Context: an optimization exercise on an open-source flow, tuned for small area, a short achievable clock period and few clock cycles. The choices shown serve that exercise and are no tape-out recipe.
At most, simulation tests tie the RTL to the original design; equivalence was not proved.
The series may have gaps, and a smaller design here may also do less where the tests do not look.
For runs 2, 3 and 5 to 7, only the layout was checked, not whether the RTL still works.

--- flow/config.mk ---
export PLATFORM = sky130hd
export DESIGN_NAME = nlp16af
export DESIGN_NICKNAME = nlp16af
export VERILOG_FILES = /design/flow/design.v
export SDC_FILE = /design/flow/constraint.sdc
export NUM_CORES = 8
export LEC_CHECK = 0
export CAP_MARGIN = 20
export CORE_MARGIN = 2
export CORE_UTILIZATION = 40
export SLEW_MARGIN = 20
--- flow/constraint.sdc ---
create_clock -name core_clock -period 12.0 [get_ports {i_clk}]
set_input_delay 2.4000 -clock core_clock [delete_from_list [all_inputs] [get_ports {i_clk}]]
set_output_delay 2.4000 -clock core_clock [all_outputs]
set_load 0.01 [all_outputs]
--- flow/design.v ---
package common_pkg;
    typedef enum logic [3:0] {IF1,D1,IF2,D2,IF3,D3,PUSH1,PUSH2,POP1,POP2,EXE,EXEA,RD,WR} inst_state_e;
    typedef enum logic [5:0]{
        ALU_ADD     = 6'h0A,
        ALU_SUB     = 6'h09,
        ALU_INC     = 6'h1B,
        ALU_DEC     = 6'h18,
        ALU_AND     = 6'h06,
        ALU_OR      = 6'h12,
        ALU_NOT     = 6'h14,
        ALU_XOR     = 6'h16,
        ALU_SHL     = 6'h20,
        ALU_SHR     = 6'h30,
        ALU_SAL     = 6'h24,
        ALU_SAR     = 6'h34,
        ALU_ROL     = 6'h22,
        ALU_ROR     = 6'h32,
        ALU_MOV     = 6'h00
    } alu_op_e;
    typedef enum logic [3:0]{
        R_IR1       = 4'h0,
        R_IR2       = 4'h1,
        R_IR3       = 4'h3,
        R_IV        = 4'h2,
        R_FLAG      = 4'h4,
        R_MEM       = 4'hB,
        R_ADDR      = 4'hC,
        R_ZR        = 4'hF,
        R_IP        = 4'hD,
        R_SP        = 4'hE,
        R_REGA      = 4'h5,
        R_REGB      = 4'h6,
        R_REGC      = 4'h7,
        R_REGD      = 4'h8,
        R_REGE      = 4'h9,
        R_REGF      = 4'hA
    } reg_id_e;
    typedef enum logic [2:0]{
        FLAGT_NOP   = 3'o0,
        FLAGT_C     = 3'o4,
        FLAGT_V     = 3'o5,
        FLAGT_Z     = 3'o6,
        FLAGT_S     = 3'o7
    } flag_type_e;
endpackage
import common_pkg::*;
module instruction_decoder(
    input   logic           i_clk,
    input   logic           i_rst_n,
    input   logic   [15:0]  i_ir1,       
    input   logic   [15:0]  i_ir2,       
    output  common_pkg::inst_state_e    o_state,     
    output  logic           o_err,
    output  common_pkg::alu_op_e        o_alu_op,    
    output  common_pkg::reg_id_e        o_s1_addr,   
    output  common_pkg::reg_id_e        o_s2_addr,   
    output  common_pkg::reg_id_e        o_dest_addr, 
    output  logic           o_mem_wr,    
    output  logic           o_mem_rd,    
    output  common_pkg::reg_id_e        o_addr_reg,
    output  logic           o_reg_w_en,
    input   logic   [3:0]   i_flag_cond,
    output  logic           o_flag_w_en
);
    common_pkg::inst_state_e now_state,next_state;
    logic   [3:0]   inst;
    logic           op_inst,push_inst,pop_inst,call_inst,load_inst,store_inst,ma_inst;
    logic   [3:0]   flag_fld;
    logic           im16_inst;
    common_pkg::alu_op_e        alu_op;
    common_pkg::reg_id_e        ra1,ra2,ra3;
    common_pkg::flag_type_e     flag_type;
    logic           flag_inv;
    logic           flag_dec;
    logic           reg_w_en,mem_rd,mem_wr;
    logic           wb_phase,wb;
    assign  inst        = i_ir1[15:12];
    assign  im16_inst   = i_ir2[15:12] == R_IR3 || i_ir2[11:8] == R_IR3;
    assign  op_inst     = inst[3:2] == 2'b00;
    assign  push_inst   = inst[3:0] == 4'b1101;
    assign  pop_inst    = inst[3:0] == 4'b1100;
    assign  call_inst   = inst[3:0] == 4'b1011;
    assign  load_inst   = inst[3:0] == 4'b1000;
    assign  store_inst  = inst[3:0] == 4'b1001;
    assign  ma_inst     = load_inst | store_inst;
    assign  wb_phase    = now_state == EXE || now_state == EXEA || now_state == WR || now_state == RD || now_state == PUSH1 || now_state == PUSH2 || now_state == POP1 || now_state == POP2;
    assign alu_op       = common_pkg::alu_op_e'(op_inst ? i_ir1[13:8] : {2'b00,i_ir1[11:8]});
    assign ra1          = common_pkg::reg_id_e'(i_ir1[3:0]);
    assign ra2          = common_pkg::reg_id_e'(i_ir2[15:12]);
    assign ra3          = common_pkg::reg_id_e'(i_ir2[11:8]);
    assign  flag_fld    = i_ir1[7:4];
    assign  flag_type   = common_pkg::flag_type_e'(flag_fld[3:1]);
    assign  flag_inv    = flag_fld[0];
    assign  o_state     = now_state;
    always_ff @( posedge i_clk or negedge i_rst_n ) begin
        if(!i_rst_n)begin
            now_state <= IF1;
        end else begin
            now_state <= next_state;
        end
    end
    always_comb begin
        next_state = now_state;
        o_err = 0;
        case(now_state)
            IF1:                    next_state = D1;
            D1: begin
                if(push_inst)       next_state = PUSH1;
                else if(pop_inst)   next_state = POP1;
                else                next_state = IF2;
            end
            IF2:                    next_state = D2;
            D2: begin
                if(im16_inst)       next_state = IF3;
                else if(call_inst)  next_state = PUSH1;
                else if(ma_inst)    next_state = EXEA;
                else                next_state = EXE;
            end
            IF3:                    next_state = D3;
            D3: begin
                if(call_inst)       next_state = PUSH1;
                else if(ma_inst)    next_state = EXEA;
                else                next_state = EXE;
            end
            PUSH1:                  next_state = PUSH2;
            PUSH2: begin
                if(call_inst)       next_state = EXE;
                else                next_state = IF1;
            end
            POP1:                   next_state = POP2;
            POP2:                   next_state = IF1;
            EXE: begin
                                    next_state = IF1;
            end
            EXEA: begin
                if(load_inst)       next_state = RD;
                else                next_state = WR;
            end
            RD:                     next_state = IF1;
            WR:                     next_state = IF1;
            default: begin
                                    next_state = IF1;
                                    o_err = 1;
            end
        endcase
    end
    always_comb begin
        o_alu_op    = ALU_MOV;
        o_s1_addr   = R_ZR;
        o_s2_addr   = R_ZR;
        o_dest_addr = R_ZR;
        o_addr_reg  = R_ZR;
        mem_rd = 0;
        mem_wr = 0;
        case(now_state)
            IF1     :bus_ctrl(ALU_MOV,  R_IR1,  R_MEM,  R_ZR,   R_IP    );
            D1      :bus_ctrl(ALU_INC,  R_IP,   R_IP,   R_ZR,   R_IP    );
            IF2     :bus_ctrl(ALU_MOV,  R_IR2,  R_MEM,  R_ZR,   R_IP    );
            D2      :bus_ctrl(ALU_INC,  R_IP,   R_IP,   R_ZR,   R_IP    );
            IF3     :bus_ctrl(ALU_MOV,  R_IR3,  R_MEM,  R_ZR,   R_IP    );
            D3      :bus_ctrl(ALU_INC,  R_IP,   R_IP,   R_ZR,   R_IP    );
            PUSH1   :bus_ctrl(ALU_DEC,  R_SP,   R_SP,   R_ZR,   R_SP    );
            PUSH2   :bus_ctrl(ALU_MOV,  R_MEM,  ra1,    R_ZR,   R_SP    );
            POP1    :bus_ctrl(ALU_MOV,  ra1,    R_MEM,  R_ZR,   R_SP    );
            POP2    :bus_ctrl(ALU_INC,  R_SP,   R_SP,   R_ZR,   R_SP    );
            EXE     :bus_ctrl(alu_op,   ra1,    ra2,    ra3,    R_ZR    );
            EXEA    :bus_ctrl(alu_op,   R_ADDR, ra2,    ra3,    R_ZR    );
            RD      :bus_ctrl(ALU_MOV,  ra1,    R_MEM,  R_ZR,   R_ADDR  );
            WR      :bus_ctrl(ALU_MOV,  R_MEM,  ra1,    R_ZR,   R_ADDR  );
            default :bus_ctrl(ALU_MOV,  R_ZR,   R_ZR,   R_ZR,   R_ADDR  );
        endcase
    end
    task automatic bus_ctrl(
        input   common_pkg::alu_op_e    i_alu_op,
        input   common_pkg::reg_id_e    i_dest_addr,
        input   common_pkg::reg_id_e    i_s1_addr,
        input   common_pkg::reg_id_e    i_s2_addr,
        input   common_pkg::reg_id_e    addr_reg
    );
        begin
            o_s1_addr   = i_s1_addr;
            o_s2_addr   = i_s2_addr;
            o_dest_addr = i_dest_addr;
            o_addr_reg  = addr_reg;
            if (i_dest_addr == R_MEM) begin
                mem_wr    = 1;
                mem_rd    = 0;
            end
            else if (i_s1_addr == R_MEM || i_s2_addr == R_MEM) begin
                mem_rd    = 1;
            end
            o_alu_op= i_alu_op;
        end
    endtask
    always_comb begin
        case(flag_type)
            FLAGT_C:    flag_dec  = i_flag_cond[3] ^ flag_inv;
            FLAGT_S:    flag_dec  = i_flag_cond[2] ^ flag_inv;
            FLAGT_V:    flag_dec  = i_flag_cond[1] ^ flag_inv;
            FLAGT_Z:    flag_dec  = i_flag_cond[0] ^ flag_inv;
            FLAGT_NOP:  flag_dec  = 1'b0 ^ flag_inv;
            default:    flag_dec  = 1'b0 ^ flag_inv;
        endcase
    end
    assign  wb = wb_phase ? flag_dec : 1'b1;
    assign  o_reg_w_en  = wb;
    assign  o_mem_wr    = wb & mem_wr;
    assign  o_flag_w_en = wb & (now_state==EXE);
    assign  o_mem_rd    = mem_rd;
endmodule
import common_pkg::*;
module ALU (
    input   common_pkg::alu_op_e        i_ctrl,
    input   logic   [15:0]  i_data_a,   i_data_b,
    input   logic           i_carry,
    output  logic   [15:0]  o_data,
    output  logic   [3:0]   o_flag
);
    logic   [16:0]  o_alu;
    logic   flag_s,flag_z,flag_c,flag_v;
    assign o_alu = alu_core(i_ctrl, i_carry, i_data_a, i_data_b);
    assign flag_s = ~o_alu[15];
    assign flag_z = ~(o_alu==0);
    assign flag_c = o_alu[16];
    assign flag_v = 1'b0;
    assign o_flag = {flag_c, flag_s, flag_v, flag_z};
    assign  o_data = o_alu[15:0];
    function [16:0] alu_core(
        input   logic   [5:0]   i_ctrl,
        input   logic           i_carry,
        input   logic   [15:0]  i_data_a,
        input   logic   [15:0]  i_data_b
    );
        begin
            case(i_ctrl)
                ALU_ADD : alu_core = i_data_a + i_data_b;
                ALU_SUB : alu_core = i_data_a - i_data_b;
                ALU_INC : alu_core = i_data_a + 16'h0001;
                ALU_DEC : alu_core = i_data_a - 16'h0001;
                ALU_AND : alu_core = {1'b1,i_data_a & i_data_b};
                ALU_OR  : alu_core = {1'b1,i_data_a | i_data_b};
                ALU_NOT : alu_core = {1'b1,~i_data_a          };
                ALU_XOR : alu_core = {1'b1,i_data_a ^ i_data_b};
                ALU_SHL : alu_core = {1'b0,i_data_a[14:0], 1'b0};          
                ALU_SHR : alu_core = {1'b0,1'b0, i_data_a[15:1]};          
                ALU_SAL : alu_core = {1'b0,i_data_a[14:0], 1'b0};          
                ALU_SAR : alu_core = {1'b0,i_data_a[15], i_data_a[15:1]};  
                ALU_ROL : alu_core = {1'b0,i_data_a[14:0], i_data_a[15]};  
                ALU_ROR : alu_core = {1'b0,i_data_a[0], i_data_a[15:1]};   
                default : alu_core = {1'b0,i_data_a};
            endcase
        end
    endfunction
endmodule
import common_pkg::*;
module register_file(
    input   logic           i_clk,
    input   logic           i_rst_n,
    input   logic           i_reg_w_en,
    input   common_pkg::reg_id_e        i_dest_addr,
    input   common_pkg::reg_id_e        i_s1_addr,
    input   common_pkg::reg_id_e        i_s2_addr,
    input   common_pkg::reg_id_e        i_addr_reg,
    input   logic   [15:0]  i_dest_data,
    output  logic   [15:0]  o_s1_data,
    output  logic   [15:0]  o_s2_data,
    output  logic   [15:0]  o_addr,
    output  logic   [15:0]  o_ir1,
    output  logic   [15:0]  o_ir2,
    input   logic   [3:0]   i_flag_alu,
    input   logic           i_flag_w_en,
    output  logic   [3:0]   o_flag_reg
);
    logic   [15:0]  regfile[15:0];
    assign  o_ir1       = regfile[R_IR1];
    assign  o_ir2       = regfile[R_IR2];
    assign  o_flag_reg  = regfile[R_FLAG];
    logic   [15:0]  s1_val,s2_val,addr_val;
    always_comb begin
        s1_val  = reg_read(i_s1_addr );
        s2_val  = reg_read(i_s2_addr );
        addr_val= reg_read(i_addr_reg);
    end
    assign o_s1_data = s1_val;
    assign o_s2_data = s2_val;
    assign o_addr    = addr_val;
    always_ff @( posedge i_clk) begin
        if(!i_rst_n)begin
            for (int i = 0; i < 16; i++) begin
                regfile[i] <= 16'h0000;
            end
            regfile[R_SP] <= 16'hEFFF;
        end
        else begin
            if(i_reg_w_en && (i_dest_addr != R_FLAG)) regfile[i_dest_addr] <= i_dest_data;
            if(i_flag_w_en) regfile[R_FLAG] <= {12'h000,i_flag_alu};
        end
    end
    function [15:0]  reg_read(
        input   common_pkg::reg_id_e    i_addr
    );
        begin
            case(i_addr)
                R_IR2:  reg_read = regfile[i_addr] & 16'h00FF;
                R_MEM:  reg_read = 16'h0000;
                R_ZR:   reg_read = 16'h0000;
                default:reg_read = regfile[i_addr];
            endcase
        end
    endfunction
endmodule
import common_pkg::*;
module nlp16af(
    input   logic           i_clk,
    input   logic           i_rst_n,
    output  logic           o_wr,
    output  logic           o_rd,
    input   logic   [15:0]  i_bus,
    output  logic   [15:0]  o_bus,
    output  logic   [15:0]  o_address
);
    common_pkg::reg_id_e        s1_addr,s2_addr,dest_addr,addr_reg;
    logic   [15:0]  s1_data,s2_data,dest_data,addr;
    logic   [15:0]  data_a,data_b;
    logic   [15:0]  ir1,ir2;
    logic           carry;
    assign  carry   = flag_reg[3];
    assign  data_a  = s1_addr   == R_MEM ? i_bus    : s1_data;
    assign  data_b  = s2_addr   == R_MEM ? i_bus    : s2_data;
    assign  o_bus   = dest_addr == R_MEM ? dest_data: 16'h0000;
    assign  o_address = addr;
    assign  o_wr = mem_wr;
    assign  o_rd = mem_rd;
    logic   [15:0]  address;
    logic           mem_wr,mem_rd;
    common_pkg::alu_op_e        alu_op;
    logic   [3:0]   flag_alu;
    logic   [3:0]   flag_reg;
    logic           flag_w_en;
    logic           reg_w_en;
    common_pkg::inst_state_e    state;
    logic           err;
    instruction_decoder ID(
        .i_clk      (i_clk      ),
        .i_rst_n    (i_rst_n    ),
        .i_ir1      (ir1        ),
        .i_ir2      (ir2        ),
        .o_state    (state      ),
        .o_err      (err        ),
        .o_alu_op   (alu_op     ),
        .o_s1_addr  (s1_addr    ),
        .o_s2_addr  (s2_addr    ),
        .o_dest_addr(dest_addr  ),
        .o_mem_wr   (mem_wr     ),
        .o_mem_rd   (mem_rd     ),
        .o_addr_reg (addr_reg   ),
        .o_reg_w_en (reg_w_en  ),
        .i_flag_cond(flag_reg   ),
        .o_flag_w_en(flag_w_en  )
    );
    ALU ALU(
        .i_ctrl     (alu_op     ),
        .i_data_a   (data_a     ),
        .i_data_b   (data_b     ),
        .i_carry    (carry      ),
        .o_data     (dest_data  ),
        .o_flag     (flag_alu   )
    );
    register_file reg_file(
        .i_clk      (i_clk      ),
        .i_rst_n    (i_rst_n    ),
        .i_reg_w_en (reg_w_en   ),
        .i_flag_w_en(flag_w_en  ),
        .i_dest_addr(dest_addr  ),
        .i_s1_addr  (s1_addr    ),
        .i_s2_addr  (s2_addr    ),
        .i_addr_reg (addr_reg   ),
        .i_dest_data(dest_data  ),
        .o_s1_data  (s1_data    ),
        .o_s2_data  (s2_data    ),
        .o_addr     (addr       ),
        .o_ir1      (ir1        ),
        .o_ir2      (ir2        ),
        .i_flag_alu (flag_alu   ),
        .o_flag_reg (flag_reg   )
    );
endmodule
--- flow/run.sh ---
#!/bin/bash
# synth_recipe.tcl (not shown) runs the flow's synth.tcl, then flattens the netlist and writes it again
# the make line also repeats each setting of config.mk as NAME=value (left out here)
make -C /OpenROAD-flow-scripts/flow DESIGN_CONFIG=/design/flow/config.mk WORK_HOME=/design/flow/orfs CLKGATE_MAP_FILE= SYNTH_SCRIPT=/design/flow/synth_recipe.tcl finish
### Met2 routing, run 1

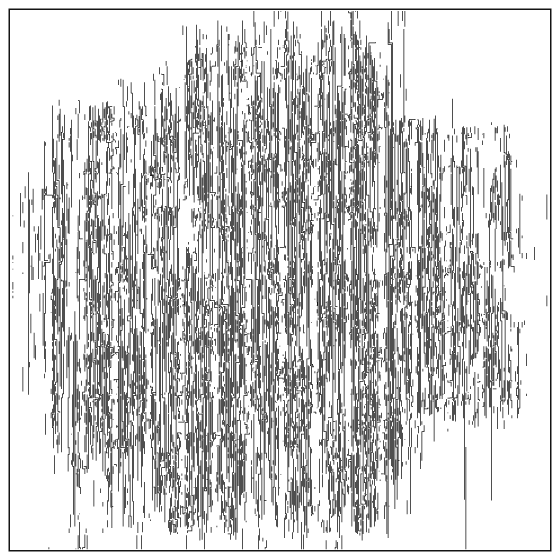
share of all routed wire: 43%
longest straight run: 90.8 um
main direction: vertical
met2 GRT Util: 48.48%
wire length after detailed routing: 80100 um
Via Count: 18390

### I/O nets highlighted, run 1

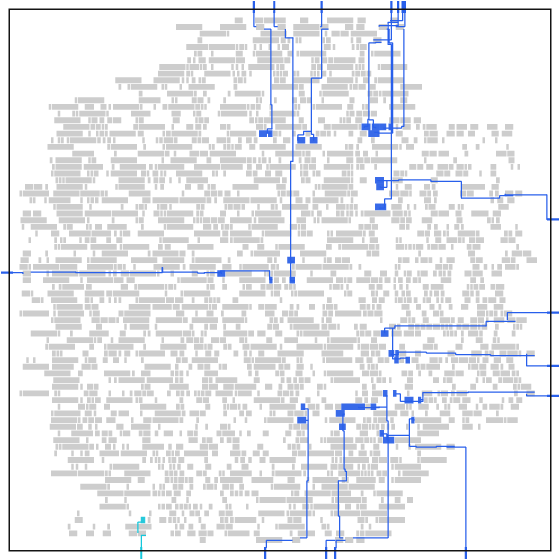
legend:
  `o_wr`:
    color: cyan
    bits: 1
    direction: output
    end_cells: 1
    buffers: 1
    wire: 13.2 um
  `i_bus`:
    color: blue
    bits: 16
    direction: input
    end_cells: 36
    buffers: 16
    wire: 1320 um
ports placed on the boundary: 52
number of input and output port buffers inserted: 51

### Cell sizes after repair, run 1

Scale bar: 50 um.
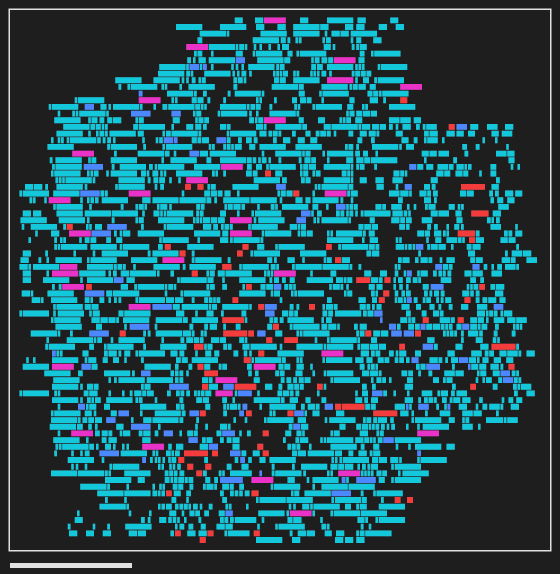
legend:
  drive 3 to 4:
    color: red
    cells: 76
    share: 3.6%
  drive 1 or less:
    color: cyan
    cells: 1895
    share: 91%
  drive 2:
    color: blue
    cells: 88
    share: 4.2%
  drive 6 and up:
    color: magenta
    cells: 33
    share: 1.6%
final cell area excluding filler cells: 20680 um2
number of non-clock buffers in the layout: 110

-- run 1: cells by family (layout without fill, tap and decap cells) --
| logic type | after synthesis | count (layout) |
|---|---|---|
| buffers and inverters | 226 | 205 |
| adder cells (fa/ha/maj) | 42 | 42 |
| AND/OR/NAND/NOR | 913 | 913 |
| AO/OA/AOI/OAI | 547 | 547 |
| multiplexers | 84 | 84 |
| XOR/XNOR | 29 | 29 |
| flip-flops | 259 | 259 |
| other | 1 | 13 |
-- run 1: flip-flops by register name, summed over array words and instances, names as in the netlist --
| register | flops |
|---|---|
| ID.now_state | 4 |
| reg_file.regfile | 255 |
-- run 1: critical path: cells and delay by family (launching register included) --
family	cells	cell delay (ps)
AOI/OAI and AO/OA	7	2290
xor gates and xnor gates	1	290
adders and majority gates	2	750
buffers and inverters	4	1750
DFF	1	940
muxes	1	500
and+or+nand+nor	2	1040
-- run 1: routing by layer --
layer / wire [um] / vias to the layer above
met5: 0 / -
met1: 30800 / 8964
met2: 34180 / 1384
li1: - / 7743
met4: 4340 / 0
met3: 10780 / 297
-- run 1: through the flow --
step | std cells | cell area, um2 | hold slack, ps | util (%)
6_report | 2699 | 20680 | 835.2 | 44.61
5_1_grt | 2699 | 20680 | 915.9 | 44.61
4_1_cts | 2699 | 20670 | 831.3 | 44.59
3_5_place_dp | 2647 | 19770 | 812.0 | 42.64
3_3_place_gp | 2647 | 19770 | 816.6 | 42.64
2_1_floorplan | 2113 | 18790 | 705.3 | -
-- run 1: worst min-delay path by stage --
stage	from	to
2_1_floorplan	reg_file.regfile[0][13]	ID.now_state[0]
3_3_place_gp	ID.now_state[0]	ID.now_state[0]
3_5_place_dp	ID.now_state[0]	ID.now_state[0]
4_1_cts	ID.now_state[0]	ID.now_state[0]
5_1_grt	ID.now_state[0]	ID.now_state[0]
6_report	ID.now_state[0]	ID.now_state[0]
-- run 1: area by class of cell --
| cell class | count | area [um2] | area share, % |
|---|---|---|---|
| Timing Repair Buffer | 110 | 965.9 | 4.670 |
| Clock buffer | 32 | 737.0 | 3.563 |
| Clock inverter | 20 | 167.7 | 0.8106 |
| Sequential cell | 259 | 7759 | 37.51 |
| Inverter | 43 | 161.4 | 0.7804 |
| Tap cell | 607 | 759.5 | 3.672 |
| Multi-Input combinational cell | 1628 | 10130 | 48.99 |
==> flow_summary.yaml, run 1 <==
synth:
  synth_simple_gate_area_share_pct: 21.94
  synth_most_common_cell: "nand2_1"
  yosys.cell_types.count: 101
  synth.yosys.warnings: 3
  synth_seq_area_share_pct: 41.39
  synthesis.instances: 2101
  synth_edf_count: 255
  synth.avg_cell_area_um2: 8.920
  synth-adder-area-share_pct: 2.831
  yosys.area.top_type: "edfxtp_1"
  synthXorXnorAreaFrac_pct: 1.355
  synth_flop_cell: "edfxtp_1"
  largest_family_of_logic_cells_by_synthesized_area: "simple AND/OR/NAND/NOR gates"
  synth_largest_type_area_fraction_pct: 40.86
  synth_register_bits: 259
  synth_area_um2: 18740
  fraction_of_the_mapped_netlist_area_in_compound_gates_pct: 21.24
  synth_common_cells: "329 x nand2_1, 307 x nor2_1, 255 x edfxtp_1"
  ys_top_cells_by_area: "edfxtp_1 41%, nand2_1 6.6%, nor2_1 6.1%, a211oi_1 2.9%, ha_1 2.7%"
  synth_mux_area_share_pct: 5.568
  async_reset_ff_share_pct: 1.544
route:
  routed_via_density: 6.813
  routedWlPerCell_um: 29.68
  drc: 0
  drt-pass1-iter-count: 8
  ant_nets: 0
  first_iter_violations: 2983
sta:
  setup_ws_final_ps: 1418
  finalHoldViolCount: 0
  setup_viol: 0
  grt_setup_unrepaired: "no"
  tightestPinTransition_ps: 1190
  finalSetupTns_ps: 0
  finalMaxSlewViolations: 0
  fmaxAchievable_mhz: 94.50
  maxSlewHeadroom_pct: 20.50
  min_period_ps: 10580
  post-route-period-util_pct: 88.18
  fin_clk_skew_ps: 11.55
global_routing:
  global_route.overflow_total: 0
  gr-usage-met3_pct: 8.811
  grt_max_degree: 89
  groute.usage.overall_pct: 32.58
  global_route_wire_length_before_repair_um: 116300
  grt_pass1_vias: 17210
  grt-busiest-layer: "met2"
  met1_usage_pct: 43.88
  antenna_found_initial: 1
cells_and_area:
  final_cell_mix: "326 x nand2_1, 307 x nor2_1, 255 x edfxtp_1, 82 x a21oi_1, 71 x a211oi_1"
  area_growth_synth_to_finish_pct: 10.36
  mostFrequentLayoutCell: "nand2_1"
  fill_cells: 4473
  drive_gt1_share_pct: 9.417
  antenna_cells: 0
  nNetsFinal: 2130
critical_path:
  worstPathRequired_ps: 9600
  crit_type: "flop to primary output"
  ff2ff_setup_slack_ps: 3970
  slowest_stage: "dfrtp_1"
  cp-endpoint: "o_bus[14]"
  worst-endpoint-arrival_ps: 8180
  worst_r2r_startpoint: "ID.now_state[3]"
  launching_element_of_the_worst_setup_path: "ID.now_state[3]"
  critPathMaxFanout: 42
  reg2reg_depth: 21
  max_stage_delay_ps: 940
  worstSetupStartpointType: "flop"
  worst_r2r_endpoint: "reg_file.regfile[4][0]"
  critical_path.endpoint_type: "primary output"
  worstPathCellList: "inv_2 -> mux2_2 -> a32o_2 -> nor3_2 -> buf_4 -> a32o_1 -> inv_1 -> ha_1 -> fa_1 -> o311a_1 -> o31ai_1 -> a221oi_1 -> o21bai_1 -> xor2_1 -> o21ai_2 -> nor2_1 -> clkdlybuf4s50_1"
clocking:
  cts_setup_buffers: 0
  clkSinkCount: 259
  clock_latency_ps: 590
  cts.reportedPaths.clkPinSlew_ps: 60
  cts-root-buf: "clkbuf_16"
  numCtsBuffers: 29
  clock_path_buffers: 3
  cts.hold.buffers_added: 0
  clock_tree_from_tritoncts: "yes"
  post_cts_resize_count: 0
  cts_htree_levels: 1
die:
  initial_core_util_pct: 40.43
  die_area_um2: 48600
  design.core.area_um2: 46360
  chip_height_um: 220.5
  std_cell_rows: 79
  dieWidth_um: 220.5
worst_hold_path:
  timing.hold.worst_path_depth: 2
  hold_path.class: "flop to flop"
placed_design:
  finalWeightedCongestion: 1.007
  dpl_worst_slack_ps: 1626
  post-dp-hpwl_um: 53260
run_status:
  outcome: "complete, no violations"
job:
  max_cap_viol_count: 0
Testbench counts for the RTL of run 1, summed over its fixed seeds: cycles 181,410.
## Run 2: files that changed since run 1, shown whole
==> flow/design.v <==
package common_pkg;
    localparam logic [2:0] ST_F1  = 3'd0;    
    localparam logic [2:0] ST_F2  = 3'd1;    
    localparam logic [2:0] ST_F3  = 3'd2;    
    localparam logic [2:0] ST_RDM = 3'd3;    
    localparam logic [2:0] ST_WR0 = 3'd4;    
    localparam logic [2:0] ST_MR  = 3'd5;    
    localparam logic [2:0] ST_MW  = 3'd6;    
endpackage
module ALU (
    input   logic   [5:0]   i_op,
    input   logic   [15:0]  i_a,
    input   logic   [15:0]  i_b,
    output  logic   [15:0]  o_res,
    output  logic           o_c,
    output  logic           o_s,
    output  logic           o_z
);
    logic op_add, op_sub, op_inc, op_dec, op_and, op_or, op_not, op_xor;
    logic op_shl, op_shr, op_sar, op_rol, op_ror, op_arith, op_logic, op_left, op_right;
    assign op_add = i_op == 6'h0A;
    assign op_sub = i_op == 6'h09;
    assign op_inc = i_op == 6'h1B;
    assign op_dec = i_op == 6'h18;
    assign op_and = i_op == 6'h06;
    assign op_or  = i_op == 6'h12;
    assign op_not = i_op == 6'h14;
    assign op_xor = i_op == 6'h16;
    assign op_shl = i_op == 6'h20 || i_op == 6'h24;
    assign op_shr = i_op == 6'h30;
    assign op_sar = i_op == 6'h34;
    assign op_rol = i_op == 6'h22;
    assign op_ror = i_op == 6'h32;
    assign op_arith = op_add | op_sub | op_inc | op_dec;
    assign op_logic = op_and | op_or | op_not | op_xor;
    assign op_left  = op_shl | op_rol;
    assign op_right = op_shr | op_sar | op_ror;
    logic [3:0] t;
    always_comb begin
        t = 4'b1100;                                   
        if (op_add | op_xor) t = 4'b0110;
        if (op_sub)          t = 4'b1001;
        if (op_dec | op_not) t = 4'b0011;
        if (op_and)          t = 4'b1000;
        if (op_or)           t = 4'b1110;
        if (op_left | op_right) t = 4'b0000;
    end
    logic [15:0] bx, lu, sh, cy;
    logic [16:0] sum;
    assign bx  = ({16{op_add}} & i_b) | ({16{op_sub}} & ~i_b) | {16{op_dec}};
    assign sum = {1'b0, i_a} + {1'b0, bx} + {16'b0, op_sub | op_inc};
    assign cy  = sum[15:0] ^ i_a ^ bx;
    always_comb begin
        for (int i = 0; i < 16; i++) lu[i] = t[{i_a[i], i_b[i]}];
    end
    assign sh = ({16{op_left}}  & {i_a[14:0], op_rol & i_a[15]})
              | ({16{op_right}} & {(op_sar & i_a[15]) | (op_ror & i_a[0]), i_a[15:1]});
    logic [15:0] res;
    assign res = lu ^ ({16{op_arith}} & cy) | sh;
    assign o_res = res;
    assign o_c   = op_logic | (op_arith & (sum[16] ^ (op_sub | op_dec)));
    assign o_s   = ~res[15];
    assign o_z   = o_c | (|res);
endmodule
import common_pkg::*;
module nlp16af(
    input   logic           i_clk,
    input   logic           i_rst_n,
    output  logic           o_wr,
    output  logic           o_rd,
    input   logic   [15:0]  i_bus,
    output  logic   [15:0]  o_bus,
    output  logic   [15:0]  o_address
);
    logic           rst;
    assign rst = ~i_rst_n;
    logic   [2:0]   state, nstate;
    logic           s_f1, s_f2, s_f3, s_rdm, s_wr0, s_mr, s_mw, s_fetch;
    assign s_f1    = state == ST_F1;
    assign s_f2    = state == ST_F2;
    assign s_f3    = state == ST_F3;
    assign s_rdm   = state == ST_RDM;
    assign s_wr0   = state == ST_WR0;
    assign s_mr    = state == ST_MR;
    assign s_mw    = state == ST_MW;
    assign s_fetch = s_f1 | s_f2 | s_f3;
    logic   [15:0]  ir1;                 
    logic   [7:0]   ir2f;                
    logic   [7:0]   ir2;                 
    logic   [15:0]  ir3, iv, r_a, r_b, r_c, r_d, r_e, r_f, adr, ip, sp;
    logic           fc, fs, fz;          
    function automatic logic cond_ok(input logic [3:0] cf, input logic c, input logic s, input logic z);
        logic t;
        begin
            case (cf[3:1])
                3'd4:    t = c;
                3'd6:    t = z;
                3'd7:    t = s;
                default: t = 1'b0;
            endcase
            cond_ok = t ^ cf[0];
        end
    endfunction
    logic   [3:0]   opc, ra1;
    logic           is_ld, is_st, is_ldst, is_call, is_pop, is_alu, ra1_mem, cnd;
    logic   [5:0]   aluop;
    assign opc     = ir1[15:12];
    assign ra1     = ir1[3:0];
    assign is_ld   = opc == 4'h8;
    assign is_st   = opc == 4'h9;
    assign is_ldst = is_ld | is_st;
    assign is_call = opc == 4'hB;
    assign is_pop  = opc == 4'hC;
    assign is_alu  = ~(is_ldst | is_call | is_pop | (opc == 4'hD));
    assign ra1_mem = ra1 == 4'hB;
    assign aluop   = (opc[3:2] == 2'b00) ? ir1[13:8] : {2'b00, ir1[11:8]};
    assign cnd     = cond_ok(ir1[7:4], fc, fs, fz);
    logic           b_push, b_pop, b_cnd;
    assign b_push  = i_bus[15:12] == 4'hD;
    assign b_pop   = i_bus[15:12] == 4'hC;
    assign b_cnd   = cond_ok(i_bus[7:4], fc, fs, fz);
    logic           im16_bus, memsrc, last, go;
    assign im16_bus = i_bus[15:12] == 4'h3 || i_bus[11:8] == 4'h3;
    assign memsrc   = s_f2 ? (i_bus[15:12] == 4'hB || i_bus[11:8] == 4'hB)
                           : (ir2f[7:4] == 4'hB || ir2f[3:0] == 4'hB);
    assign last     = (s_f2 & ~im16_bus) | s_f3;
    assign go       = last & cnd;
    always_comb begin
        nstate = ST_F1;
        case (state)
            ST_F1: begin
                if (b_push)       nstate = b_cnd ? ST_MW : ST_F1;
                else if (b_pop)   nstate = b_cnd ? ST_MR : ST_F1;
                else              nstate = ST_F2;
            end
            ST_F2, ST_F3: begin
                if (s_f2 & im16_bus)          nstate = ST_F3;
                else if (!cnd)                nstate = ST_F1;
                else if (is_call)             nstate = ST_MW;
                else if (is_alu & ra1_mem)    nstate = ST_WR0;
                else if (memsrc)              nstate = ST_RDM;
                else if (is_ld)               nstate = ST_MR;
                else if (is_st)               nstate = ST_MW;
                else                          nstate = ST_F1;
            end
            ST_RDM: begin
                if (is_ld)                    nstate = ST_MR;
                else if (is_st)               nstate = ST_MW;
                else if (ra1_mem)             nstate = ST_WR0;
                else                          nstate = ST_F1;
            end
            ST_MW:                            nstate = is_call ? ST_RDM : ST_F1;
            default:                          nstate = ST_F1;
        endcase
    end
    always_ff @(posedge i_clk) begin
        if (rst) state <= ST_F1;
        else     state <= nstate;
    end
    logic   wr_ra1, wr_adr, wr_ir1, flag_we, mem_en, sp_dec, sp_inc;
    assign wr_ra1  = (go & is_alu & ~ra1_mem & ~memsrc) | (s_rdm & ~is_ldst & ~ra1_mem) | (s_mr & ~ra1_mem);
    assign wr_adr  = (go & is_ldst & ~memsrc) | (s_rdm & is_ldst);
    assign wr_ir1  = (go & is_alu & ra1_mem) | (s_rdm & ~is_ldst & ra1_mem);
    assign flag_we = (go & is_alu & (ra1_mem | ~memsrc)) | (s_rdm & ~is_ldst);
    assign mem_en  = (s_mr & ~ra1_mem) | (s_rdm & (is_ldst | ~ra1_mem));
    assign sp_dec  = (s_f1 & b_push & b_cnd) | (go & is_call);
    assign sp_inc  = s_mr & is_pop;
    logic   [3:0]   wdest;
    logic           wen;
    assign wdest = wr_adr ? 4'hC : ra1;
    assign wen   = wr_ra1 | wr_adr;
    logic   [3:0]   fa, fb;
    logic   [5:0]   op;
    always_comb begin
        fa = ir2f[7:4];
        fb = ir2f[3:0];
        op = aluop;
        if (s_f2) begin
            fa = i_bus[15:12];
            fb = i_bus[11:8];
        end else if (s_mr) begin
            fa = 4'hB; fb = 4'hF; op = 6'h00;
        end else if (s_mw) begin
            fa = ra1;  fb = 4'hF; op = 6'h00;
        end else if (s_wr0) begin
            fa = 4'h0; fb = 4'hF; op = 6'h00;
        end
    end
    logic   [15:0]  ip_inc, sp_pm;
    assign ip_inc = ip + 16'h0001;
    assign sp_pm  = sp + (sp_dec ? 16'hFFFF : 16'h0001);
    function automatic logic [15:0] rdreg(
        input logic [3:0]  f,
        input logic [15:0] x_ir1, input logic [7:0] x_ir2, input logic [15:0] x_iv, input logic [15:0] x_ir3,
        input logic [3:0]  x_flag,
        input logic [15:0] x_a, input logic [15:0] x_b, input logic [15:0] x_c,
        input logic [15:0] x_d, input logic [15:0] x_e, input logic [15:0] x_f,
        input logic [15:0] x_mem, input logic [15:0] x_adr, input logic [15:0] x_ip, input logic [15:0] x_sp
    );
        begin
            case (f)
                4'h0:    rdreg = x_ir1;
                4'h1:    rdreg = {8'h00, x_ir2};
                4'h2:    rdreg = x_iv;
                4'h3:    rdreg = x_ir3;
                4'h4:    rdreg = {12'h000, x_flag};
                4'h5:    rdreg = x_a;
                4'h6:    rdreg = x_b;
                4'h7:    rdreg = x_c;
                4'h8:    rdreg = x_d;
                4'h9:    rdreg = x_e;
                4'hA:    rdreg = x_f;
                4'hB:    rdreg = x_mem;
                4'hC:    rdreg = x_adr;
                4'hD:    rdreg = x_ip;
                4'hE:    rdreg = x_sp;
                default: rdreg = 16'h0000;
            endcase
        end
    endfunction
    logic   [7:0]   v_ir2;
    logic   [15:0]  v_ir3, v_mem, v_ip, a, b;
    assign v_ir2 = s_f2 ? i_bus[7:0] : ir2;
    assign v_ir3 = s_f3 ? i_bus : ir3;
    assign v_mem = mem_en ? i_bus : 16'h0000;
    assign v_ip  = (s_f2 | s_f3) ? ip_inc : ip;
    assign a = rdreg(fa, ir1, v_ir2, iv, v_ir3, {fc, fs, 1'b0, fz}, r_a, r_b, r_c, r_d, r_e, r_f, v_mem, adr, v_ip, sp);
    assign b = rdreg(fb, ir1, v_ir2, iv, v_ir3, {fc, fs, 1'b0, fz}, r_a, r_b, r_c, r_d, r_e, r_f, v_mem, adr, v_ip, sp);
    logic   [15:0]  res;
    logic           c_o, s_o, z_o;
    ALU alu (
        .i_op   (op),
        .i_a    (a),
        .i_b    (b),
        .o_res  (res),
        .o_c    (c_o),
        .o_s    (s_o),
        .o_z    (z_o)
    );
    assign o_rd      = s_fetch | s_rdm | (s_mr & ~ra1_mem);
    assign o_wr      = s_wr0 | s_mw | (s_mr & ra1_mem);
    assign o_bus     = a;
    always_comb begin
        if (s_fetch)                                        o_address = ip;
        else if ((s_mr & is_pop) | (s_mw & ~is_st))         o_address = sp;
        else if (s_mr | s_mw)                               o_address = adr;
        else                                                o_address = 16'h0000;
    end
    logic   [15:0]  wd;
    assign wd = rst ? 16'h0000 : res;
    logic   [15:0]  we;
    always_comb begin
        we = 16'h0000;
        if (wen) we[wdest] = 1'b1;
    end
    always_ff @(posedge i_clk) begin
        if (s_f1 | wr_ir1)          ir1  <= s_f1 ? i_bus : res;
        if (s_f2)                   ir2f <= i_bus[15:8];
        if (rst | we[1] | s_f2)     ir2  <= (rst | we[1]) ? wd[7:0] : i_bus[7:0];
        if (rst | we[2])            iv   <= wd;
        if (rst | we[3] | s_f3)     ir3  <= (rst | we[3]) ? wd : i_bus;
        if (rst | we[5])            r_a  <= wd;
        if (rst | we[6])            r_b  <= wd;
        if (rst | we[7])            r_c  <= wd;
        if (rst | we[8])            r_d  <= wd;
        if (rst | we[9])            r_e  <= wd;
        if (rst | we[10])           r_f  <= wd;
        if (rst | we[12])           adr  <= wd;
        if (rst | we[13] | s_fetch) ip   <= (rst | we[13]) ? wd : ip_inc;
        if (rst | sp_dec | sp_inc)  sp   <= rst ? 16'hEFFF : sp_pm;
        if (rst | flag_we)          {fc, fs, fz} <= rst ? 3'b000 : {c_o, s_o, z_o};
    end
endmodule
==> flow/config.mk <==
export PLATFORM = sky130hd
export DESIGN_NAME = nlp16af
export DESIGN_NICKNAME = nlp16af
export VERILOG_FILES = /design/flow/design.v
export SDC_FILE = /design/flow/constraint.sdc
export NUM_CORES = 8
export LEC_CHECK = 0
export CAP_MARGIN = 20
export CORE_MARGIN = 2
export CORE_UTILIZATION = 40
export SETUP_SLACK_MARGIN = 5
export SLEW_MARGIN = 20
### Clock tree branches, run 2

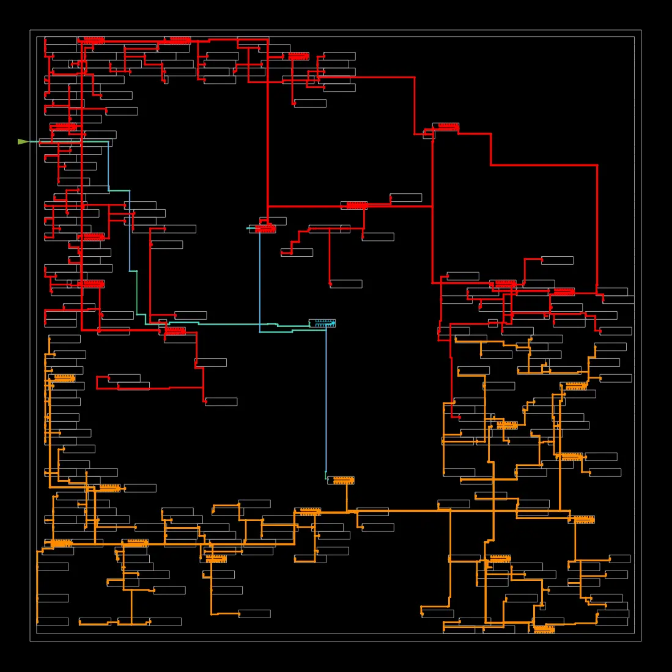
cell at the root of the clock tree: clkbuf_16
sinks on the clock net: 214
H-tree levels: 1

### Placement by cell class, run 2

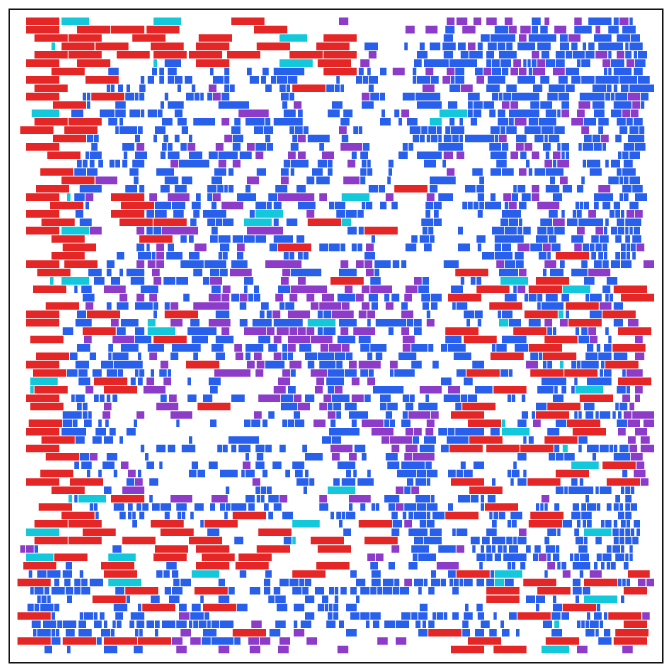
legend:
  flip-flops:
    color: red
    cells: 214
    share_of_their_area: 28%
  other buffers and delay cells:
    color: purple
    cells: 350
    share_of_their_area: 15%
  clock drivers and dummy loads:
    color: cyan
    cells: 48
    share_of_their_area: 3.9%
  all other logic:
    color: blue
    cells: 1511
    share_of_their_area: 53%
core occupancy in the finished layout: 54.97%
Core Rows: 76
placeable core region: 42790 um2
sequential fraction of total cell area: 27.20%
final cell area excluding filler cells: 23520 um2

### Cell sizes after repair, run 2

Scale bar: 50 um.
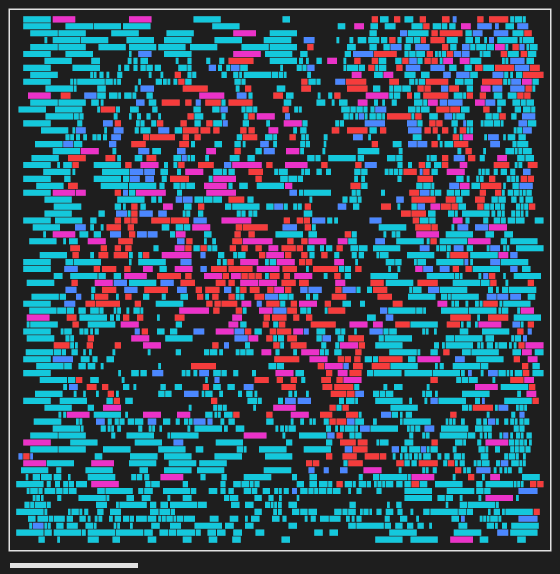
Area growth, synth to finish: 36.28%
setup ws final: 4423 ps
number of non-clock buffers in the layout: 350

### I/O nets highlighted, run 2

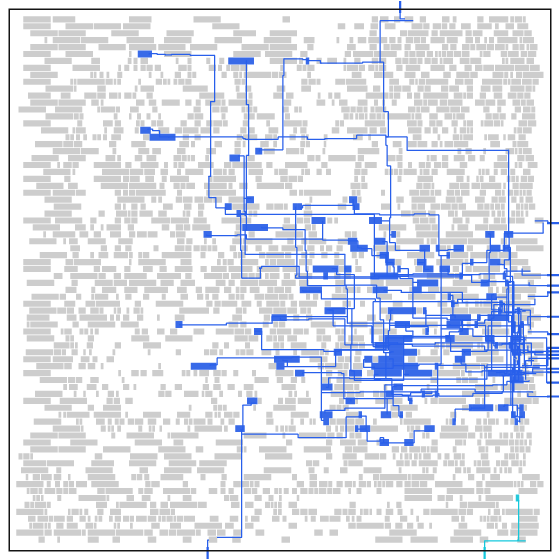
legend:
  `o_wr`:
    color: cyan
    bits: 1
    direction: output
    end_cells: 1
    buffers: 1
    wire: 35.9 um
  `i_bus`:
    color: blue
    bits: 16
    direction: input
    end_cells: 134
    buffers: 23
    wire: 4080 um

==> flow_summary.yaml, run 2 <==
run_status:
  outcome: "complete, no violations"
route:
  routedWlPerCell_um: 39.80
  drc: 0
  first_iter_violations: 3460
  drt-pass1-iter-count: 7
  ant_nets: 0
  vias: 19420
  routed_via_density: 7.264
synth:
  synth_flop_cell: "edfxtp_1"
  synth_most_common_cell: "edfxtp_1"
  synthesis.instances: 1860
  yosys.cell_types.count: 106
  synth.yosys.warnings: 2
  synth.avg_cell_area_um2: 9.280
  yosys.area.top_type: "edfxtp_1"
  synth_common_cells: "211 x edfxtp_1, 162 x nor2_1, 159 x nand2_1"
  synth_area_um2: 17260
  synth_register_bits: 214
global_routing:
  grt_max_degree: 51
  antenna_found_initial: 10
  grt_pass1_vias: 18070
  groute.usage.overall_pct: 46.74
  global_route_wire_length_before_repair_um: 144900
  global_route.overflow_total: 0
cells_and_area:
  final_cell_mix: "217 x buf_4, 211 x edfxtp_1, 148 x nand2_1, 134 x nor2_1, 93 x a21oi_1"
  nNetsFinal: 2155
  finalNonFillerCells: 2673
  mostFrequentLayoutCell: "buf_4"
  multi_input_comb_area_um2: 11860
  drive_gt1_share_pct: 32.60
critical_path:
  crit_type: "input port to flop"
  critical_path.endpoint_type: "flop"
  worst-endpoint-arrival_ps: 7890
  slowest_stage: "o21ai_0"
  ff2ff_setup_slack_ps: 4820
  worstSetupStartpointType: "input port"
  worstPathRequired_ps: 12310
  max_stage_delay_ps: 550
  crit_buf_inv: 4
sta:
  grt_setup_unrepaired: "yes"
  fmaxAchievable_mhz: 132.0
  finalHoldViolCount: 0
  tightestPinTransition_ps: 1312
  setup_viol: 0
  finalMaxSlewViolations: 0
  post-route-period-util_pct: 63.14
  finalSetupTns_ps: 0
  fin_clk_skew_ps: 34.27
placed_design:
  dpl-instance-area_um2: 18580
  portBuffers: 51
  post-dp-hpwl_um: 71920
  place_inst: 2380
  finalWeightedCongestion: 1.081
worst_hold_path:
  hold_path.class: "flop to flop"
die:
  die_area_um2: 44830
  dieWidth_um: 211.7
  initial_core_util_pct: 40.34
  pin_count: 52
  chip_height_um: 211.7
clocking:
  post_cts_resize_count: 400
  cts_setup_buffers: 183
  clock_tree_from_tritoncts: "yes"
  cts.hold.buffers_added: 0
  cts.reportedPaths.clkPinSlew_ps: 60
  clock_latency_ps: 590
  numCtsBuffers: 26
  clock_path_buffers: 3
job:
  max_cap_viol_count: 0
run 2: kinds of logic after synthesis:
kind of cell | count (synthesis) | share of synthesized area [%]
AO/OA/AOI/OAI | 568 | 24.41
XOR/XNOR | 78 | 4.204
adder cells (fa/ha/maj) | 34 | 2.595
buffers and inverters | 177 | 4.943
flip-flops | 214 | 37.05
multiplexers | 117 | 7.132
AND/OR/NAND/NOR | 672 | 19.67
run 2: worst register-to-register path, cell delays in order, from the launching register on:
cell and delay, ps:
dfxtp_1 310, buf_4 480, nor3b_2 890, buf_4 430
mux2i_1 770, nor2_1 130, a221o_1 340, o21ai_0 260
o2111ai_2 500, mux2i_1 370, ha_1 340, or2_2 350
o31a_1 150, nand2_1 150, xor2_2 220, o21ai_1 100
a221oi_2 270, xnor2_1 100, a211o_2 360, buf_12 160
mux2_4 250
run 2: layout make-up:
class | instances | area share (%)
Sequential cell | 214 | 27.20
Inverter | 36 | 0.6276
Antenna cell | 4 | 0.04255
Clock buffer | 33 | 2.968
Tap cell | 546 | 2.904
Multi-Input combinational cell | 1475 | 50.43
Clock inverter | 15 | 0.8138
Timing Repair Buffer | 350 | 15.02
run 2: worst paths after layout:
path	cells after the start	to	from
worst max-delay path	21	ir1[12]	i_bus[8]
worst min-delay path	2	ip[15]	ip[15]
worst max register to register	20	ir1[12]	state[1]
worst min register to register	2	ip[15]	ip[15]
run 2: metal layers:
metal / vias to the layer above / routed length (um) / global-route usage (%)
met5: - / 66 / 1.335
met4: 4 / 9954 / 32.30
met3: 489 / 14930 / 17.89
met2: 1682 / 40920 / 63.59
met1: 9474 / 40510 / 60.48
li1: 7767 / - / -
run 2: per-stage QoR:
step	worst slack, ps	util (%)	hold WS (ps)
2_1_floorplan	4551	-	632.7
3_3_place_gp	2383	43.40	791.5
3_5_place_dp	2580	43.41	789.6
4_1_cts	4486	53.36	801.9
5_1_grt	4398	54.95	828.6
6_report	4423	54.97	832.7
==> inputs of run 3 (changes only) <==
--- a/flow/config.mk
+++ b/flow/config.mk
@@ -8,5 +8,4 @@
 export CAP_MARGIN = 20
 export CORE_MARGIN = 2
 export CORE_UTILIZATION = 40
-export SETUP_SLACK_MARGIN = 5
 export SLEW_MARGIN = 20
### Placement by cell class, run 3

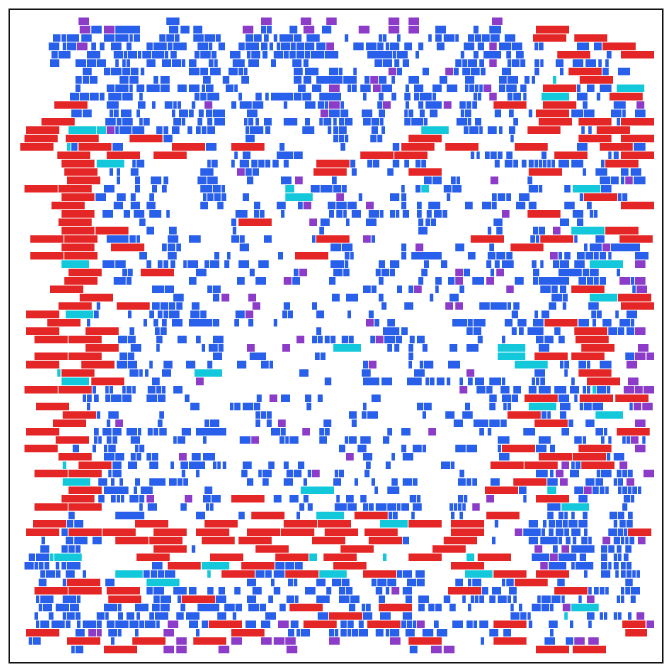
legend:
  flip-flops:
    color: red
    cells: 214
    share_of_their_area: 34%
  other buffers and delay cells:
    color: purple
    cells: 140
    share_of_their_area: 6.3%
  clock drivers and dummy loads:
    color: cyan
    cells: 47
    share_of_their_area: 4.8%
  all other logic:
    color: blue
    cells: 1505
    share_of_their_area: 55%
final cell area excluding filler cells: 19460 um2
sequential fraction of total cell area: 32.88%
core occupancy in the finished layout: 45.48%

### Clock tree branches, run 3

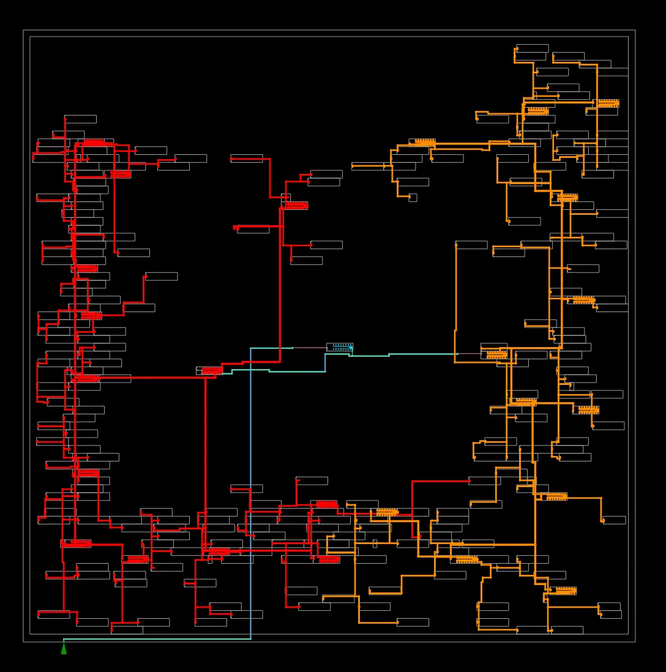
Seq cells: 214
cts bufs inserted: 26

### I/O nets highlighted, run 3

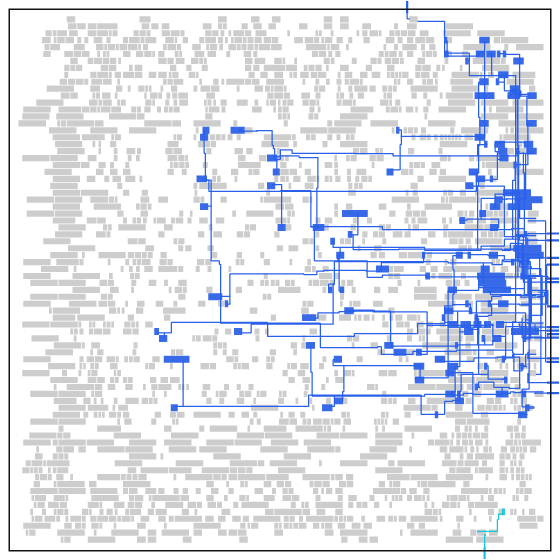
legend:
  `o_wr`:
    color: cyan
    bits: 1
    direction: output
    end_cells: 1
    buffers: 1
    wire: 23.3 um
  `i_bus`:
    color: blue
    bits: 16
    direction: input
    end_cells: 134
    buffers: 21
    wire: 3880 um

### Met2 routing, run 3

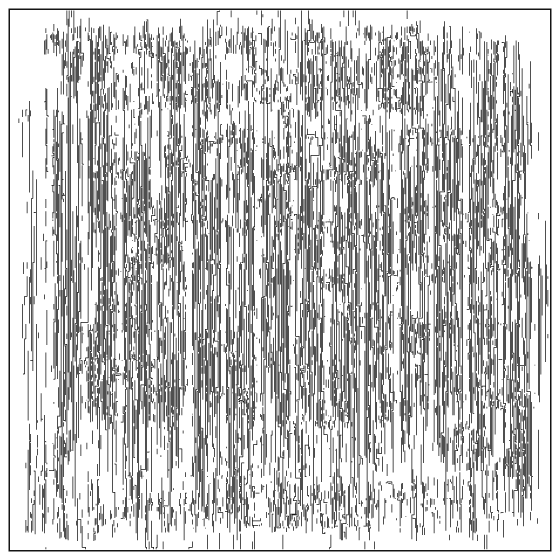
longest straight run: 134 um
nets with wire on the layer: 1620
main direction: vertical
share of all routed wire: 40%
wire length after detailed routing: 96000 um
Via Count: 17660

==> flow_summary.yaml, run 3 <==
clocking:
  cts_setup_buffers: 0
  cts.reportedPaths.clkPinSlew_ps: 60
  clock_path_buffers: 3
  post_cts_resize_count: 0
  cts_htree_levels: 1
  clock_tree_from_tritoncts: "yes"
  clock_latency_ps: 560
  cts.hold.buffers_added: 0
  clkSinkCount: 214
  cts-root-buf: "clkbuf_16"
global_routing:
  antenna_found_initial: 2
  grt_max_degree: 47
  global_route.overflow_total: 0
  global_route_wire_length_before_repair_um: 131300
  groute.usage.overall_pct: 42.36
  grt_pass1_vias: 16140
placed_design:
  portBuffers: 51
  post-dp-hpwl_um: 72280
  place_inst: 2405
  finalWeightedCongestion: 1.071
  dpl-instance-area_um2: 18550
critical_path:
  crit_type: "input port to flop"
  critical_path.endpoint_type: "flop"
  reg2reg_depth: 23
  crit_buf_inv: 2
  worst-endpoint-arrival_ps: 10140
  worstSetupStartpointType: "input port"
  worstPathRequired_ps: 12280
  crit_cells: 24
  critPathTopFamily: "compound AO/OA/AOI/OAI gates"
  crit_top_cell: "a21oi_1"
  worstPathCellList: "clkdlybuf4s50_1 -> nor3b_1 -> o32ai_4 -> and4_1 -> and3_1 -> a221oi_1 -> nand3_1 -> nor2_1 -> inv_1 -> fa_1 -> fa_1 -> a211oi_1 -> o21bai_1 -> a21oi_1 -> o211ai_1 -> a41oi_1 -> o21bai_1 -> a21oi_1 -> mux2i_1 -> o211ai_1 -> a211oi_1 -> o2111ai_1 -> nor4_1 -> a21oi_1"
  slowest_stage: "clkdlybuf4s50_1"
  critPathMaxFanout: 11
  max_stage_delay_ps: 900
sta:
  tightestPinTransition_ps: 1120
  fmaxAchievable_mhz: 101.5
  fin_clk_skew_ps: 15.11
  finalSetupTns_ps: 0
  finalMaxSlewViolations: 0
  post-route-period-util_pct: 82.09
  min_period_ps: 9851
  maxSlewHeadroom_pct: 24.76
  finalHoldViolCount: 0
  grt_setup_unrepaired: "no"
  setup_viol: 0
worst_hold_path:
  timing.hold.worst_path_depth: 2
  hold_path.class: "flop to flop"
synth:
  synth_edf_count: 211
  synth_seq_area_share_pct: 37.05
  synth_most_common_cell: "edfxtp_1"
  synth_common_cells: "211 x edfxtp_1, 162 x nor2_1, 159 x nand2_1"
  synth.yosys.warnings: 2
  yosys.area.top_type: "edfxtp_1"
  synth_area_um2: 17260
  synth_largest_type_area_fraction_pct: 36.71
  synth_register_bits: 214
  yosys.cell_types.count: 106
  synth_flop_cell: "edfxtp_1"
  synthesis.instances: 1860
  async_reset_ff_share_pct: 0
  synth.avg_cell_area_um2: 9.280
  ys_top_cells_by_area: "edfxtp_1 37%, mux2i_1 4.5%, nor2_1 3.5%, a21oi_1 3.5%, nand2_1 3.5%"
cells_and_area:
  nNetsFinal: 1939
  finalNonFillerCells: 2453
  mostFrequentLayoutCell: "edfxtp_1"
  final_cell_mix: "211 x edfxtp_1, 160 x nor2_1, 159 x nand2_1, 120 x a21oi_1"
  drive_gt1_share_pct: 12.75
  area_growth_synth_to_finish_pct: 12.74
route:
  drt-pass1-iter-count: 6
  routed_via_density: 7.197
  routedWlPerCell_um: 39.14
  first_iter_violations: 3013
  ant_nets: 0
  drc: 0
die:
  dieWidth_um: 211.7
  design.core.area_um2: 42790
  initial_core_util_pct: 40.34
  chip_height_um: 211.7
  die_area_um2: 44830
  std_cell_rows: 76
  pin_count: 52
job:
  max_cap_viol_count: 0
run_status:
  outcome: "complete, no violations"
-- run 3: cell types whose count changed in the layout (fill, tap and decap cells not counted), moves of 12 or more --
cell and change:
nor3_1 +19, nor2_1 +26, nor3_4 -12, buf_6 -45, buf_4 -128, a21oi_2 -16, buf_12 -35, mux2i_1 +14
clkdlybuf4s50_1 +26, a21oi_1 +27, nor2_4 -21
-- run 3: final cells by class --
| class | instances | area, um2 |
|---|---|---|
| Fill cell | 4152 | 23330 |
| Inverter | 36 | 135.1 |
| Sequential cell | 214 | 6399 |
| Tap cell | 546 | 683.2 |
| Clock inverter | 19 | 229.0 |
| Multi-Input combinational cell | 1469 | 10160 |
| Clock buffer | 28 | 679.4 |
| Antenna cell | 1 | 2.502 |
| Timing Repair Buffer | 140 | 1174 |
-- run 3: kinds of logic (layout without fill, tap and decap cells) --
logic type                 count (synthesis)  in the layout  synth area share, %
AOI/OAI and AO/OA                        568            568                24.41
xor gates and xnor gates                  78             78                4.204
adders and majority gates                 34             34                2.595
buffers and inverters                    177            223                4.943
DFF                                      214            214                37.05
muxes                                    117            117                7.132
other                                      0              1                    0
and+or+nand+nor                          672            672                19.67
-- run 3: final timing paths --
kind                   from  slack, ps     end
hold / removal       ip[15]        770  ip[15]
hold reg to reg      ip[15]        770  ip[15]
setup reg to reg   state[0]       3430      fz
setup / recovery  i_bus[14]       2150      fz
-- run 3: per-stage QoR --
step	utilization [%]	setup slack [ps]	hold slack (ps)
global route	45.47	1862	780.7
finish	45.48	2149	770.8
global placement	43.35	2035	752.2
detailed placement	43.35	1983	744.6
CTS	45.47	2518	766.0
floorplan	-	4122	632.7
-- run 3: worst min-delay path, delay by kind of cell (launching register included) --
family	cells	cell delay (ps)
XOR/XNOR	1	130
flip-flops	1	410
AO/OA/AOI/OAI	1	60
-- run 3: metal layers --
metal  vias to the layer above  routed length, um  GRT usage [%]  share of wire, %
met5                         -                  0              0                 0
li1                       7300                  -              -                 -
met2                      1315              38460          58.60                40
met3                       256              11810          12.11                12
met4                         0               6777          25.45               7.1
met1                      8784              38960          58.21                41
==> inputs of run 4 (changes only) <==
--- a/flow/design.v
+++ b/flow/design.v
@@ -17,7 +17,7 @@
     output  logic           o_z
 );
     logic op_add, op_sub, op_inc, op_dec, op_and, op_or, op_not, op_xor;
-    logic op_shl, op_shr, op_sar, op_rol, op_ror, op_arith, op_logic, op_left, op_right;
+    logic op_shl, op_shr, op_sar, op_rol, op_ror, op_arith, op_logic;
     assign op_add = i_op == 6'h0A;
     assign op_sub = i_op == 6'h09;
     assign op_inc = i_op == 6'h1B;
@@ -33,30 +33,26 @@
     assign op_ror = i_op == 6'h32;
     assign op_arith = op_add | op_sub | op_inc | op_dec;
     assign op_logic = op_and | op_or | op_not | op_xor;
-    assign op_left  = op_shl | op_rol;
-    assign op_right = op_shr | op_sar | op_ror;
-    logic [3:0] t;
-    always_comb begin
-        t = 4'b1100;                                   
-        if (op_add | op_xor) t = 4'b0110;
-        if (op_sub)          t = 4'b1001;
-        if (op_dec | op_not) t = 4'b0011;
-        if (op_and)          t = 4'b1000;
-        if (op_or)           t = 4'b1110;
-        if (op_left | op_right) t = 4'b0000;
-    end
-    logic [15:0] bx, lu, sh, cy;
+    logic [15:0] bx;
     logic [16:0] sum;
+    logic        cin;
     assign bx  = ({16{op_add}} & i_b) | ({16{op_sub}} & ~i_b) | {16{op_dec}};
-    assign sum = {1'b0, i_a} + {1'b0, bx} + {16'b0, op_sub | op_inc};
-    assign cy  = sum[15:0] ^ i_a ^ bx;
-    always_comb begin
-        for (int i = 0; i < 16; i++) lu[i] = t[{i_a[i], i_b[i]}];
-    end
-    assign sh = ({16{op_left}}  & {i_a[14:0], op_rol & i_a[15]})
-              | ({16{op_right}} & {(op_sar & i_a[15]) | (op_ror & i_a[0]), i_a[15:1]});
+    assign cin = op_sub | op_inc;
+    assign sum = {1'b0, i_a} + {1'b0, bx} + {16'b0, cin};
     logic [15:0] res;
-    assign res = lu ^ ({16{op_arith}} & cy) | sh;
+    always_comb begin
+        if (op_arith)      res = sum[15:0];
+        else if (op_and)   res = i_a & i_b;
+        else if (op_or)    res = i_a | i_b;
+        else if (op_not)   res = ~i_a;
+        else if (op_xor)   res = i_a ^ i_b;
+        else if (op_shl)   res = {i_a[14:0], 1'b0};
+        else if (op_shr)   res = {1'b0, i_a[15:1]};
+        else if (op_sar)   res = {i_a[15], i_a[15:1]};
+        else if (op_rol)   res = {i_a[14:0], i_a[15]};
+        else if (op_ror)   res = {i_a[0], i_a[15:1]};
+        else               res = i_a;
+    end
     assign o_res = res;
     assign o_c   = op_logic | (op_arith & (sum[16] ^ (op_sub | op_dec)));
     assign o_s   = ~res[15];
### Clock tree branches, run 4

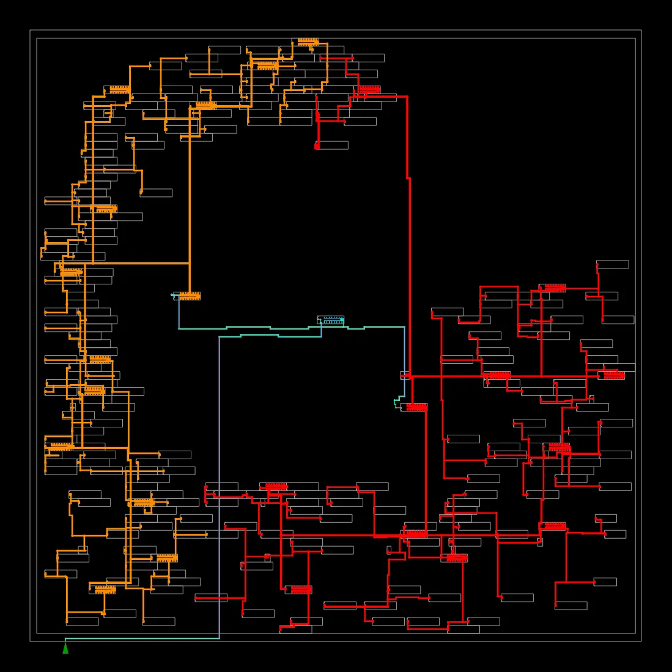
cts bufs inserted: 25

### Met2 routing, run 4

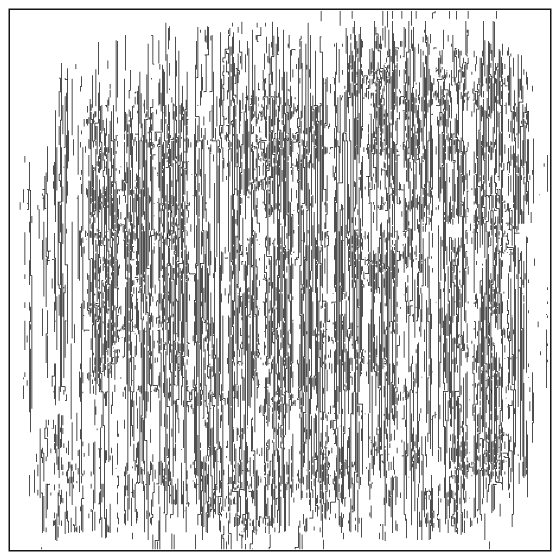
wire length on this layer: 35.4 mm
share of all routed wire: 40%
main direction: vertical
wire length after detailed routing: 87970 um
Via Count: 16770
met2 GRT Util: 55.64%

### Placement by cell class, run 4

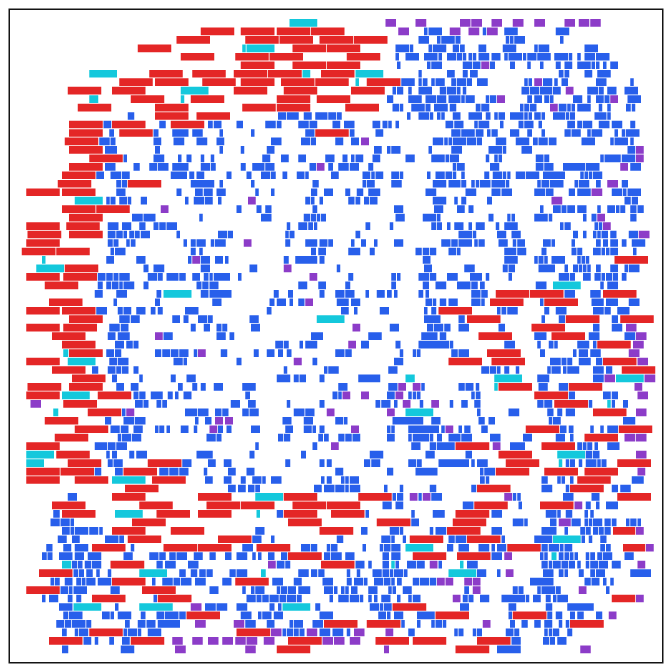
legend:
  flip-flops:
    color: red
    cells: 214
    share_of_their_area: 35%
  all other logic:
    color: blue
    cells: 1434
    share_of_their_area: 55%
  clock drivers and dummy loads:
    color: cyan
    cells: 46
    share_of_their_area: 4.4%
  other buffers and delay cells:
    color: purple
    cells: 118
    share_of_their_area: 5.6%
Core Rows: 75
placeable core region: 41850 um2
sequential fraction of total cell area: 34.00%
final cell area excluding filler cells: 18820 um2
core occupancy in the finished layout: 44.96%

### Cell sizes after repair, run 4

Scale bar: 50 um.
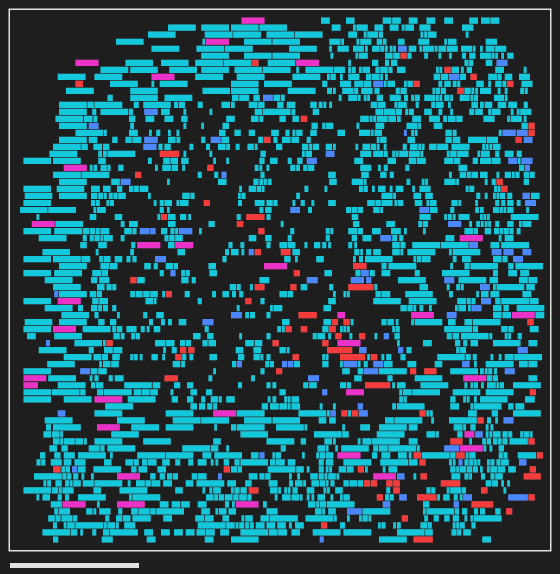
setup ws final: 2515 ps
number of non-clock buffers in the layout: 118
Area growth, synth to finish: 11.38%

==> flow_summary.yaml, run 4 <==
run_status:
  outcome: "complete, no violations"
synth:
  synth_edf_count: 211
  synth_flop_cell: "edfxtp_1"
  synth_common_cells: "211 x edfxtp_1, 162 x nand2_1, 151 x nor2_1"
  synth_area_um2: 16890
  synthesis.instances: 1776
  synth.avg_cell_area_um2: 9.513
  synth_register_bits: 214
  async_reset_ff_share_pct: 0
  ys_top_cells_by_area: "edfxtp_1 38%, ha_1 4.7%, mux2i_1 3.7%, nand2_1 3.6%, nor2_1 3.4%"
  yosys.area.top_type: "edfxtp_1"
  yosys.cell_types.count: 118
  synth_seq_area_share_pct: 37.86
  synth_largest_type_area_fraction_pct: 37.50
  synth_most_common_cell: "edfxtp_1"
  synth.yosys.warnings: 2
critical_path:
  critPathMaxFanout: 15
  cp-endpoint: "r_a[10]"
  crit_type: "input port to flop"
  ff2ff_setup_slack_ps: 4290
  worst_r2r_endpoint: "r_a[10]"
  worst-endpoint-arrival_ps: 9680
  worstPathRequired_ps: 12190
  worstSetupStartpointType: "input port"
  launching_element_of_the_worst_setup_path: "i_bus[8]"
  worst_r2r_startpoint: "ir1[0]"
  critical_path.endpoint_type: "flop"
  reg2reg_depth: 21
global_routing:
  global_route_wire_length_before_repair_um: 122200
  antenna_found_initial: 4
  grt_max_degree: 47
  grt_pass1_vias: 15400
  groute.usage.overall_pct: 39.29
  global_route.overflow_total: 0
route:
  ant_nets: 0
  routed_via_density: 7.133
  routedWlPerCell_um: 37.42
  drc: 0
  first_iter_violations: 2680
  drt-pass1-iter-count: 6
job:
  max_cap_viol_count: 0
sta:
  maxSlewHeadroom_pct: 17.18
  grt_setup_unrepaired: "no"
  fin_clk_skew_ps: 27.32
  min_period_ps: 9485
  hold-worst-slack_ps: 847.3
  fmaxAchievable_mhz: 105.4
  finalMaxSlewViolations: 0
  finalHoldViolCount: 0
  tightestPinTransition_ps: 1238
  setup_viol: 0
  post-route-period-util_pct: 79.04
  finalSetupTns_ps: 0
clocking:
  cts-root-buf: "clkbuf_16"
  clock_latency_ps: 570
  cts.hold.buffers_added: 0
  cts_setup_buffers: 0
  post_cts_resize_count: 0
  clock_path_buffers: 3
  clkSinkCount: 214
  cts.reportedPaths.clkPinSlew_ps: 60
  clock_tree_from_tritoncts: "yes"
  cts_htree_levels: 1
placed_design:
  place_inst: 2304
  post-dp-hpwl_um: 65980
  portBuffers: 51
  finalWeightedCongestion: 1.129
die:
  initial_core_util_pct: 40.37
  dieWidth_um: 209.5
  pin_count: 52
  die_area_um2: 43900
  chip_height_um: 209.5
cells_and_area:
  antenna_cells: 0
  final_cell_mix: "211 x edfxtp_1, 162 x nand2_1, 151 x nor2_1, 87 x a21oi_1, 66 x buf_4"
  mostFrequentLayoutCell: "edfxtp_1"
  drive_gt1_share_pct: 11.48
  nNetsFinal: 1877
  finalNonFillerCells: 2351
worst_hold_path:
  hold_path.class: "flop to flop"
Testbench counts for the RTL of run 4, summed over its fixed seeds: cycles 81,650.
[run 4: how the worst min path moves through the flow]
stage	start	end	slack, ps	cells past startpoint
after floorplan	sp[0]	sp[0]	630	1
after global placement	ip[4]	ip[4]	820	3
after detailed placement	ip[5]	ip[5]	810	3
after CTS	ip[5]	ip[5]	830	3
after global routing	sp[0]	sp[0]	870	1
final	state[1]	state[1]	850	3
[run 4: per-layer routing]
layer	global-route usage (%)	wire length, um	vias up	part of all wire (%)
met4	24.33	6892	0	7.8
met1	53.68	35220	8240	40
met3	9.891	10480	311	12
met5	0	0	-	0
li1	-	-	6927	-
met2	55.64	35390	1291	40
[run 4: area by class of cell]
| type | count | area [um2] |
|---|---|---|
| clock buffer | 30 | 644.4 |
| clock inverter | 16 | 148.9 |
| fill | 4028 | 23030 |
| inverter | 59 | 221.5 |
| multi-input combinational | 1375 | 9719 |
| sequential | 214 | 6397 |
| tap | 539 | 674.4 |
| timing repair buffer | 118 | 1012 |
[run 4: cells by family (layout without fill, tap and decap cells)]
group / Yosys count / in the layout / synth area share [%]
AOI/OAI and AO/OA: 537 / 537 / 24.55
DFF: 214 / 214 / 37.86
adders and majority gates: 66 / 66 / 5.021
xor gates and xnor gates: 56 / 56 / 2.948
muxes: 84 / 84 / 5.154
and+or+nand+nor: 632 / 632 / 19.11
buffers and inverters: 187 / 223 / 5.362
[run 4: worst max-delay path, stage by stage]
cell and delay, ps:
clkdlybuf4s50_1 860, o21bai_1 150, a31oi_1 540, nand2b_1 270, nor2_1 70, buf_4 250
a22o_1 220, a221oi_1 210, nand3_1 170, nor2_1 370, mux2i_1 230, nand2_1 80
fa_1 460, fa_1 460, a21o_1 180, a21oi_1 240, nor2b_1 100, o41a_1 340
a41oi_1 290, and2_1 190, xor2_1 230, o221ai_1 160, a21oi_1 760, nor2_1 420
[run 4: stage by stage]
stage,instance area (um2),setup WS (ps)
finish,18820,2515
global route,18820,2359
CTS,18810,2768
detailed placement,18010,2204
global placement,18000,2281
floorplan,16900,4492
## Run 5: files that changed since run 4, shown whole
==> flow/design.v <==
package common_pkg;
    localparam logic [3:0] ST_F1  = 4'd0;    
    localparam logic [3:0] ST_F2  = 4'd1;    
    localparam logic [3:0] ST_F3  = 4'd2;    
    localparam logic [3:0] ST_R0  = 4'd3;    
    localparam logic [3:0] ST_XS  = 4'd4;    
    localparam logic [3:0] ST_MLS = 4'd5;    
    localparam logic [3:0] ST_MPP = 4'd6;    
    localparam logic [3:0] ST_CM  = 4'd7;    
    localparam logic [3:0] ST_WR0 = 4'd8;    
endpackage
module carry16 (
    input   logic   [15:0]  i_g,
    input   logic   [15:0]  i_p,
    input   logic           i_cin,
    output  logic   [16:0]  o_c          
);
    logic [15:0] g0, p0, g1, p1, g2, p2, g3, p3, g4, p4;
    assign g0 = {i_g[15:1], i_g[0] | (i_p[0] & i_cin)};
    assign p0 = i_p;
    always_comb begin
        for (int i = 0; i < 16; i++) begin
            if (i[0]) begin g1[i] = g0[i] | (p0[i] & g0[i-1]); p1[i] = p0[i] & p0[i-1]; end
            else      begin g1[i] = g0[i]; p1[i] = p0[i]; end
        end
        for (int i = 0; i < 16; i++) begin
            if (i[1]) begin g2[i] = g1[i] | (p1[i] & g1[{i[3:2], 2'b01}]); p2[i] = p1[i] & p1[{i[3:2], 2'b01}]; end
            else      begin g2[i] = g1[i]; p2[i] = p1[i]; end
        end
        for (int i = 0; i < 16; i++) begin
            if (i[2]) begin g3[i] = g2[i] | (p2[i] & g2[{i[3], 3'b011}]); p3[i] = p2[i] & p2[{i[3], 3'b011}]; end
            else      begin g3[i] = g2[i]; p3[i] = p2[i]; end
        end
        for (int i = 0; i < 16; i++) begin
            if (i[3]) begin g4[i] = g3[i] | (p3[i] & g3[7]); p4[i] = p3[i] & p3[7]; end
            else      begin g4[i] = g3[i]; p4[i] = p3[i]; end
        end
    end
    assign o_c = {g4, i_cin};
endmodule
module ALU (
    input   logic   [15:0]  i_a,
    input   logic   [15:0]  i_b,
    input   logic   [3:0]   i_t,         
    input   logic           i_bpos,      
    input   logic           i_bneg,      
    input   logic           i_cin,       
    input   logic           i_arith,     
    input   logic           i_subdec,    
    input   logic           i_logic,     
    input   logic           i_left,      
    input   logic           i_right,     
    input   logic           i_rol,       
    input   logic           i_msb,       
    input   logic           i_ror,       
    output  logic   [15:0]  o_res,
    output  logic           o_c,
    output  logic           o_s,
    output  logic           o_z
);
    logic [15:0] bx, lu, g, sh, nsum, k;
    logic [16:0] c;
    always_comb begin
        for (int i = 0; i < 16; i++) begin
            bx[i] = i_b[i] ? i_bpos : i_bneg;
            lu[i] = i_t[{i_a[i], i_b[i]}];
        end
    end
    assign g = i_a & bx;
    assign k = i_a | bx;
    carry16 cy (.i_g(g), .i_p(lu), .i_cin(i_cin), .o_c(c));
    assign sh   = ({16{i_left}}  & {i_a[14:0], i_rol & i_a[15]})
                | ({16{i_right}} & {(i_msb & i_a[15]) | (i_ror & i_a[0]), i_a[15:1]});
    assign nsum = lu | sh;
    assign o_res = nsum ^ ({16{i_arith}} & c[15:0]);
    logic zero16, z_arith;
    assign zero16  = (lu[0] == i_cin) && (lu[15:1] == k[14:0]);
    assign z_arith = ~zero16 | (k[15] ^ i_subdec);
    assign o_z = i_arith ? z_arith : (i_logic | (|nsum));
    assign o_c = i_logic | (i_arith & (c[16] ^ i_subdec));
    assign o_s = ~o_res[15];
endmodule
module regsel (
    input   logic   [3:0]   i_f,
    input   logic           i_mem_ok,
    output  logic   [14:0]  o_sel
);
    always_comb begin
        for (int i = 0; i < 15; i++) o_sel[i] = (i_f == i[3:0]);
        o_sel[11] = o_sel[11] & i_mem_ok;
    end
endmodule
module rport (
    input   logic   [14:0]  i_sel,
    input   logic   [15:0]  i_ir1,
    input   logic   [7:0]   i_ir2,
    input   logic   [15:0]  i_iv,
    input   logic   [15:0]  i_ir3,
    input   logic   [3:0]   i_flag,
    input   logic   [15:0]  i_a, i_b, i_c, i_d, i_e, i_f,
    input   logic   [15:0]  i_mem,
    input   logic   [15:0]  i_adr,
    input   logic   [15:0]  i_ip,
    input   logic   [15:0]  i_sp,
    output  logic   [15:0]  o_data
);
    assign o_data = ({16{i_sel[0]}}  & i_ir1)
                  | ({16{i_sel[1]}}  & {8'h00, i_ir2})
                  | ({16{i_sel[2]}}  & i_iv)
                  | ({16{i_sel[3]}}  & i_ir3)
                  | ({16{i_sel[4]}}  & {12'h000, i_flag})
                  | ({16{i_sel[5]}}  & i_a)
                  | ({16{i_sel[6]}}  & i_b)
                  | ({16{i_sel[7]}}  & i_c)
                  | ({16{i_sel[8]}}  & i_d)
                  | ({16{i_sel[9]}}  & i_e)
                  | ({16{i_sel[10]}} & i_f)
                  | ({16{i_sel[11]}} & i_mem)
                  | ({16{i_sel[12]}} & i_adr)
                  | ({16{i_sel[13]}} & i_ip)
                  | ({16{i_sel[14]}} & i_sp);
endmodule
module inc16 (
    input   logic   [15:0]  i_a,
    output  logic   [15:0]  o_s
);
    logic [16:0] c;
    assign c[0] = 1'b1;
    always_comb begin
        for (int i = 0; i < 16; i++) c[i+1] = c[i] & i_a[i];
    end
    assign o_s = i_a ^ c[15:0];
endmodule
module incdec16 (
    input   logic   [15:0]  i_a,
    input   logic           i_dec,
    output  logic   [15:0]  o_s
);
    logic [16:0] c;
    assign c[0] = 1'b1;
    always_comb begin
        for (int i = 0; i < 16; i++) c[i+1] = c[i] & (i_a[i] ^ i_dec);
    end
    assign o_s = i_a ^ c[15:0];
endmodule
import common_pkg::*;
module nlp16af(
    input   logic           i_clk,
    input   logic           i_rst_n,
    output  logic           o_wr,
    output  logic           o_rd,
    input   logic   [15:0]  i_bus,
    output  logic   [15:0]  o_bus,
    output  logic   [15:0]  o_address
);
    logic           rst;
    assign rst = ~i_rst_n;
    logic   [3:0]   state, nstate;
    logic           xq, nxq;             
    logic           nxt, nnxt;           
    logic           mv;                  
    logic   [3:0]   fa, fb, nfa, nfb;    
    logic   [2:0]   asel, nasel;         
    logic           s_f1, s_f2, s_f3, s_r0, s_xs, s_mls, s_mpp, s_cm, s_wr0;
    assign s_f1  = state == ST_F1;
    assign s_f2  = state == ST_F2;
    assign s_f3  = state == ST_F3;
    assign s_r0  = state == ST_R0;
    assign s_xs  = state == ST_XS;
    assign s_mls = state == ST_MLS;
    assign s_mpp = state == ST_MPP;
    assign s_cm  = state == ST_CM;
    assign s_wr0 = state == ST_WR0;
    logic   [15:0]  ir1;                 
    logic   [7:0]   ir2f;                
    logic   [7:0]   ir2;                 
    logic   [15:0]  ir3, iv, r_a, r_b, r_c, r_d, r_e, r_f, adr, ip, sp;
    logic           fc, fs, fz;          
    logic   [15:0]  mdr;                 
    logic   [3:0]   e_ra1;               
    logic           e_ld;                
    function automatic logic cond_ok(input logic [3:0] cf, input logic c, input logic s, input logic z);
        logic t;
        begin
            case (cf[3:1])
                3'd4:    t = c;
                3'd6:    t = z;
                3'd7:    t = s;
                default: t = 1'b0;
            endcase
            cond_ok = t ^ cf[0];
        end
    endfunction
    logic   [3:0]   opc, ra1;
    logic           is_ld, is_st, is_ldst, is_call, is_pop, is_push, is_alu, ra1_mem, ra1_ip, cnd;
    logic   [5:0]   aluop;
    assign opc     = ir1[15:12];
    assign ra1     = ir1[3:0];
    assign is_ld   = opc == 4'h8;
    assign is_st   = opc == 4'h9;
    assign is_ldst = is_ld | is_st;
    assign is_call = opc == 4'hB;
    assign is_pop  = opc == 4'hC;
    assign is_push = opc == 4'hD;
    assign is_alu  = ~(is_ldst | is_call | is_pop | is_push);
    assign ra1_mem = ra1 == 4'hB;
    assign ra1_ip  = ra1 == 4'hD;
    assign aluop   = (opc[3:2] == 2'b00) ? ir1[13:8] : {2'b00, ir1[11:8]};
    assign cnd     = cond_ok(ir1[7:4], fc, fs, fz);
    logic           b_push, b_pop;
    assign b_push = i_bus[15:12] == 4'hD;
    assign b_pop  = i_bus[15:12] == 4'hC;
    logic           im16_bus, memsrc_bus, memsrc_reg, eof, memsrc;
    logic   [3:0]   w2a, w2b;
    assign im16_bus   = i_bus[15:12] == 4'h3 || i_bus[11:8] == 4'h3;
    assign memsrc_bus = i_bus[15:12] == 4'hB || i_bus[11:8] == 4'hB;
    assign memsrc_reg = ir2f[7:4] == 4'hB || ir2f[3:0] == 4'hB;
    assign eof        = (s_f2 & ~im16_bus) | s_f3;    
    assign memsrc     = s_f2 ? memsrc_bus : memsrc_reg;
    assign w2a        = s_f2 ? i_bus[15:12] : ir2f[7:4];
    assign w2b        = s_f2 ? i_bus[11:8]  : ir2f[3:0];
    logic           x_ra1, x_adr, squash, st_xs;
    assign x_ra1  = xq & ~is_ldst & ~ra1_mem;          
    assign x_adr  = xq & is_ldst;                      
    assign squash = s_f1 & xq & ~is_ldst & ra1_ip;     
    assign st_xs  = is_st & (ra1 == 4'h0 || ra1_ip);   
    localparam logic [2:0] A_IP = 3'b001, A_ADR = 3'b010, A_SP = 3'b100, A_0 = 3'b000;
    always_comb begin
        nstate = ST_F1;
        nxq    = 1'b0;
        nnxt   = 1'b0;
        nfa    = 4'hF;
        nfb    = 4'hF;
        case (state)
            ST_F1: begin
                if (xq & ~is_ldst & ra1_ip) begin
                    nstate = ST_F1;
                end else if (xq & is_ldst) begin
                    nstate = ST_MLS; nnxt = 1'b1;
                    if (is_st) nfa = ra1;
                end else if (b_push) begin
                    nstate = ST_MPP; nfa = i_bus[3:0];
                end else if (b_pop) begin
                    nstate = ST_MPP;
                end else begin
                    nstate = ST_F2;
                end
            end
            ST_F2, ST_F3: begin
                if (s_f2 & im16_bus)              nstate = ST_F3;
                else if (!cnd)                    nstate = ST_F1;
                else if (is_call) begin           nstate = ST_CM; nfa = ra1; end
                else if (memsrc & ~(is_alu & ra1_mem)) nstate = ST_R0;
                else begin
                    nstate = (st_xs | (is_alu & ra1_mem)) ? ST_XS : ST_F1;
                    nxq = 1'b1; nfa = w2a; nfb = w2b;
                end
            end
            ST_R0: begin
                nstate = st_xs ? ST_XS : ST_F1;
                nxq = 1'b1; nfa = ir2f[7:4]; nfb = ir2f[3:0];
            end
            ST_CM: begin
                if (memsrc_reg & ~ra1_mem)        nstate = ST_R0;
                else begin
                    nstate = ra1_mem ? ST_XS : ST_F1;
                    nxq = 1'b1; nfa = ir2f[7:4]; nfb = ir2f[3:0];
                end
            end
            ST_XS: begin
                if (is_ldst) begin
                    nstate = ST_MLS;
                    if (is_st) nfa = ra1;
                end else begin
                    nstate = ST_WR0; nfa = 4'h0;
                end
            end
            ST_MLS: begin
                if (nxt & (is_push | is_pop)) begin
                    nstate = ST_MPP;
                    if (is_push) nfa = ra1;
                end else begin
                    nstate = nxt ? ST_F2 : ST_F1;
                end
            end
            default:                              nstate = ST_F1;
        endcase
        case (nstate)
            ST_F1, ST_F2, ST_F3:    nasel = A_IP;
            ST_MLS:                 nasel = A_ADR;
            ST_MPP, ST_CM:          nasel = A_SP;
            default:                nasel = A_0;
        endcase
    end
    always_ff @(posedge i_clk) begin
        if (rst) begin
            state <= ST_F1;
            xq    <= 1'b0;
            nxt   <= 1'b0;
            mv    <= 1'b0;
            fa    <= 4'hF;
            fb    <= 4'hF;
            asel  <= A_IP;
        end else begin
            state <= nstate;
            xq    <= nxq;
            nxt   <= nnxt;
            mv    <= s_r0;
            fa    <= nfa;
            fb    <= nfb;
            asel  <= nasel;
        end
    end
    logic   [14:0]  sel_a, sel_b;
    logic   [15:0]  a, b;
    regsel rsa (.i_f(fa), .i_mem_ok(mv), .o_sel(sel_a));
    regsel rsb (.i_f(fb), .i_mem_ok(mv), .o_sel(sel_b));
    rport  rpa (.i_sel(sel_a), .i_ir1(ir1), .i_ir2(ir2), .i_iv(iv), .i_ir3(ir3), .i_flag({fc, fs, 1'b0, fz}),
                .i_a(r_a), .i_b(r_b), .i_c(r_c), .i_d(r_d), .i_e(r_e), .i_f(r_f),
                .i_mem(mdr), .i_adr(adr), .i_ip(ip), .i_sp(sp), .o_data(a));
    rport  rpb (.i_sel(sel_b), .i_ir1(ir1), .i_ir2(ir2), .i_iv(iv), .i_ir3(ir3), .i_flag({fc, fs, 1'b0, fz}),
                .i_a(r_a), .i_b(r_b), .i_c(r_c), .i_d(r_d), .i_e(r_e), .i_f(r_f),
                .i_mem(mdr), .i_adr(adr), .i_ip(ip), .i_sp(sp), .o_data(b));
    logic   [3:0]   t;
    logic           bpos, bneg, cin, arith, subdec, lgc, left, right, rol, sar, ror;
    always_comb begin
        t = 4'b0000; bpos = 0; bneg = 0; cin = 0; arith = 0; subdec = 0; lgc = 0;
        left = 0; right = 0; rol = 0; sar = 0; ror = 0;
        if (xq) begin
            case (aluop)
                6'h0A: begin t = 4'b0110; bpos = 1; arith = 1; end                               
                6'h09: begin t = 4'b1001; bneg = 1; cin = 1; arith = 1; subdec = 1; end          
                6'h1B: begin t = 4'b1100; cin = 1; arith = 1; end                                
                6'h18: begin t = 4'b0011; bpos = 1; bneg = 1; arith = 1; subdec = 1; end         
                6'h06: begin t = 4'b1000; lgc = 1; end                                           
                6'h12: begin t = 4'b1110; lgc = 1; end                                           
                6'h14: begin t = 4'b0011; lgc = 1; end                                           
                6'h16: begin t = 4'b0110; lgc = 1; end                                           
                6'h20, 6'h24: left = 1;                                                          
                6'h22: begin left = 1; rol = 1; end                                              
                6'h30: right = 1;                                                                
                6'h34: begin right = 1; sar = 1; end                                             
                6'h32: begin right = 1; ror = 1; end                                             
                default: t = 4'b1100;                                                            
            endcase
        end
    end
    logic   [15:0]  res;
    logic           c_o, s_o, z_o;
    ALU alu (
        .i_a(a), .i_b(b), .i_t(t), .i_bpos(bpos), .i_bneg(bneg), .i_cin(cin), .i_arith(arith),
        .i_subdec(subdec), .i_logic(lgc), .i_left(left), .i_right(right), .i_rol(rol),
        .i_msb(sar), .i_ror(ror),
        .o_res(res), .o_c(c_o), .o_s(s_o), .o_z(z_o)
    );
    logic   ld_mls, pop_ok;
    assign ld_mls = s_mls & e_ld & (e_ra1 != 4'hB);
    assign pop_ok = s_mpp & is_pop & cnd;
    assign o_rd   = s_f1 | s_f2 | s_f3 | s_r0 | ld_mls | (s_mpp & is_pop & ~ra1_mem);
    assign o_wr   = s_wr0 | s_cm | (s_mls & ~ld_mls) | (s_mpp & cnd & (is_push | ra1_mem));
    assign o_bus  = a;
    assign o_address = ({16{asel[0]}} & ip) | ({16{asel[1]}} & adr) | ({16{asel[2]}} & sp);
    logic           ldsel, bsel;
    logic   [15:0]  wd;
    assign ldsel = ld_mls | (pop_ok & ~ra1_mem);
    assign bsel  = ldsel | s_f2 | s_f3;
    assign wd    = (res | (i_bus & {16{bsel}})) & {16{~rst}};
    logic   [3:0]   wdest;
    logic           wen;
    assign wdest = x_adr ? 4'hC : (s_mls ? e_ra1 : ra1);
    assign wen   = x_ra1 | x_adr | ldsel;
    logic   [15:0]  we;
    always_comb begin
        we = 16'h0000;
        if (wen) we[wdest] = 1'b1;
    end
    logic           flag_we, sp_dec, sp_inc, ir1_res;
    assign flag_we = xq & ~is_ldst;
    assign ir1_res = s_xs & ~is_ldst;                  
    assign sp_dec  = (s_f1 & b_push & ~squash & ~(xq & is_ldst)) | (s_mls & nxt & is_push)
                   | (eof & cnd & is_call);
    assign sp_inc  = s_mpp & ((is_pop & cnd) | (is_push & ~cnd));
    logic   [15:0]  ip_inc, sp_pm;
    inc16    ipi (.i_a(ip), .o_s(ip_inc));
    incdec16 spi (.i_a(sp), .i_dec(~s_mpp), .o_s(sp_pm));    
    always_ff @(posedge i_clk) begin
        mdr <= i_bus;
        if (s_f1 | ir1_res)                     ir1  <= s_f1 ? i_bus : res;
        if (s_f2)                               ir2f <= i_bus[15:8];
        if (rst | we[1] | s_f2)                 ir2  <= wd[7:0];
        if (rst | we[2])                        iv   <= wd;
        if (rst | we[3] | s_f3)                 ir3  <= wd;
        if (rst | we[5])                        r_a  <= wd;
        if (rst | we[6])                        r_b  <= wd;
        if (rst | we[7])                        r_c  <= wd;
        if (rst | we[8])                        r_d  <= wd;
        if (rst | we[9])                        r_e  <= wd;
        if (rst | we[10])                       r_f  <= wd;
        if (rst | we[12])                       adr  <= wd;
        if (rst | we[13] | s_f1 | s_f2 | s_f3)  ip   <= (rst | we[13]) ? wd : ip_inc;
        if (rst | sp_dec | sp_inc)              sp   <= rst ? 16'hEFFF : sp_pm;
        if (rst | flag_we)                      {fc, fs, fz} <= rst ? 3'b000 : {c_o, s_o, z_o};
        if (x_adr)                              {e_ra1, e_ld} <= {ra1, is_ld};
    end
endmodule
==> flow/config.mk <==
export PLATFORM = sky130hd
export DESIGN_NAME = nlp16af
export DESIGN_NICKNAME = nlp16af
export VERILOG_FILES = /design/flow/design.v
export SDC_FILE = /design/flow/constraint.sdc
export NUM_CORES = 8
export LEC_CHECK = 0
export CAP_MARGIN = 20
export CORE_MARGIN = 2
export CORE_UTILIZATION = 40
export SETUP_SLACK_MARGIN = 4
export SLEW_MARGIN = 20
export SYNTH_HIERARCHICAL = 1
### Placement by cell class, run 5

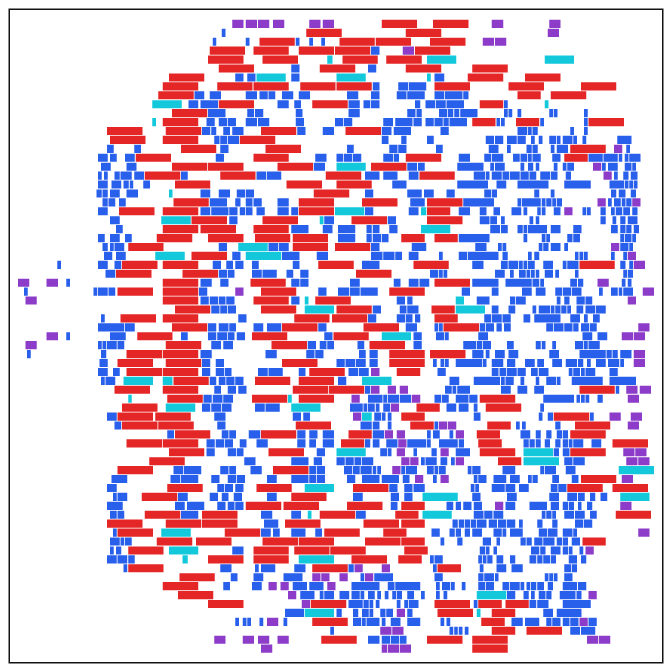
legend:
  flip-flops:
    color: red
    cells: 250
    share_of_their_area: 43%
  other buffers and delay cells:
    color: purple
    cells: 99
    share_of_their_area: 5.2%
  clock drivers and dummy loads:
    color: cyan
    cells: 48
    share_of_their_area: 5.5%
  all other logic:
    color: blue
    cells: 1039
    share_of_their_area: 46%
final cell area excluding filler cells: 17170 um2
placeable core region: 37490 um2
core occupancy in the finished layout: 45.79%
Core Rows: 71

### Met2 routing, run 5

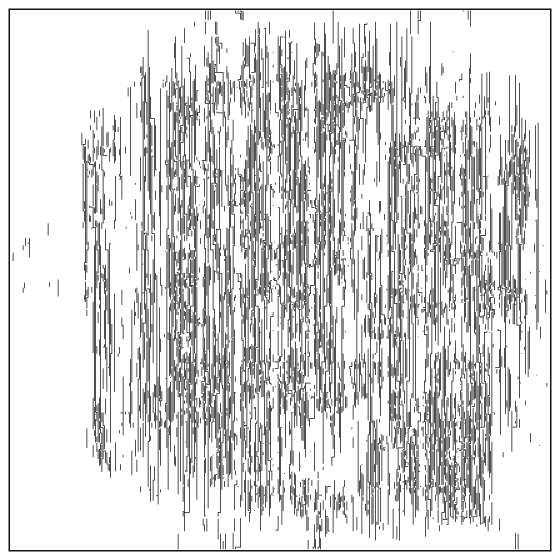
share of all routed wire: 43%
nets with wire on the layer: 1218
wire length after detailed routing: 58150 um
Via Count: 13270

### Cell sizes after repair, run 5

Scale bar: 50 um.
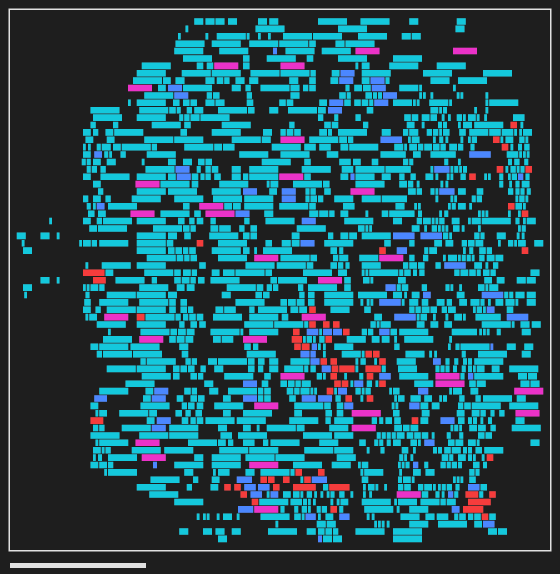
setup ws final: 5837 ps
Area growth, synth to finish: 13.20%
number of non-clock buffers in the layout: 99

### I/O nets highlighted, run 5

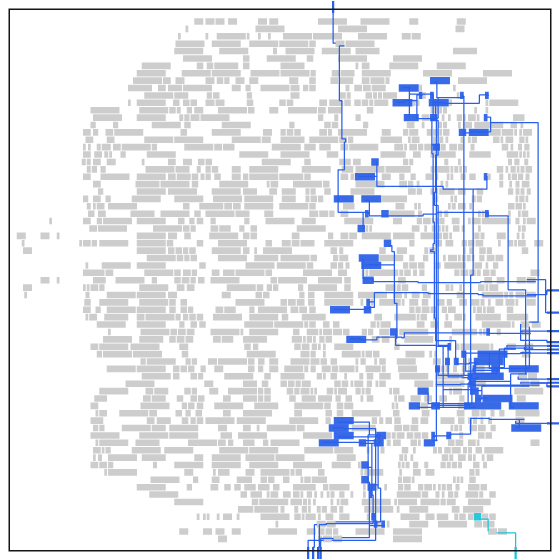
legend:
  `o_wr`:
    color: cyan
    bits: 1
    direction: output
    end_cells: 1
    buffers: 1
    wire: 20.5 um
  `i_bus`:
    color: blue
    bits: 16
    direction: input
    end_cells: 77
    buffers: 16
    wire: 2210 um

==> flow_summary.yaml, run 5 <==
die:
  chip_height_um: 198.7
  pin_count: 52
  initial_core_util_pct: 40.45
  dieWidth_um: 198.7
clocking:
  cts_htree_levels: 1
  cts-root-buf: "clkbuf_16"
  clock_latency_ps: 550
  clock_tree_from_tritoncts: "yes"
  cts.hold.buffers_added: 0
  cts.reportedPaths.clkPinSlew_ps: 60
  numCtsBuffers: 27
  clkSinkCount: 250
  clock_path_buffers: 3
  post_cts_resize_count: 0
route:
  routedWlPerCell_um: 29.87
  drt-pass1-iter-count: 9
  drc: 0
  first_iter_violations: 2112
  ant_nets: 0
  routed_via_density: 6.816
cells_and_area:
  mostFrequentLayoutCell: "edfxtp_1"
  fill_cells: 3452
  antenna_cells: 0
  drive_gt1_share_pct: 12.33
synth:
  synth_flop_cell: "edfxtp_1"
  synth_area_um2: 15170
  synth.avg_cell_area_um2: 10.96
  yosys.cell_types.count: 87
  synth_most_common_cell: "edfxtp_1"
  ys_top_cells_by_area: "edfxtp_1 43%, a22oi_1 5.9%, dfxtp_1 4.5%, a22o_1 3.0%, nand2_1 2.8%"
  synthesis.instances: 1384
  synth_register_bits: 250
  synth_edf_count: 216
  async_reset_ff_share_pct: 0
  synth_largest_type_area_fraction_pct: 42.77
sta:
  fmaxAchievable_mhz: 162.3
  min_period_ps: 6163
  post-route-period-util_pct: 51.36
  finalMaxSlewViolations: 0
  grt_setup_unrepaired: "no"
  fin_clk_skew_ps: 15.98
  finalSetupTns_ps: 0
  finalHoldViolCount: 0
  setup_viol: 0
critical_path:
  worstPathCellList: "nand2b_1 -> nor2_1 -> buf_4 -> a22oi_1 -> and3_1 -> nand4_1 -> clkdlybuf4s50_1"
  worst-endpoint-arrival_ps: 3760
  worstPathRequired_ps: 9600
  crit_cells: 7
  slowest_stage: "nor2_1"
  worstSetupStartpointType: "flop"
  critical_path.endpoint_type: "primary output"
  crit_buf_inv: 2
  reg2reg_depth: 15
  critPathMaxFanout: 11
worst_hold_path:
  hold_path.class: "flop to flop"
global_routing:
  grt_max_degree: 51
  grt_pass1_vias: 12750
  groute.usage.overall_pct: 29.17
  global_route.overflow_total: 0
placed_design:
  portBuffers: 51
  finalWeightedCongestion: 0.9415
  post-dp-hpwl_um: 38920
run_status:
  outcome: "complete, no violations"
job:
  max_cap_viol_count: 0
[run 5: cell count changes in the layout (fill, tap and decap cells not counted), moves of 32 or more]
cell     previous run  this run
nand2_1           162       114
ha_1               63        19
dfxtp_1             2        34
nor2_1            151        69
a22o_1             10        52
mux2i_1            63        17
a22oi_1            61       120
a21oi_1            87        39
[run 5: worst register-to-register path: stages (launching register included)]
cell and delay, ps:
dfxtp_1 510, nand2b_1 210, nor3_4 830, a222oi_1 280, and3_1 220, nand4_1 300, mux4_1 670, a21o_2 270
nand4_1 110, a21oi_1 120, o21ai_0 430, a21oi_1 130, nand2_1 110, xor2_1 200, a21o_1 160, and2_1 400
[run 5: per-module statistics from Yosys, one instance, submodules excluded]
module	flip-flops and latches	cells inside	copies in the design	cell area, um2
ALU	0	176	1	1419
carry16	0	54	1	309.0
inc16	0	16	1	187.7
incdec16	0	61	1	455.4
nlp16af	250	715	1	10020
regsel	0	22	2	113.9
rport	0	159	2	1274
[run 5: kinds of logic (layout without fill, tap and decap cells)]
kind of cell	after synthesis	after routing	share of synthesized area (%)
buffers and inverters	143	194	4.686
other	1	2	0.02473
adders and majority gates	19	19	1.568
AOI/OAI and AO/OA	429	429	23.15
DFF	250	250	47.26
xor gates and xnor gates	43	43	2.483
muxes	43	43	4.505
and+or+nand+nor	456	456	16.33
[run 5: per-layer routing]
layer	wire length (um)	GRT usage, %
met5	0	0
met4	2774	12.71
met3	7887	7.291
met2	25010	44.26
met1	22480	39.52
[run 5: through the flow]
stage	cells	util, %	area, um2
2_1_floorplan	1385	-	15170
6_report	1947	45.79	17170
3_3_place_gp	1899	43.36	16260
4_1_cts	1947	45.78	17160
5_1_grt	1947	45.79	17170
3_5_place_dp	1899	43.37	16260
[run 5: worst paths after layout]
check,slack (ps),end,startpoint
worst min register to register,550,fb[2],ir2f[2]
worst max-delay path,5840,o_bus[7],fa[2]
worst max register to register,6820,r_c[11],fb[1]
worst min-delay path,550,fb[2],ir2f[2]
[run 5: area by class of cell]
class / instances / area, um2 / share of cell area (%)
Clock buffer: 31 / 690.7 / 4.023
Clock inverter: 17 / 212.7 / 1.239
Inverter: 47 / 176.4 / 1.028
Multi-Input combinational cell: 992 / 7416 / 43.20
Sequential cell: 250 / 7167 / 41.75
Tap cell: 511 / 639.4 / 3.724
Timing Repair Buffer: 99 / 865.8 / 5.043
==> inputs of run 6 (changes only) <==
--- a/flow/config.mk
+++ b/flow/config.mk
@@ -8,6 +8,5 @@
 export CAP_MARGIN = 20
 export CORE_MARGIN = 2
 export CORE_UTILIZATION = 40
-export SETUP_SLACK_MARGIN = 4
 export SLEW_MARGIN = 20
 export SYNTH_HIERARCHICAL = 1
### Clock tree branches, run 6

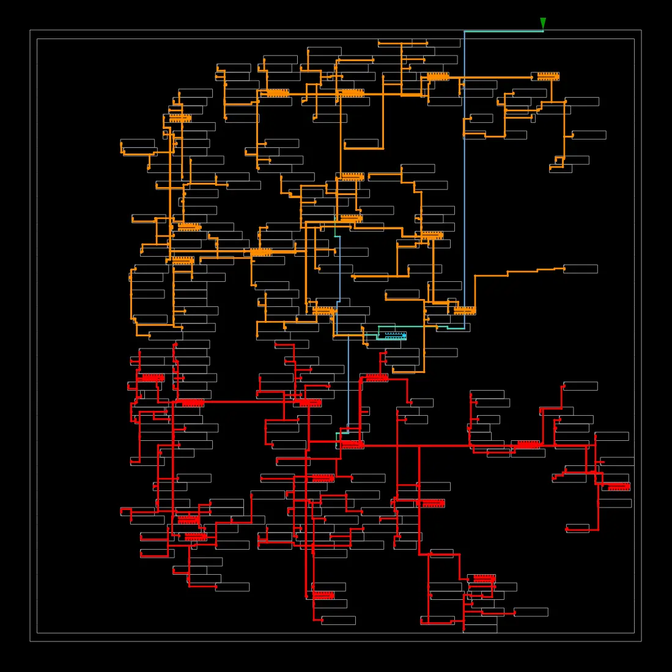
cts bufs inserted: 27
sinks on the clock net: 250
Seq cells: 250

==> flow_summary.yaml, run 6 <==
run_status:
  outcome: "complete, no violations"
sta:
  fin_clk_skew_ps: 15.98
  tightestPinTransition_ps: 1240
  fmaxAchievable_mhz: 162.3
  post-route-period-util_pct: 51.36
  finalHoldViolCount: 0
  hold-worst-slack_ps: 547.0
  setup_ws_final_ps: 5837
  maxSlewHeadroom_pct: 17.26
  finalMaxSlewViolations: 0
  min_period_ps: 6163
  grt_setup_unrepaired: "no"
  finalSetupTns_ps: 0
  setup_viol: 0
critical_path:
  cp-endpoint: "o_bus[7]"
  slowest_stage: "nor2_1"
  worstPathRequired_ps: 9600
  ff2ff_setup_slack_ps: 6820
  worstPathCellList: "nand2b_1 -> nor2_1 -> buf_4 -> a22oi_1 -> and3_1 -> nand4_1 -> clkdlybuf4s50_1"
  reg2reg_depth: 15
  worst_r2r_endpoint: "r_c[11]"
  critical_path.endpoint_type: "primary output"
  crit_type: "flop to primary output"
  worst-endpoint-arrival_ps: 3760
  max_stage_delay_ps: 770
  worst_r2r_startpoint: "fb[1]"
  launching_element_of_the_worst_setup_path: "fa[2]"
  worstSetupStartpointType: "flop"
  critPathMaxFanout: 11
cells_and_area:
  mostFrequentLayoutCell: "edfxtp_1"
  sequential_cell_area_in_the_final_layout_um2: 7167
  antenna_cells: 0
  area_growth_synth_to_finish_pct: 13.20
  fill_cells: 3452
  drive_gt1_share_pct: 12.33
  final_cell_mix: "216 x edfxtp_1, 120 x a22oi_1, 114 x nand2_1, 69 x nor2_1, 52 x a22o_1"
  multi_input_comb_area_um2: 7416
  nNetsFinal: 1454
clocking:
  cts.reportedPaths.clkPinSlew_ps: 60
  cts_htree_levels: 1
  clock_tree_from_tritoncts: "yes"
  clock_latency_ps: 550
  cts.hold.buffers_added: 0
  clock_path_buffers: 3
  cts-root-buf: "clkbuf_16"
  post_cts_resize_count: 0
  cts_setup_buffers: 0
route:
  routedWlPerCell_um: 29.87
  first_iter_violations: 2112
  drc: 0
  routed_via_density: 6.816
  detail_route.wirelength_um: 58150
  drt-pass1-iter-count: 9
  ant_nets: 0
  vias: 13270
die:
  std_cell_rows: 71
  dieWidth_um: 198.7
  chip_height_um: 198.7
  pin_count: 52
  design.core.area_um2: 37490
  initial_core_util_pct: 40.45
  die_area_um2: 39490
synth:
  synthesis.instances: 1384
  synth_flop_cell: "edfxtp_1"
  synth_most_common_cell: "edfxtp_1"
  synth_edf_count: 216
  ys_top_cells_by_area: "edfxtp_1 43%, a22oi_1 5.9%, dfxtp_1 4.5%, a22o_1 3.0%, nand2_1 2.8%"
  synth.yosys.warnings: 12
  yosys.cell_types.count: 87
  synth_seq_area_share_pct: 47.26
  synth_largest_type_area_fraction_pct: 42.77
  synth_area_um2: 15170
  synth.avg_cell_area_um2: 10.96
  synth_common_cells: "216 x edfxtp_1, 120 x a22oi_1, 114 x nand2_1"
  async_reset_ff_share_pct: 0
  yosys.area.top_type: "edfxtp_1"
  synth_register_bits: 250
global_routing:
  global_route.overflow_total: 0
  groute.usage.overall_pct: 29.17
  antenna_found_initial: 1
  grt_max_degree: 51
  global_route_wire_length_before_repair_um: 84190
  grt_pass1_vias: 12750
worst_hold_path:
  hold_path.class: "flop to flop"
  worst_hold_startpoint: "ir2f[2]"
placed_design:
  dpl_worst_slack_ps: 6621
  post-dp-hpwl_um: 38920
  finalWeightedCongestion: 0.9415
  portBuffers: 51
job:
  max_cap_viol_count: 0
-- run 6: area by class of cell --
cell class | instances | share of cell area, %
Clock inverter | 17 | 1.239
Timing Repair Buffer | 99 | 5.043
Sequential cell | 250 | 41.75
Clock buffer | 31 | 4.023
Tap cell | 511 | 3.724
Multi-Input combinational cell | 992 | 43.20
Inverter | 47 | 1.028
-- run 6: kinds of logic after synthesis --
group | Yosys count | share of synthesized area (%)
simple gates | 456 | 16.33
compound gates | 429 | 23.15
flops | 250 | 47.26
buf+inv | 143 | 4.686
xor+xnor | 43 | 2.483
mux | 43 | 4.505
fa+ha+maj | 19 | 1.568
other cells | 1 | 0.02473
-- run 6: worst min path at each step --
| stage | endpoint | slack, ps | cells after the start |
|---|---|---|---|
| 2_1_floorplan | fb[2] | 450 | 2 |
| 3_3_place_gp | fb[0] | 500 | 2 |
| 3_5_place_dp | fb[2] | 500 | 2 |
| 4_1_cts | fb[2] | 550 | 2 |
| 5_1_grt | fb[3] | 590 | 2 |
| 6_report | fb[2] | 550 | 2 |
-- run 6: Yosys stat by module, one instance, submodules excluded --
module / times used / cell area [um2] / cells
regsel: 2 / 113.9 / 22
rport: 2 / 1274 / 159
inc16: 1 / 187.7 / 16
ALU: 1 / 1419 / 176
nlp16af: 1 / 10020 / 715
incdec16: 1 / 455.4 / 61
carry16: 1 / 309.0 / 54
-- run 6: per-layer routing --
metal | vias to the layer above | track usage [%] | wire (um)
met3 | 220 | 7.291 | 7887
met5 | - | 0 | 0
li1 | 5605 | - | -
met1 | 6392 | 39.52 | 22480
met4 | 0 | 12.71 | 2774
met2 | 1054 | 44.26 | 25010
-- run 6: worst max-delay path, delay by kind of cell (launching register included) --
family                 cells  cell delay, ps
AO/OA/AOI/OAI              1             120
AND/OR/NAND/NOR            4            1550
flip-flops                 1             490
buffers and inverters      2            1030
-- run 6: through the flow --
step	cell area [um2]	utilization (%)	instances
floorplan	15170	-	1385
global placement	16260	43.36	1899
detailed placement	16260	43.37	1899
CTS	17160	45.78	1947
global route	17170	45.79	1947
finish	17170	45.79	1947
==> inputs of run 7 (changes only) <==
--- a/flow/design.v
+++ b/flow/design.v
@@ -159,6 +159,8 @@
     logic           xq, nxq;             
     logic           nxt, nnxt;           
     logic           mv;                  
+    logic           ejd;                 
+    logic           cmx, ncmx;           
     logic   [3:0]   fa, fb, nfa, nfb;    
     logic   [2:0]   asel, nasel;         
     logic           s_f1, s_f2, s_f3, s_r0, s_xs, s_mls, s_mpp, s_cm, s_wr0;
@@ -207,9 +209,20 @@
     assign ra1_ip  = ra1 == 4'hD;
     assign aluop   = (opc[3:2] == 2'b00) ? ir1[13:8] : {2'b00, ir1[11:8]};
     assign cnd     = cond_ok(ir1[7:4], fc, fs, fz);
-    logic           b_push, b_pop;
+    logic           is_mov;
+    always_comb begin
+        case (aluop)
+            6'h0A, 6'h09, 6'h1B, 6'h18, 6'h06, 6'h12, 6'h14, 6'h16,
+            6'h20, 6'h24, 6'h22, 6'h30, 6'h34, 6'h32: is_mov = 1'b0;
+            default:                                 is_mov = 1'b1;
+        endcase
+    end
+    logic           ej;
+    assign ej = s_f3 & cnd & is_alu & ra1_ip & is_mov & (ir2f[7:4] == 4'h3);
+    logic           b_push, b_pop, b_skip;
     assign b_push = i_bus[15:12] == 4'hD;
     assign b_pop  = i_bus[15:12] == 4'hC;
+    assign b_skip = ~xq & ~cond_ok(i_bus[7:4], fc, fs, fz);
     logic           im16_bus, memsrc_bus, memsrc_reg, eof, memsrc;
     logic   [3:0]   w2a, w2b;
     assign im16_bus   = i_bus[15:12] == 4'h3 || i_bus[11:8] == 4'h3;
@@ -220,24 +233,27 @@
     assign w2a        = s_f2 ? i_bus[15:12] : ir2f[7:4];
     assign w2b        = s_f2 ? i_bus[11:8]  : ir2f[3:0];
     logic           x_ra1, x_adr, squash, st_xs;
-    assign x_ra1  = xq & ~is_ldst & ~ra1_mem;          
+    assign x_ra1  = xq & ~is_ldst & ~ra1_mem & ~ejd;   
     assign x_adr  = xq & is_ldst;                      
-    assign squash = s_f1 & xq & ~is_ldst & ra1_ip;     
+    assign squash = s_f1 & xq & ~is_ldst & ra1_ip & ~ejd;    
     assign st_xs  = is_st & (ra1 == 4'h0 || ra1_ip);   
     localparam logic [2:0] A_IP = 3'b001, A_ADR = 3'b010, A_SP = 3'b100, A_0 = 3'b000;
     always_comb begin
         nstate = ST_F1;
         nxq    = 1'b0;
+        ncmx   = 1'b0;
         nnxt   = 1'b0;
         nfa    = 4'hF;
         nfb    = 4'hF;
         case (state)
             ST_F1: begin
-                if (xq & ~is_ldst & ra1_ip) begin
+                if (xq & ~is_ldst & ra1_ip & ~ejd) begin
                     nstate = ST_F1;
                 end else if (xq & is_ldst) begin
                     nstate = ST_MLS; nnxt = 1'b1;
                     if (is_st) nfa = ra1;
+                end else if ((b_push | b_pop) & b_skip) begin
+                    nstate = ST_F1;
                 end else if (b_push) begin
                     nstate = ST_MPP; nfa = i_bus[3:0];
                 end else if (b_pop) begin
@@ -249,7 +265,12 @@
             ST_F2, ST_F3: begin
                 if (s_f2 & im16_bus)              nstate = ST_F3;
                 else if (!cnd)                    nstate = ST_F1;
-                else if (is_call) begin           nstate = ST_CM; nfa = ra1; end
+                else if (is_call) begin
+                    nstate = ST_CM; nfa = ra1;
+                    if (is_mov & ~ra1_mem & (w2a != 4'hB)) begin
+                        ncmx = 1'b1; nxq = 1'b1; nfb = w2a;
+                    end
+                end
                 else if (memsrc & ~(is_alu & ra1_mem)) nstate = ST_R0;
                 else begin
                     nstate = (st_xs | (is_alu & ra1_mem)) ? ST_XS : ST_F1;
@@ -261,7 +282,8 @@
                 nxq = 1'b1; nfa = ir2f[7:4]; nfb = ir2f[3:0];
             end
             ST_CM: begin
-                if (memsrc_reg & ~ra1_mem)        nstate = ST_R0;
+                if (cmx)                          nstate = ST_F1;
+                else if (memsrc_reg & ~ra1_mem)   nstate = ST_R0;
                 else begin
                     nstate = ra1_mem ? ST_XS : ST_F1;
                     nxq = 1'b1; nfa = ir2f[7:4]; nfb = ir2f[3:0];
@@ -276,11 +298,11 @@
                 end
             end
             ST_MLS: begin
-                if (nxt & (is_push | is_pop)) begin
+                if (nxt & (is_push | is_pop) & cnd) begin
                     nstate = ST_MPP;
                     if (is_push) nfa = ra1;
                 end else begin
-                    nstate = nxt ? ST_F2 : ST_F1;
+                    nstate = (nxt & ~(is_push | is_pop)) ? ST_F2 : ST_F1;
                 end
             end
             default:                              nstate = ST_F1;
@@ -298,6 +320,8 @@
             xq    <= 1'b0;
             nxt   <= 1'b0;
             mv    <= 1'b0;
+            ejd   <= 1'b0;
+            cmx   <= 1'b0;
             fa    <= 4'hF;
             fb    <= 4'hF;
             asel  <= A_IP;
@@ -306,6 +330,8 @@
             xq    <= nxq;
             nxt   <= nnxt;
             mv    <= s_r0;
+            ejd   <= ej;
+            cmx   <= ncmx;
             fa    <= nfa;
             fb    <= nfb;
             asel  <= nasel;
@@ -341,7 +367,7 @@
                 6'h30: right = 1;                                                                
                 6'h34: begin right = 1; sar = 1; end                                             
                 6'h32: begin right = 1; ror = 1; end                                             
-                default: t = 4'b1100;                                                            
+                default: t = cmx ? 4'b1010 : 4'b1100;                                            
             endcase
         end
     end
@@ -377,7 +403,7 @@
     logic           flag_we, sp_dec, sp_inc, ir1_res;
     assign flag_we = xq & ~is_ldst;
     assign ir1_res = s_xs & ~is_ldst;                  
-    assign sp_dec  = (s_f1 & b_push & ~squash & ~(xq & is_ldst)) | (s_mls & nxt & is_push)
+    assign sp_dec  = (s_f1 & b_push & ~(b_skip) & ~squash & ~(xq & is_ldst)) | (s_mls & nxt & is_push & cnd)
                    | (eof & cnd & is_call);
     assign sp_inc  = s_mpp & ((is_pop & cnd) | (is_push & ~cnd));
     logic   [15:0]  ip_inc, sp_pm;
@@ -397,7 +423,7 @@
         if (rst | we[9])                        r_e  <= wd;
         if (rst | we[10])                       r_f  <= wd;
         if (rst | we[12])                       adr  <= wd;
-        if (rst | we[13] | s_f1 | s_f2 | s_f3)  ip   <= (rst | we[13]) ? wd : ip_inc;
+        if (rst | we[13] | s_f1 | s_f2 | s_f3)  ip   <= (rst | we[13] | ej) ? wd : ip_inc;
         if (rst | sp_dec | sp_inc)              sp   <= rst ? 16'hEFFF : sp_pm;
         if (rst | flag_we)                      {fc, fs, fz} <= rst ? 3'b000 : {c_o, s_o, z_o};
         if (x_adr)                              {e_ra1, e_ld} <= {ra1, is_ld};
### Clock tree branches, run 7

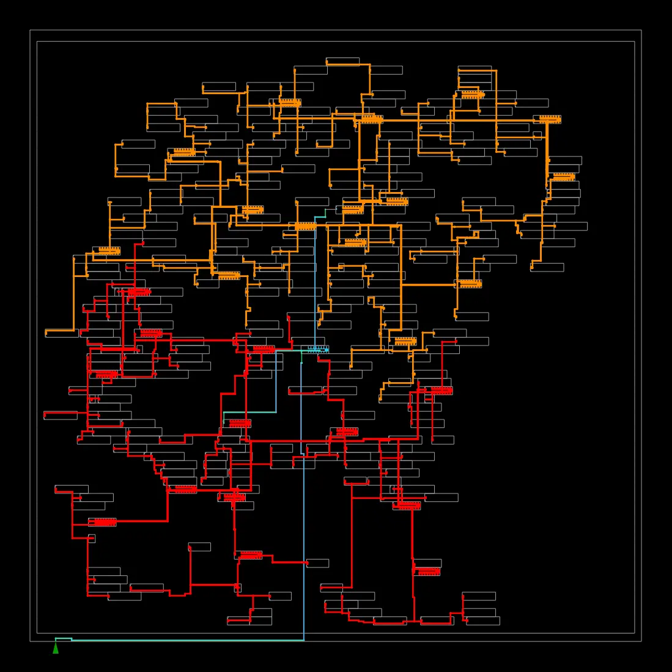
sinks on the clock net: 252
cts bufs inserted: 29
Seq cells: 252

### I/O nets highlighted, run 7

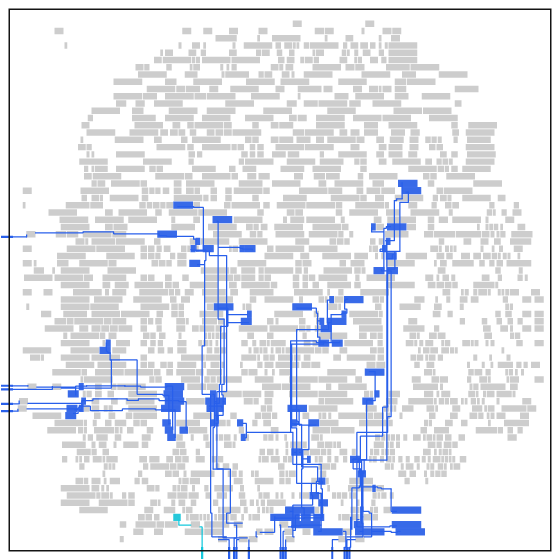
legend:
  `i_bus`:
    color: blue
    bits: 16
    direction: input
    end_cells: 82
    buffers: 17
    wire: 2120 um
  `o_wr`:
    color: cyan
    bits: 1
    direction: output
    end_cells: 1
    buffers: 1
    wire: 15.9 um

### Placement by cell class, run 7

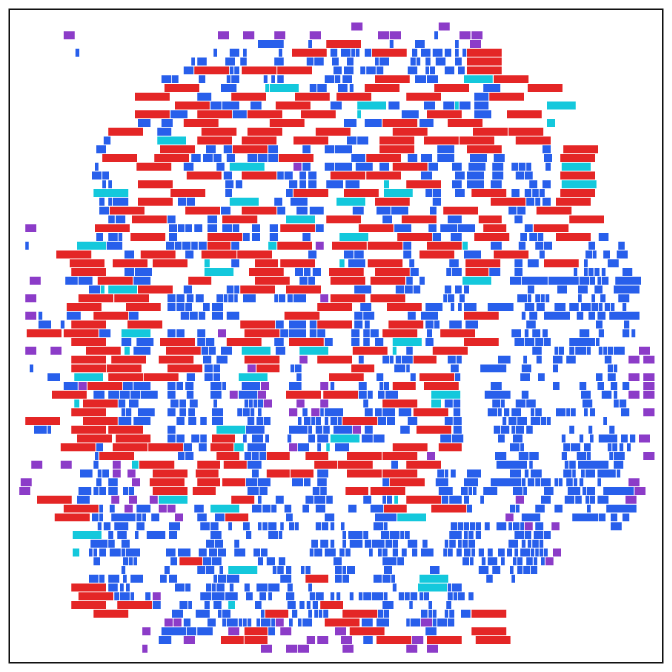
core occupancy in the finished layout: 45.84%
Core Rows: 72

### Cell sizes after repair, run 7

Scale bar: 50 um.
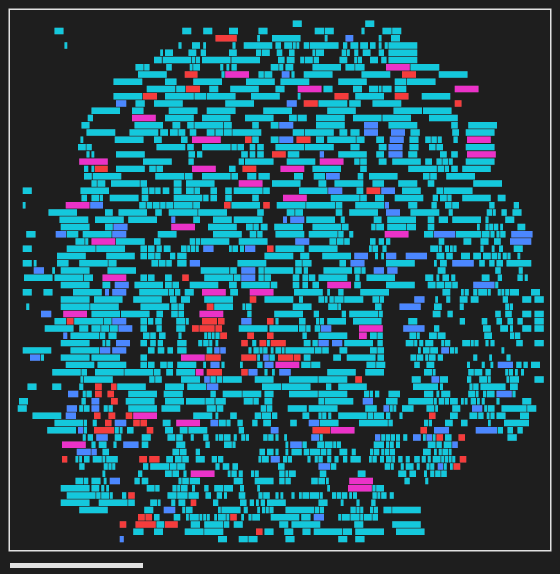
number of non-clock buffers in the layout: 93
Area growth, synth to finish: 12.85%

==> flow_summary.yaml, run 7 <==
run_status:
  outcome: "complete, no violations"
route:
  drt-pass1-iter-count: 9
  drc: 0
  detail_route.wirelength_um: 61080
  first_iter_violations: 1990
  routedWlPerCell_um: 30.51
  vias: 13930
  routed_via_density: 6.959
  ant_nets: 0
synth:
  yosys.area.top_type: "edfxtp_1"
  synth_largest_type_area_fraction_pct: 41.22
  fraction_of_the_mapped_netlist_area_in_compound_gates_pct: 22.38
  synthXorXnorAreaFrac_pct: 2.560
  synth_edf_count: 216
  synth_mux_area_share_pct: 6.966
  synth_common_cells: "216 x edfxtp_1, 120 x a22oi_1, 94 x nor2_1"
  async_reset_ff_share_pct: 0
  synth_area_um2: 15740
  largest_family_of_logic_cells_by_synthesized_area: "compound AO/OA/AOI/OAI gates"
  yosys.cell_types.count: 95
  synth-adder-area-share_pct: 1.511
  synth_most_common_cell: "edfxtp_1"
  synthesis.instances: 1438
  synth_register_bits: 252
  synth.avg_cell_area_um2: 10.94
  synth_flop_cell: "edfxtp_1"
  ys_top_cells_by_area: "edfxtp_1 41%, a22oi_1 5.7%, dfxtp_1 4.6%, a222oi_1 2.5%, a221oi_2 2.5%"
  synth_simple_gate_area_share_pct: 15.78
  synth.yosys.warnings: 12
  synth_seq_area_share_pct: 45.80
global_routing:
  global_route.overflow_total: 0
  met1_usage_pct: 40.59
  grt_max_degree: 54
  grt_use_met2_pct: 45.62
  global_route_wire_length_before_repair_um: 88990
  grt-busiest-layer: "met2"
  antenna_found_initial: 0
  grt_pass1_vias: 13280
  groute.usage.overall_pct: 29.35
  gr-usage-met3_pct: 5.224
sta:
  finalSetupTns_ps: 0
  tightestPinTransition_ps: 1309
  fmaxAchievable_mhz: 160.7
  hold-worst-slack_ps: 614.3
  min_period_ps: 6222
  fin_clk_skew_ps: 28.90
  finalMaxSlewViolations: 0
  finalHoldViolCount: 0
  grt_setup_unrepaired: "no"
  setup_viol: 0
  maxSlewHeadroom_pct: 12.61
  post-route-period-util_pct: 51.85
worst_hold_path:
  timing.hold.worst_path_depth: 2
  hold_path.class: "flop to flop"
critical_path:
  critPathTopFamily: "simple AND/OR/NAND/NOR gates"
  slowest_stage: "nor2_2"
  crit_type: "flop to primary output"
  worstSetupStartpointType: "flop"
  worstPathRequired_ps: 9600
  max_stage_delay_ps: 1040
  critical_path.endpoint_type: "primary output"
  reg2reg_depth: 19
  critPathMaxFanout: 16
  crit_buf_inv: 1
  worstPathCellList: "nand2_1 -> nor2_2 -> a22oi_1 -> and3_1 -> nand4_1 -> clkdlybuf4s50_1"
  crit_cells: 6
  worst-endpoint-arrival_ps: 3820
die:
  chip_height_um: 202.3
  pin_count: 52
  initial_core_util_pct: 40.62
  design.core.area_um2: 38740
  die_area_um2: 40940
  dieWidth_um: 202.3
cells_and_area:
  mostFrequentLayoutCell: "edfxtp_1"
  nNetsFinal: 1498
  final_cell_mix: "216 x edfxtp_1, 120 x a22oi_1, 89 x nor2_1, 81 x nand2_1, 51 x inv_1"
  drive_gt1_share_pct: 14.49
  antenna_cells: 0
clocking:
  clock_path_buffers: 3
  clock_latency_ps: 570
  cts_htree_levels: 1
  clock_tree_from_tritoncts: "yes"
  post_cts_resize_count: 0
  cts-root-buf: "clkbuf_16"
  cts_setup_buffers: 0
  cts.reportedPaths.clkPinSlew_ps: 60
  cts.hold.buffers_added: 0
job:
  max_cap_viol_count: 0
placed_design:
  portBuffers: 51
  post-dp-hpwl_um: 42300
  finalWeightedCongestion: 1.010
==> run 7: worst paths after layout <==
path                 from  endpoint  slack (ps)
hold reg to reg   ir2f[2]     fb[2]         610
setup reg to reg   ir1[8]    ip[11]        5990
hold / removal    ir2f[2]     fb[2]         610
setup / recovery    fa[0]  o_bus[5]        5780
==> run 7: cell type report <==
| class | instances | area [um2] |
|---|---|---|
| Sequential cell | 252 | 7207 |
| Multi-Input combinational cell | 1033 | 7908 |
| Tap cell | 518 | 648.1 |
| Clock buffer | 38 | 804.5 |
| Timing Repair Buffer | 93 | 820.8 |
| Inverter | 52 | 200.2 |
| Clock inverter | 16 | 168.9 |
| Fill cell | 3649 | 20980 |
==> run 7: per-module statistics from Yosys (local to each module, per instance) <==
module / flops+latches / cells / area [um2]
regsel: 0 / 22 / 113.9
carry16: 0 / 54 / 309.0
inc16: 0 / 16 / 187.7
rport: 0 / 159 / 1274
ALU: 0 / 176 / 1419
nlp16af: 252 / 769 / 10590
incdec16: 0 / 61 / 455.4
==> run 7: per-stage QoR <==
step / cells / instance area [um2] / setup slack (ps)
detailed placement: 1947 / 16770 / 6162
finish: 2002 / 17760 / 5778
global route: 2002 / 17760 / 5687
global placement: 1947 / 16770 / 6264
floorplan: 1439 / 15740 / 7364
CTS: 2001 / 17750 / 5945
==> run 7: cells by family (layout without fill, tap and decap cells) <==
| group | count (synthesis) | after routing |
|---|---|---|
| other | 1 | 2 |
| xor gates and xnor gates | 46 | 46 |
| buffers and inverters | 154 | 199 |
| and+or+nand+nor | 451 | 451 |
| DFF | 252 | 252 |
| AOI/OAI and AO/OA | 438 | 438 |
| muxes | 77 | 77 |
| adders and majority gates | 19 | 19 |
==> run 7: per-layer routing <==
metal  up-vias  share of wire [%]
li1       5840                  -
met1      6897                 40
met2       989                 44
met3       205                 12
met4         0                4.4
met5         -                  0

==> re-timing with driven ports <==
The flow's constraints put no driver on any port. The routed layouts listed below were extracted and timed again, unchanged, in two steps.
Step 1 assumes that a clkbuf_16 drives the clock port and a buf_2 every other input.
Step 2 times the ports against the registers' clock, not the clock port: input delays grow and output delays shrink by t, the midpoint of the rising clock arrivals with the driver on.
Slacks: ideal / step 1 / step 2; pairs: ideal / step 1.
run | t (ns) | slack for setup (ns) | worst hold slack (ns) | slew at the worst register clock pin (ns) | pins driven straight from the clock port
run 1 | 0.642 | 1.418 / 1.359 / 1.500 | 0.835 / 0.835 / 0.835 | 0.07 / 0.07 | 1
run 2 | 0.624 | 4.423 / 4.445 / 3.821 | 0.833 / 0.833 / 0.833 | 0.08 / 0.08 | 1
run 3 | 0.609 | 2.149 / 2.168 / 1.560 | 0.771 / 0.771 / 0.771 | 0.07 / 0.07 | 1
run 4 | 0.613 | 2.515 / 2.545 / 1.931 | 0.847 / 0.847 / 0.847 | 0.07 / 0.07 | 1
run 5 | 0.594 | 5.837 / 5.786 / 6.380 | 0.547 / 0.547 / 0.547 | 0.06 / 0.06 | 1
run 6 | 0.594 | 5.837 / 5.786 / 6.380 | 0.547 / 0.547 / 0.547 | 0.06 / 0.06 | 1
run 7 | 0.609 | 5.778 / 5.730 / 5.991 | 0.614 / 0.614 / 0.614 | 0.06 / 0.06 | 1
After both steps setup and hold are still met in every run listed. For run 2, which loses most, drivers alone change the setup slack by +0.022 ns; drivers and shift together by -0.602 ns.
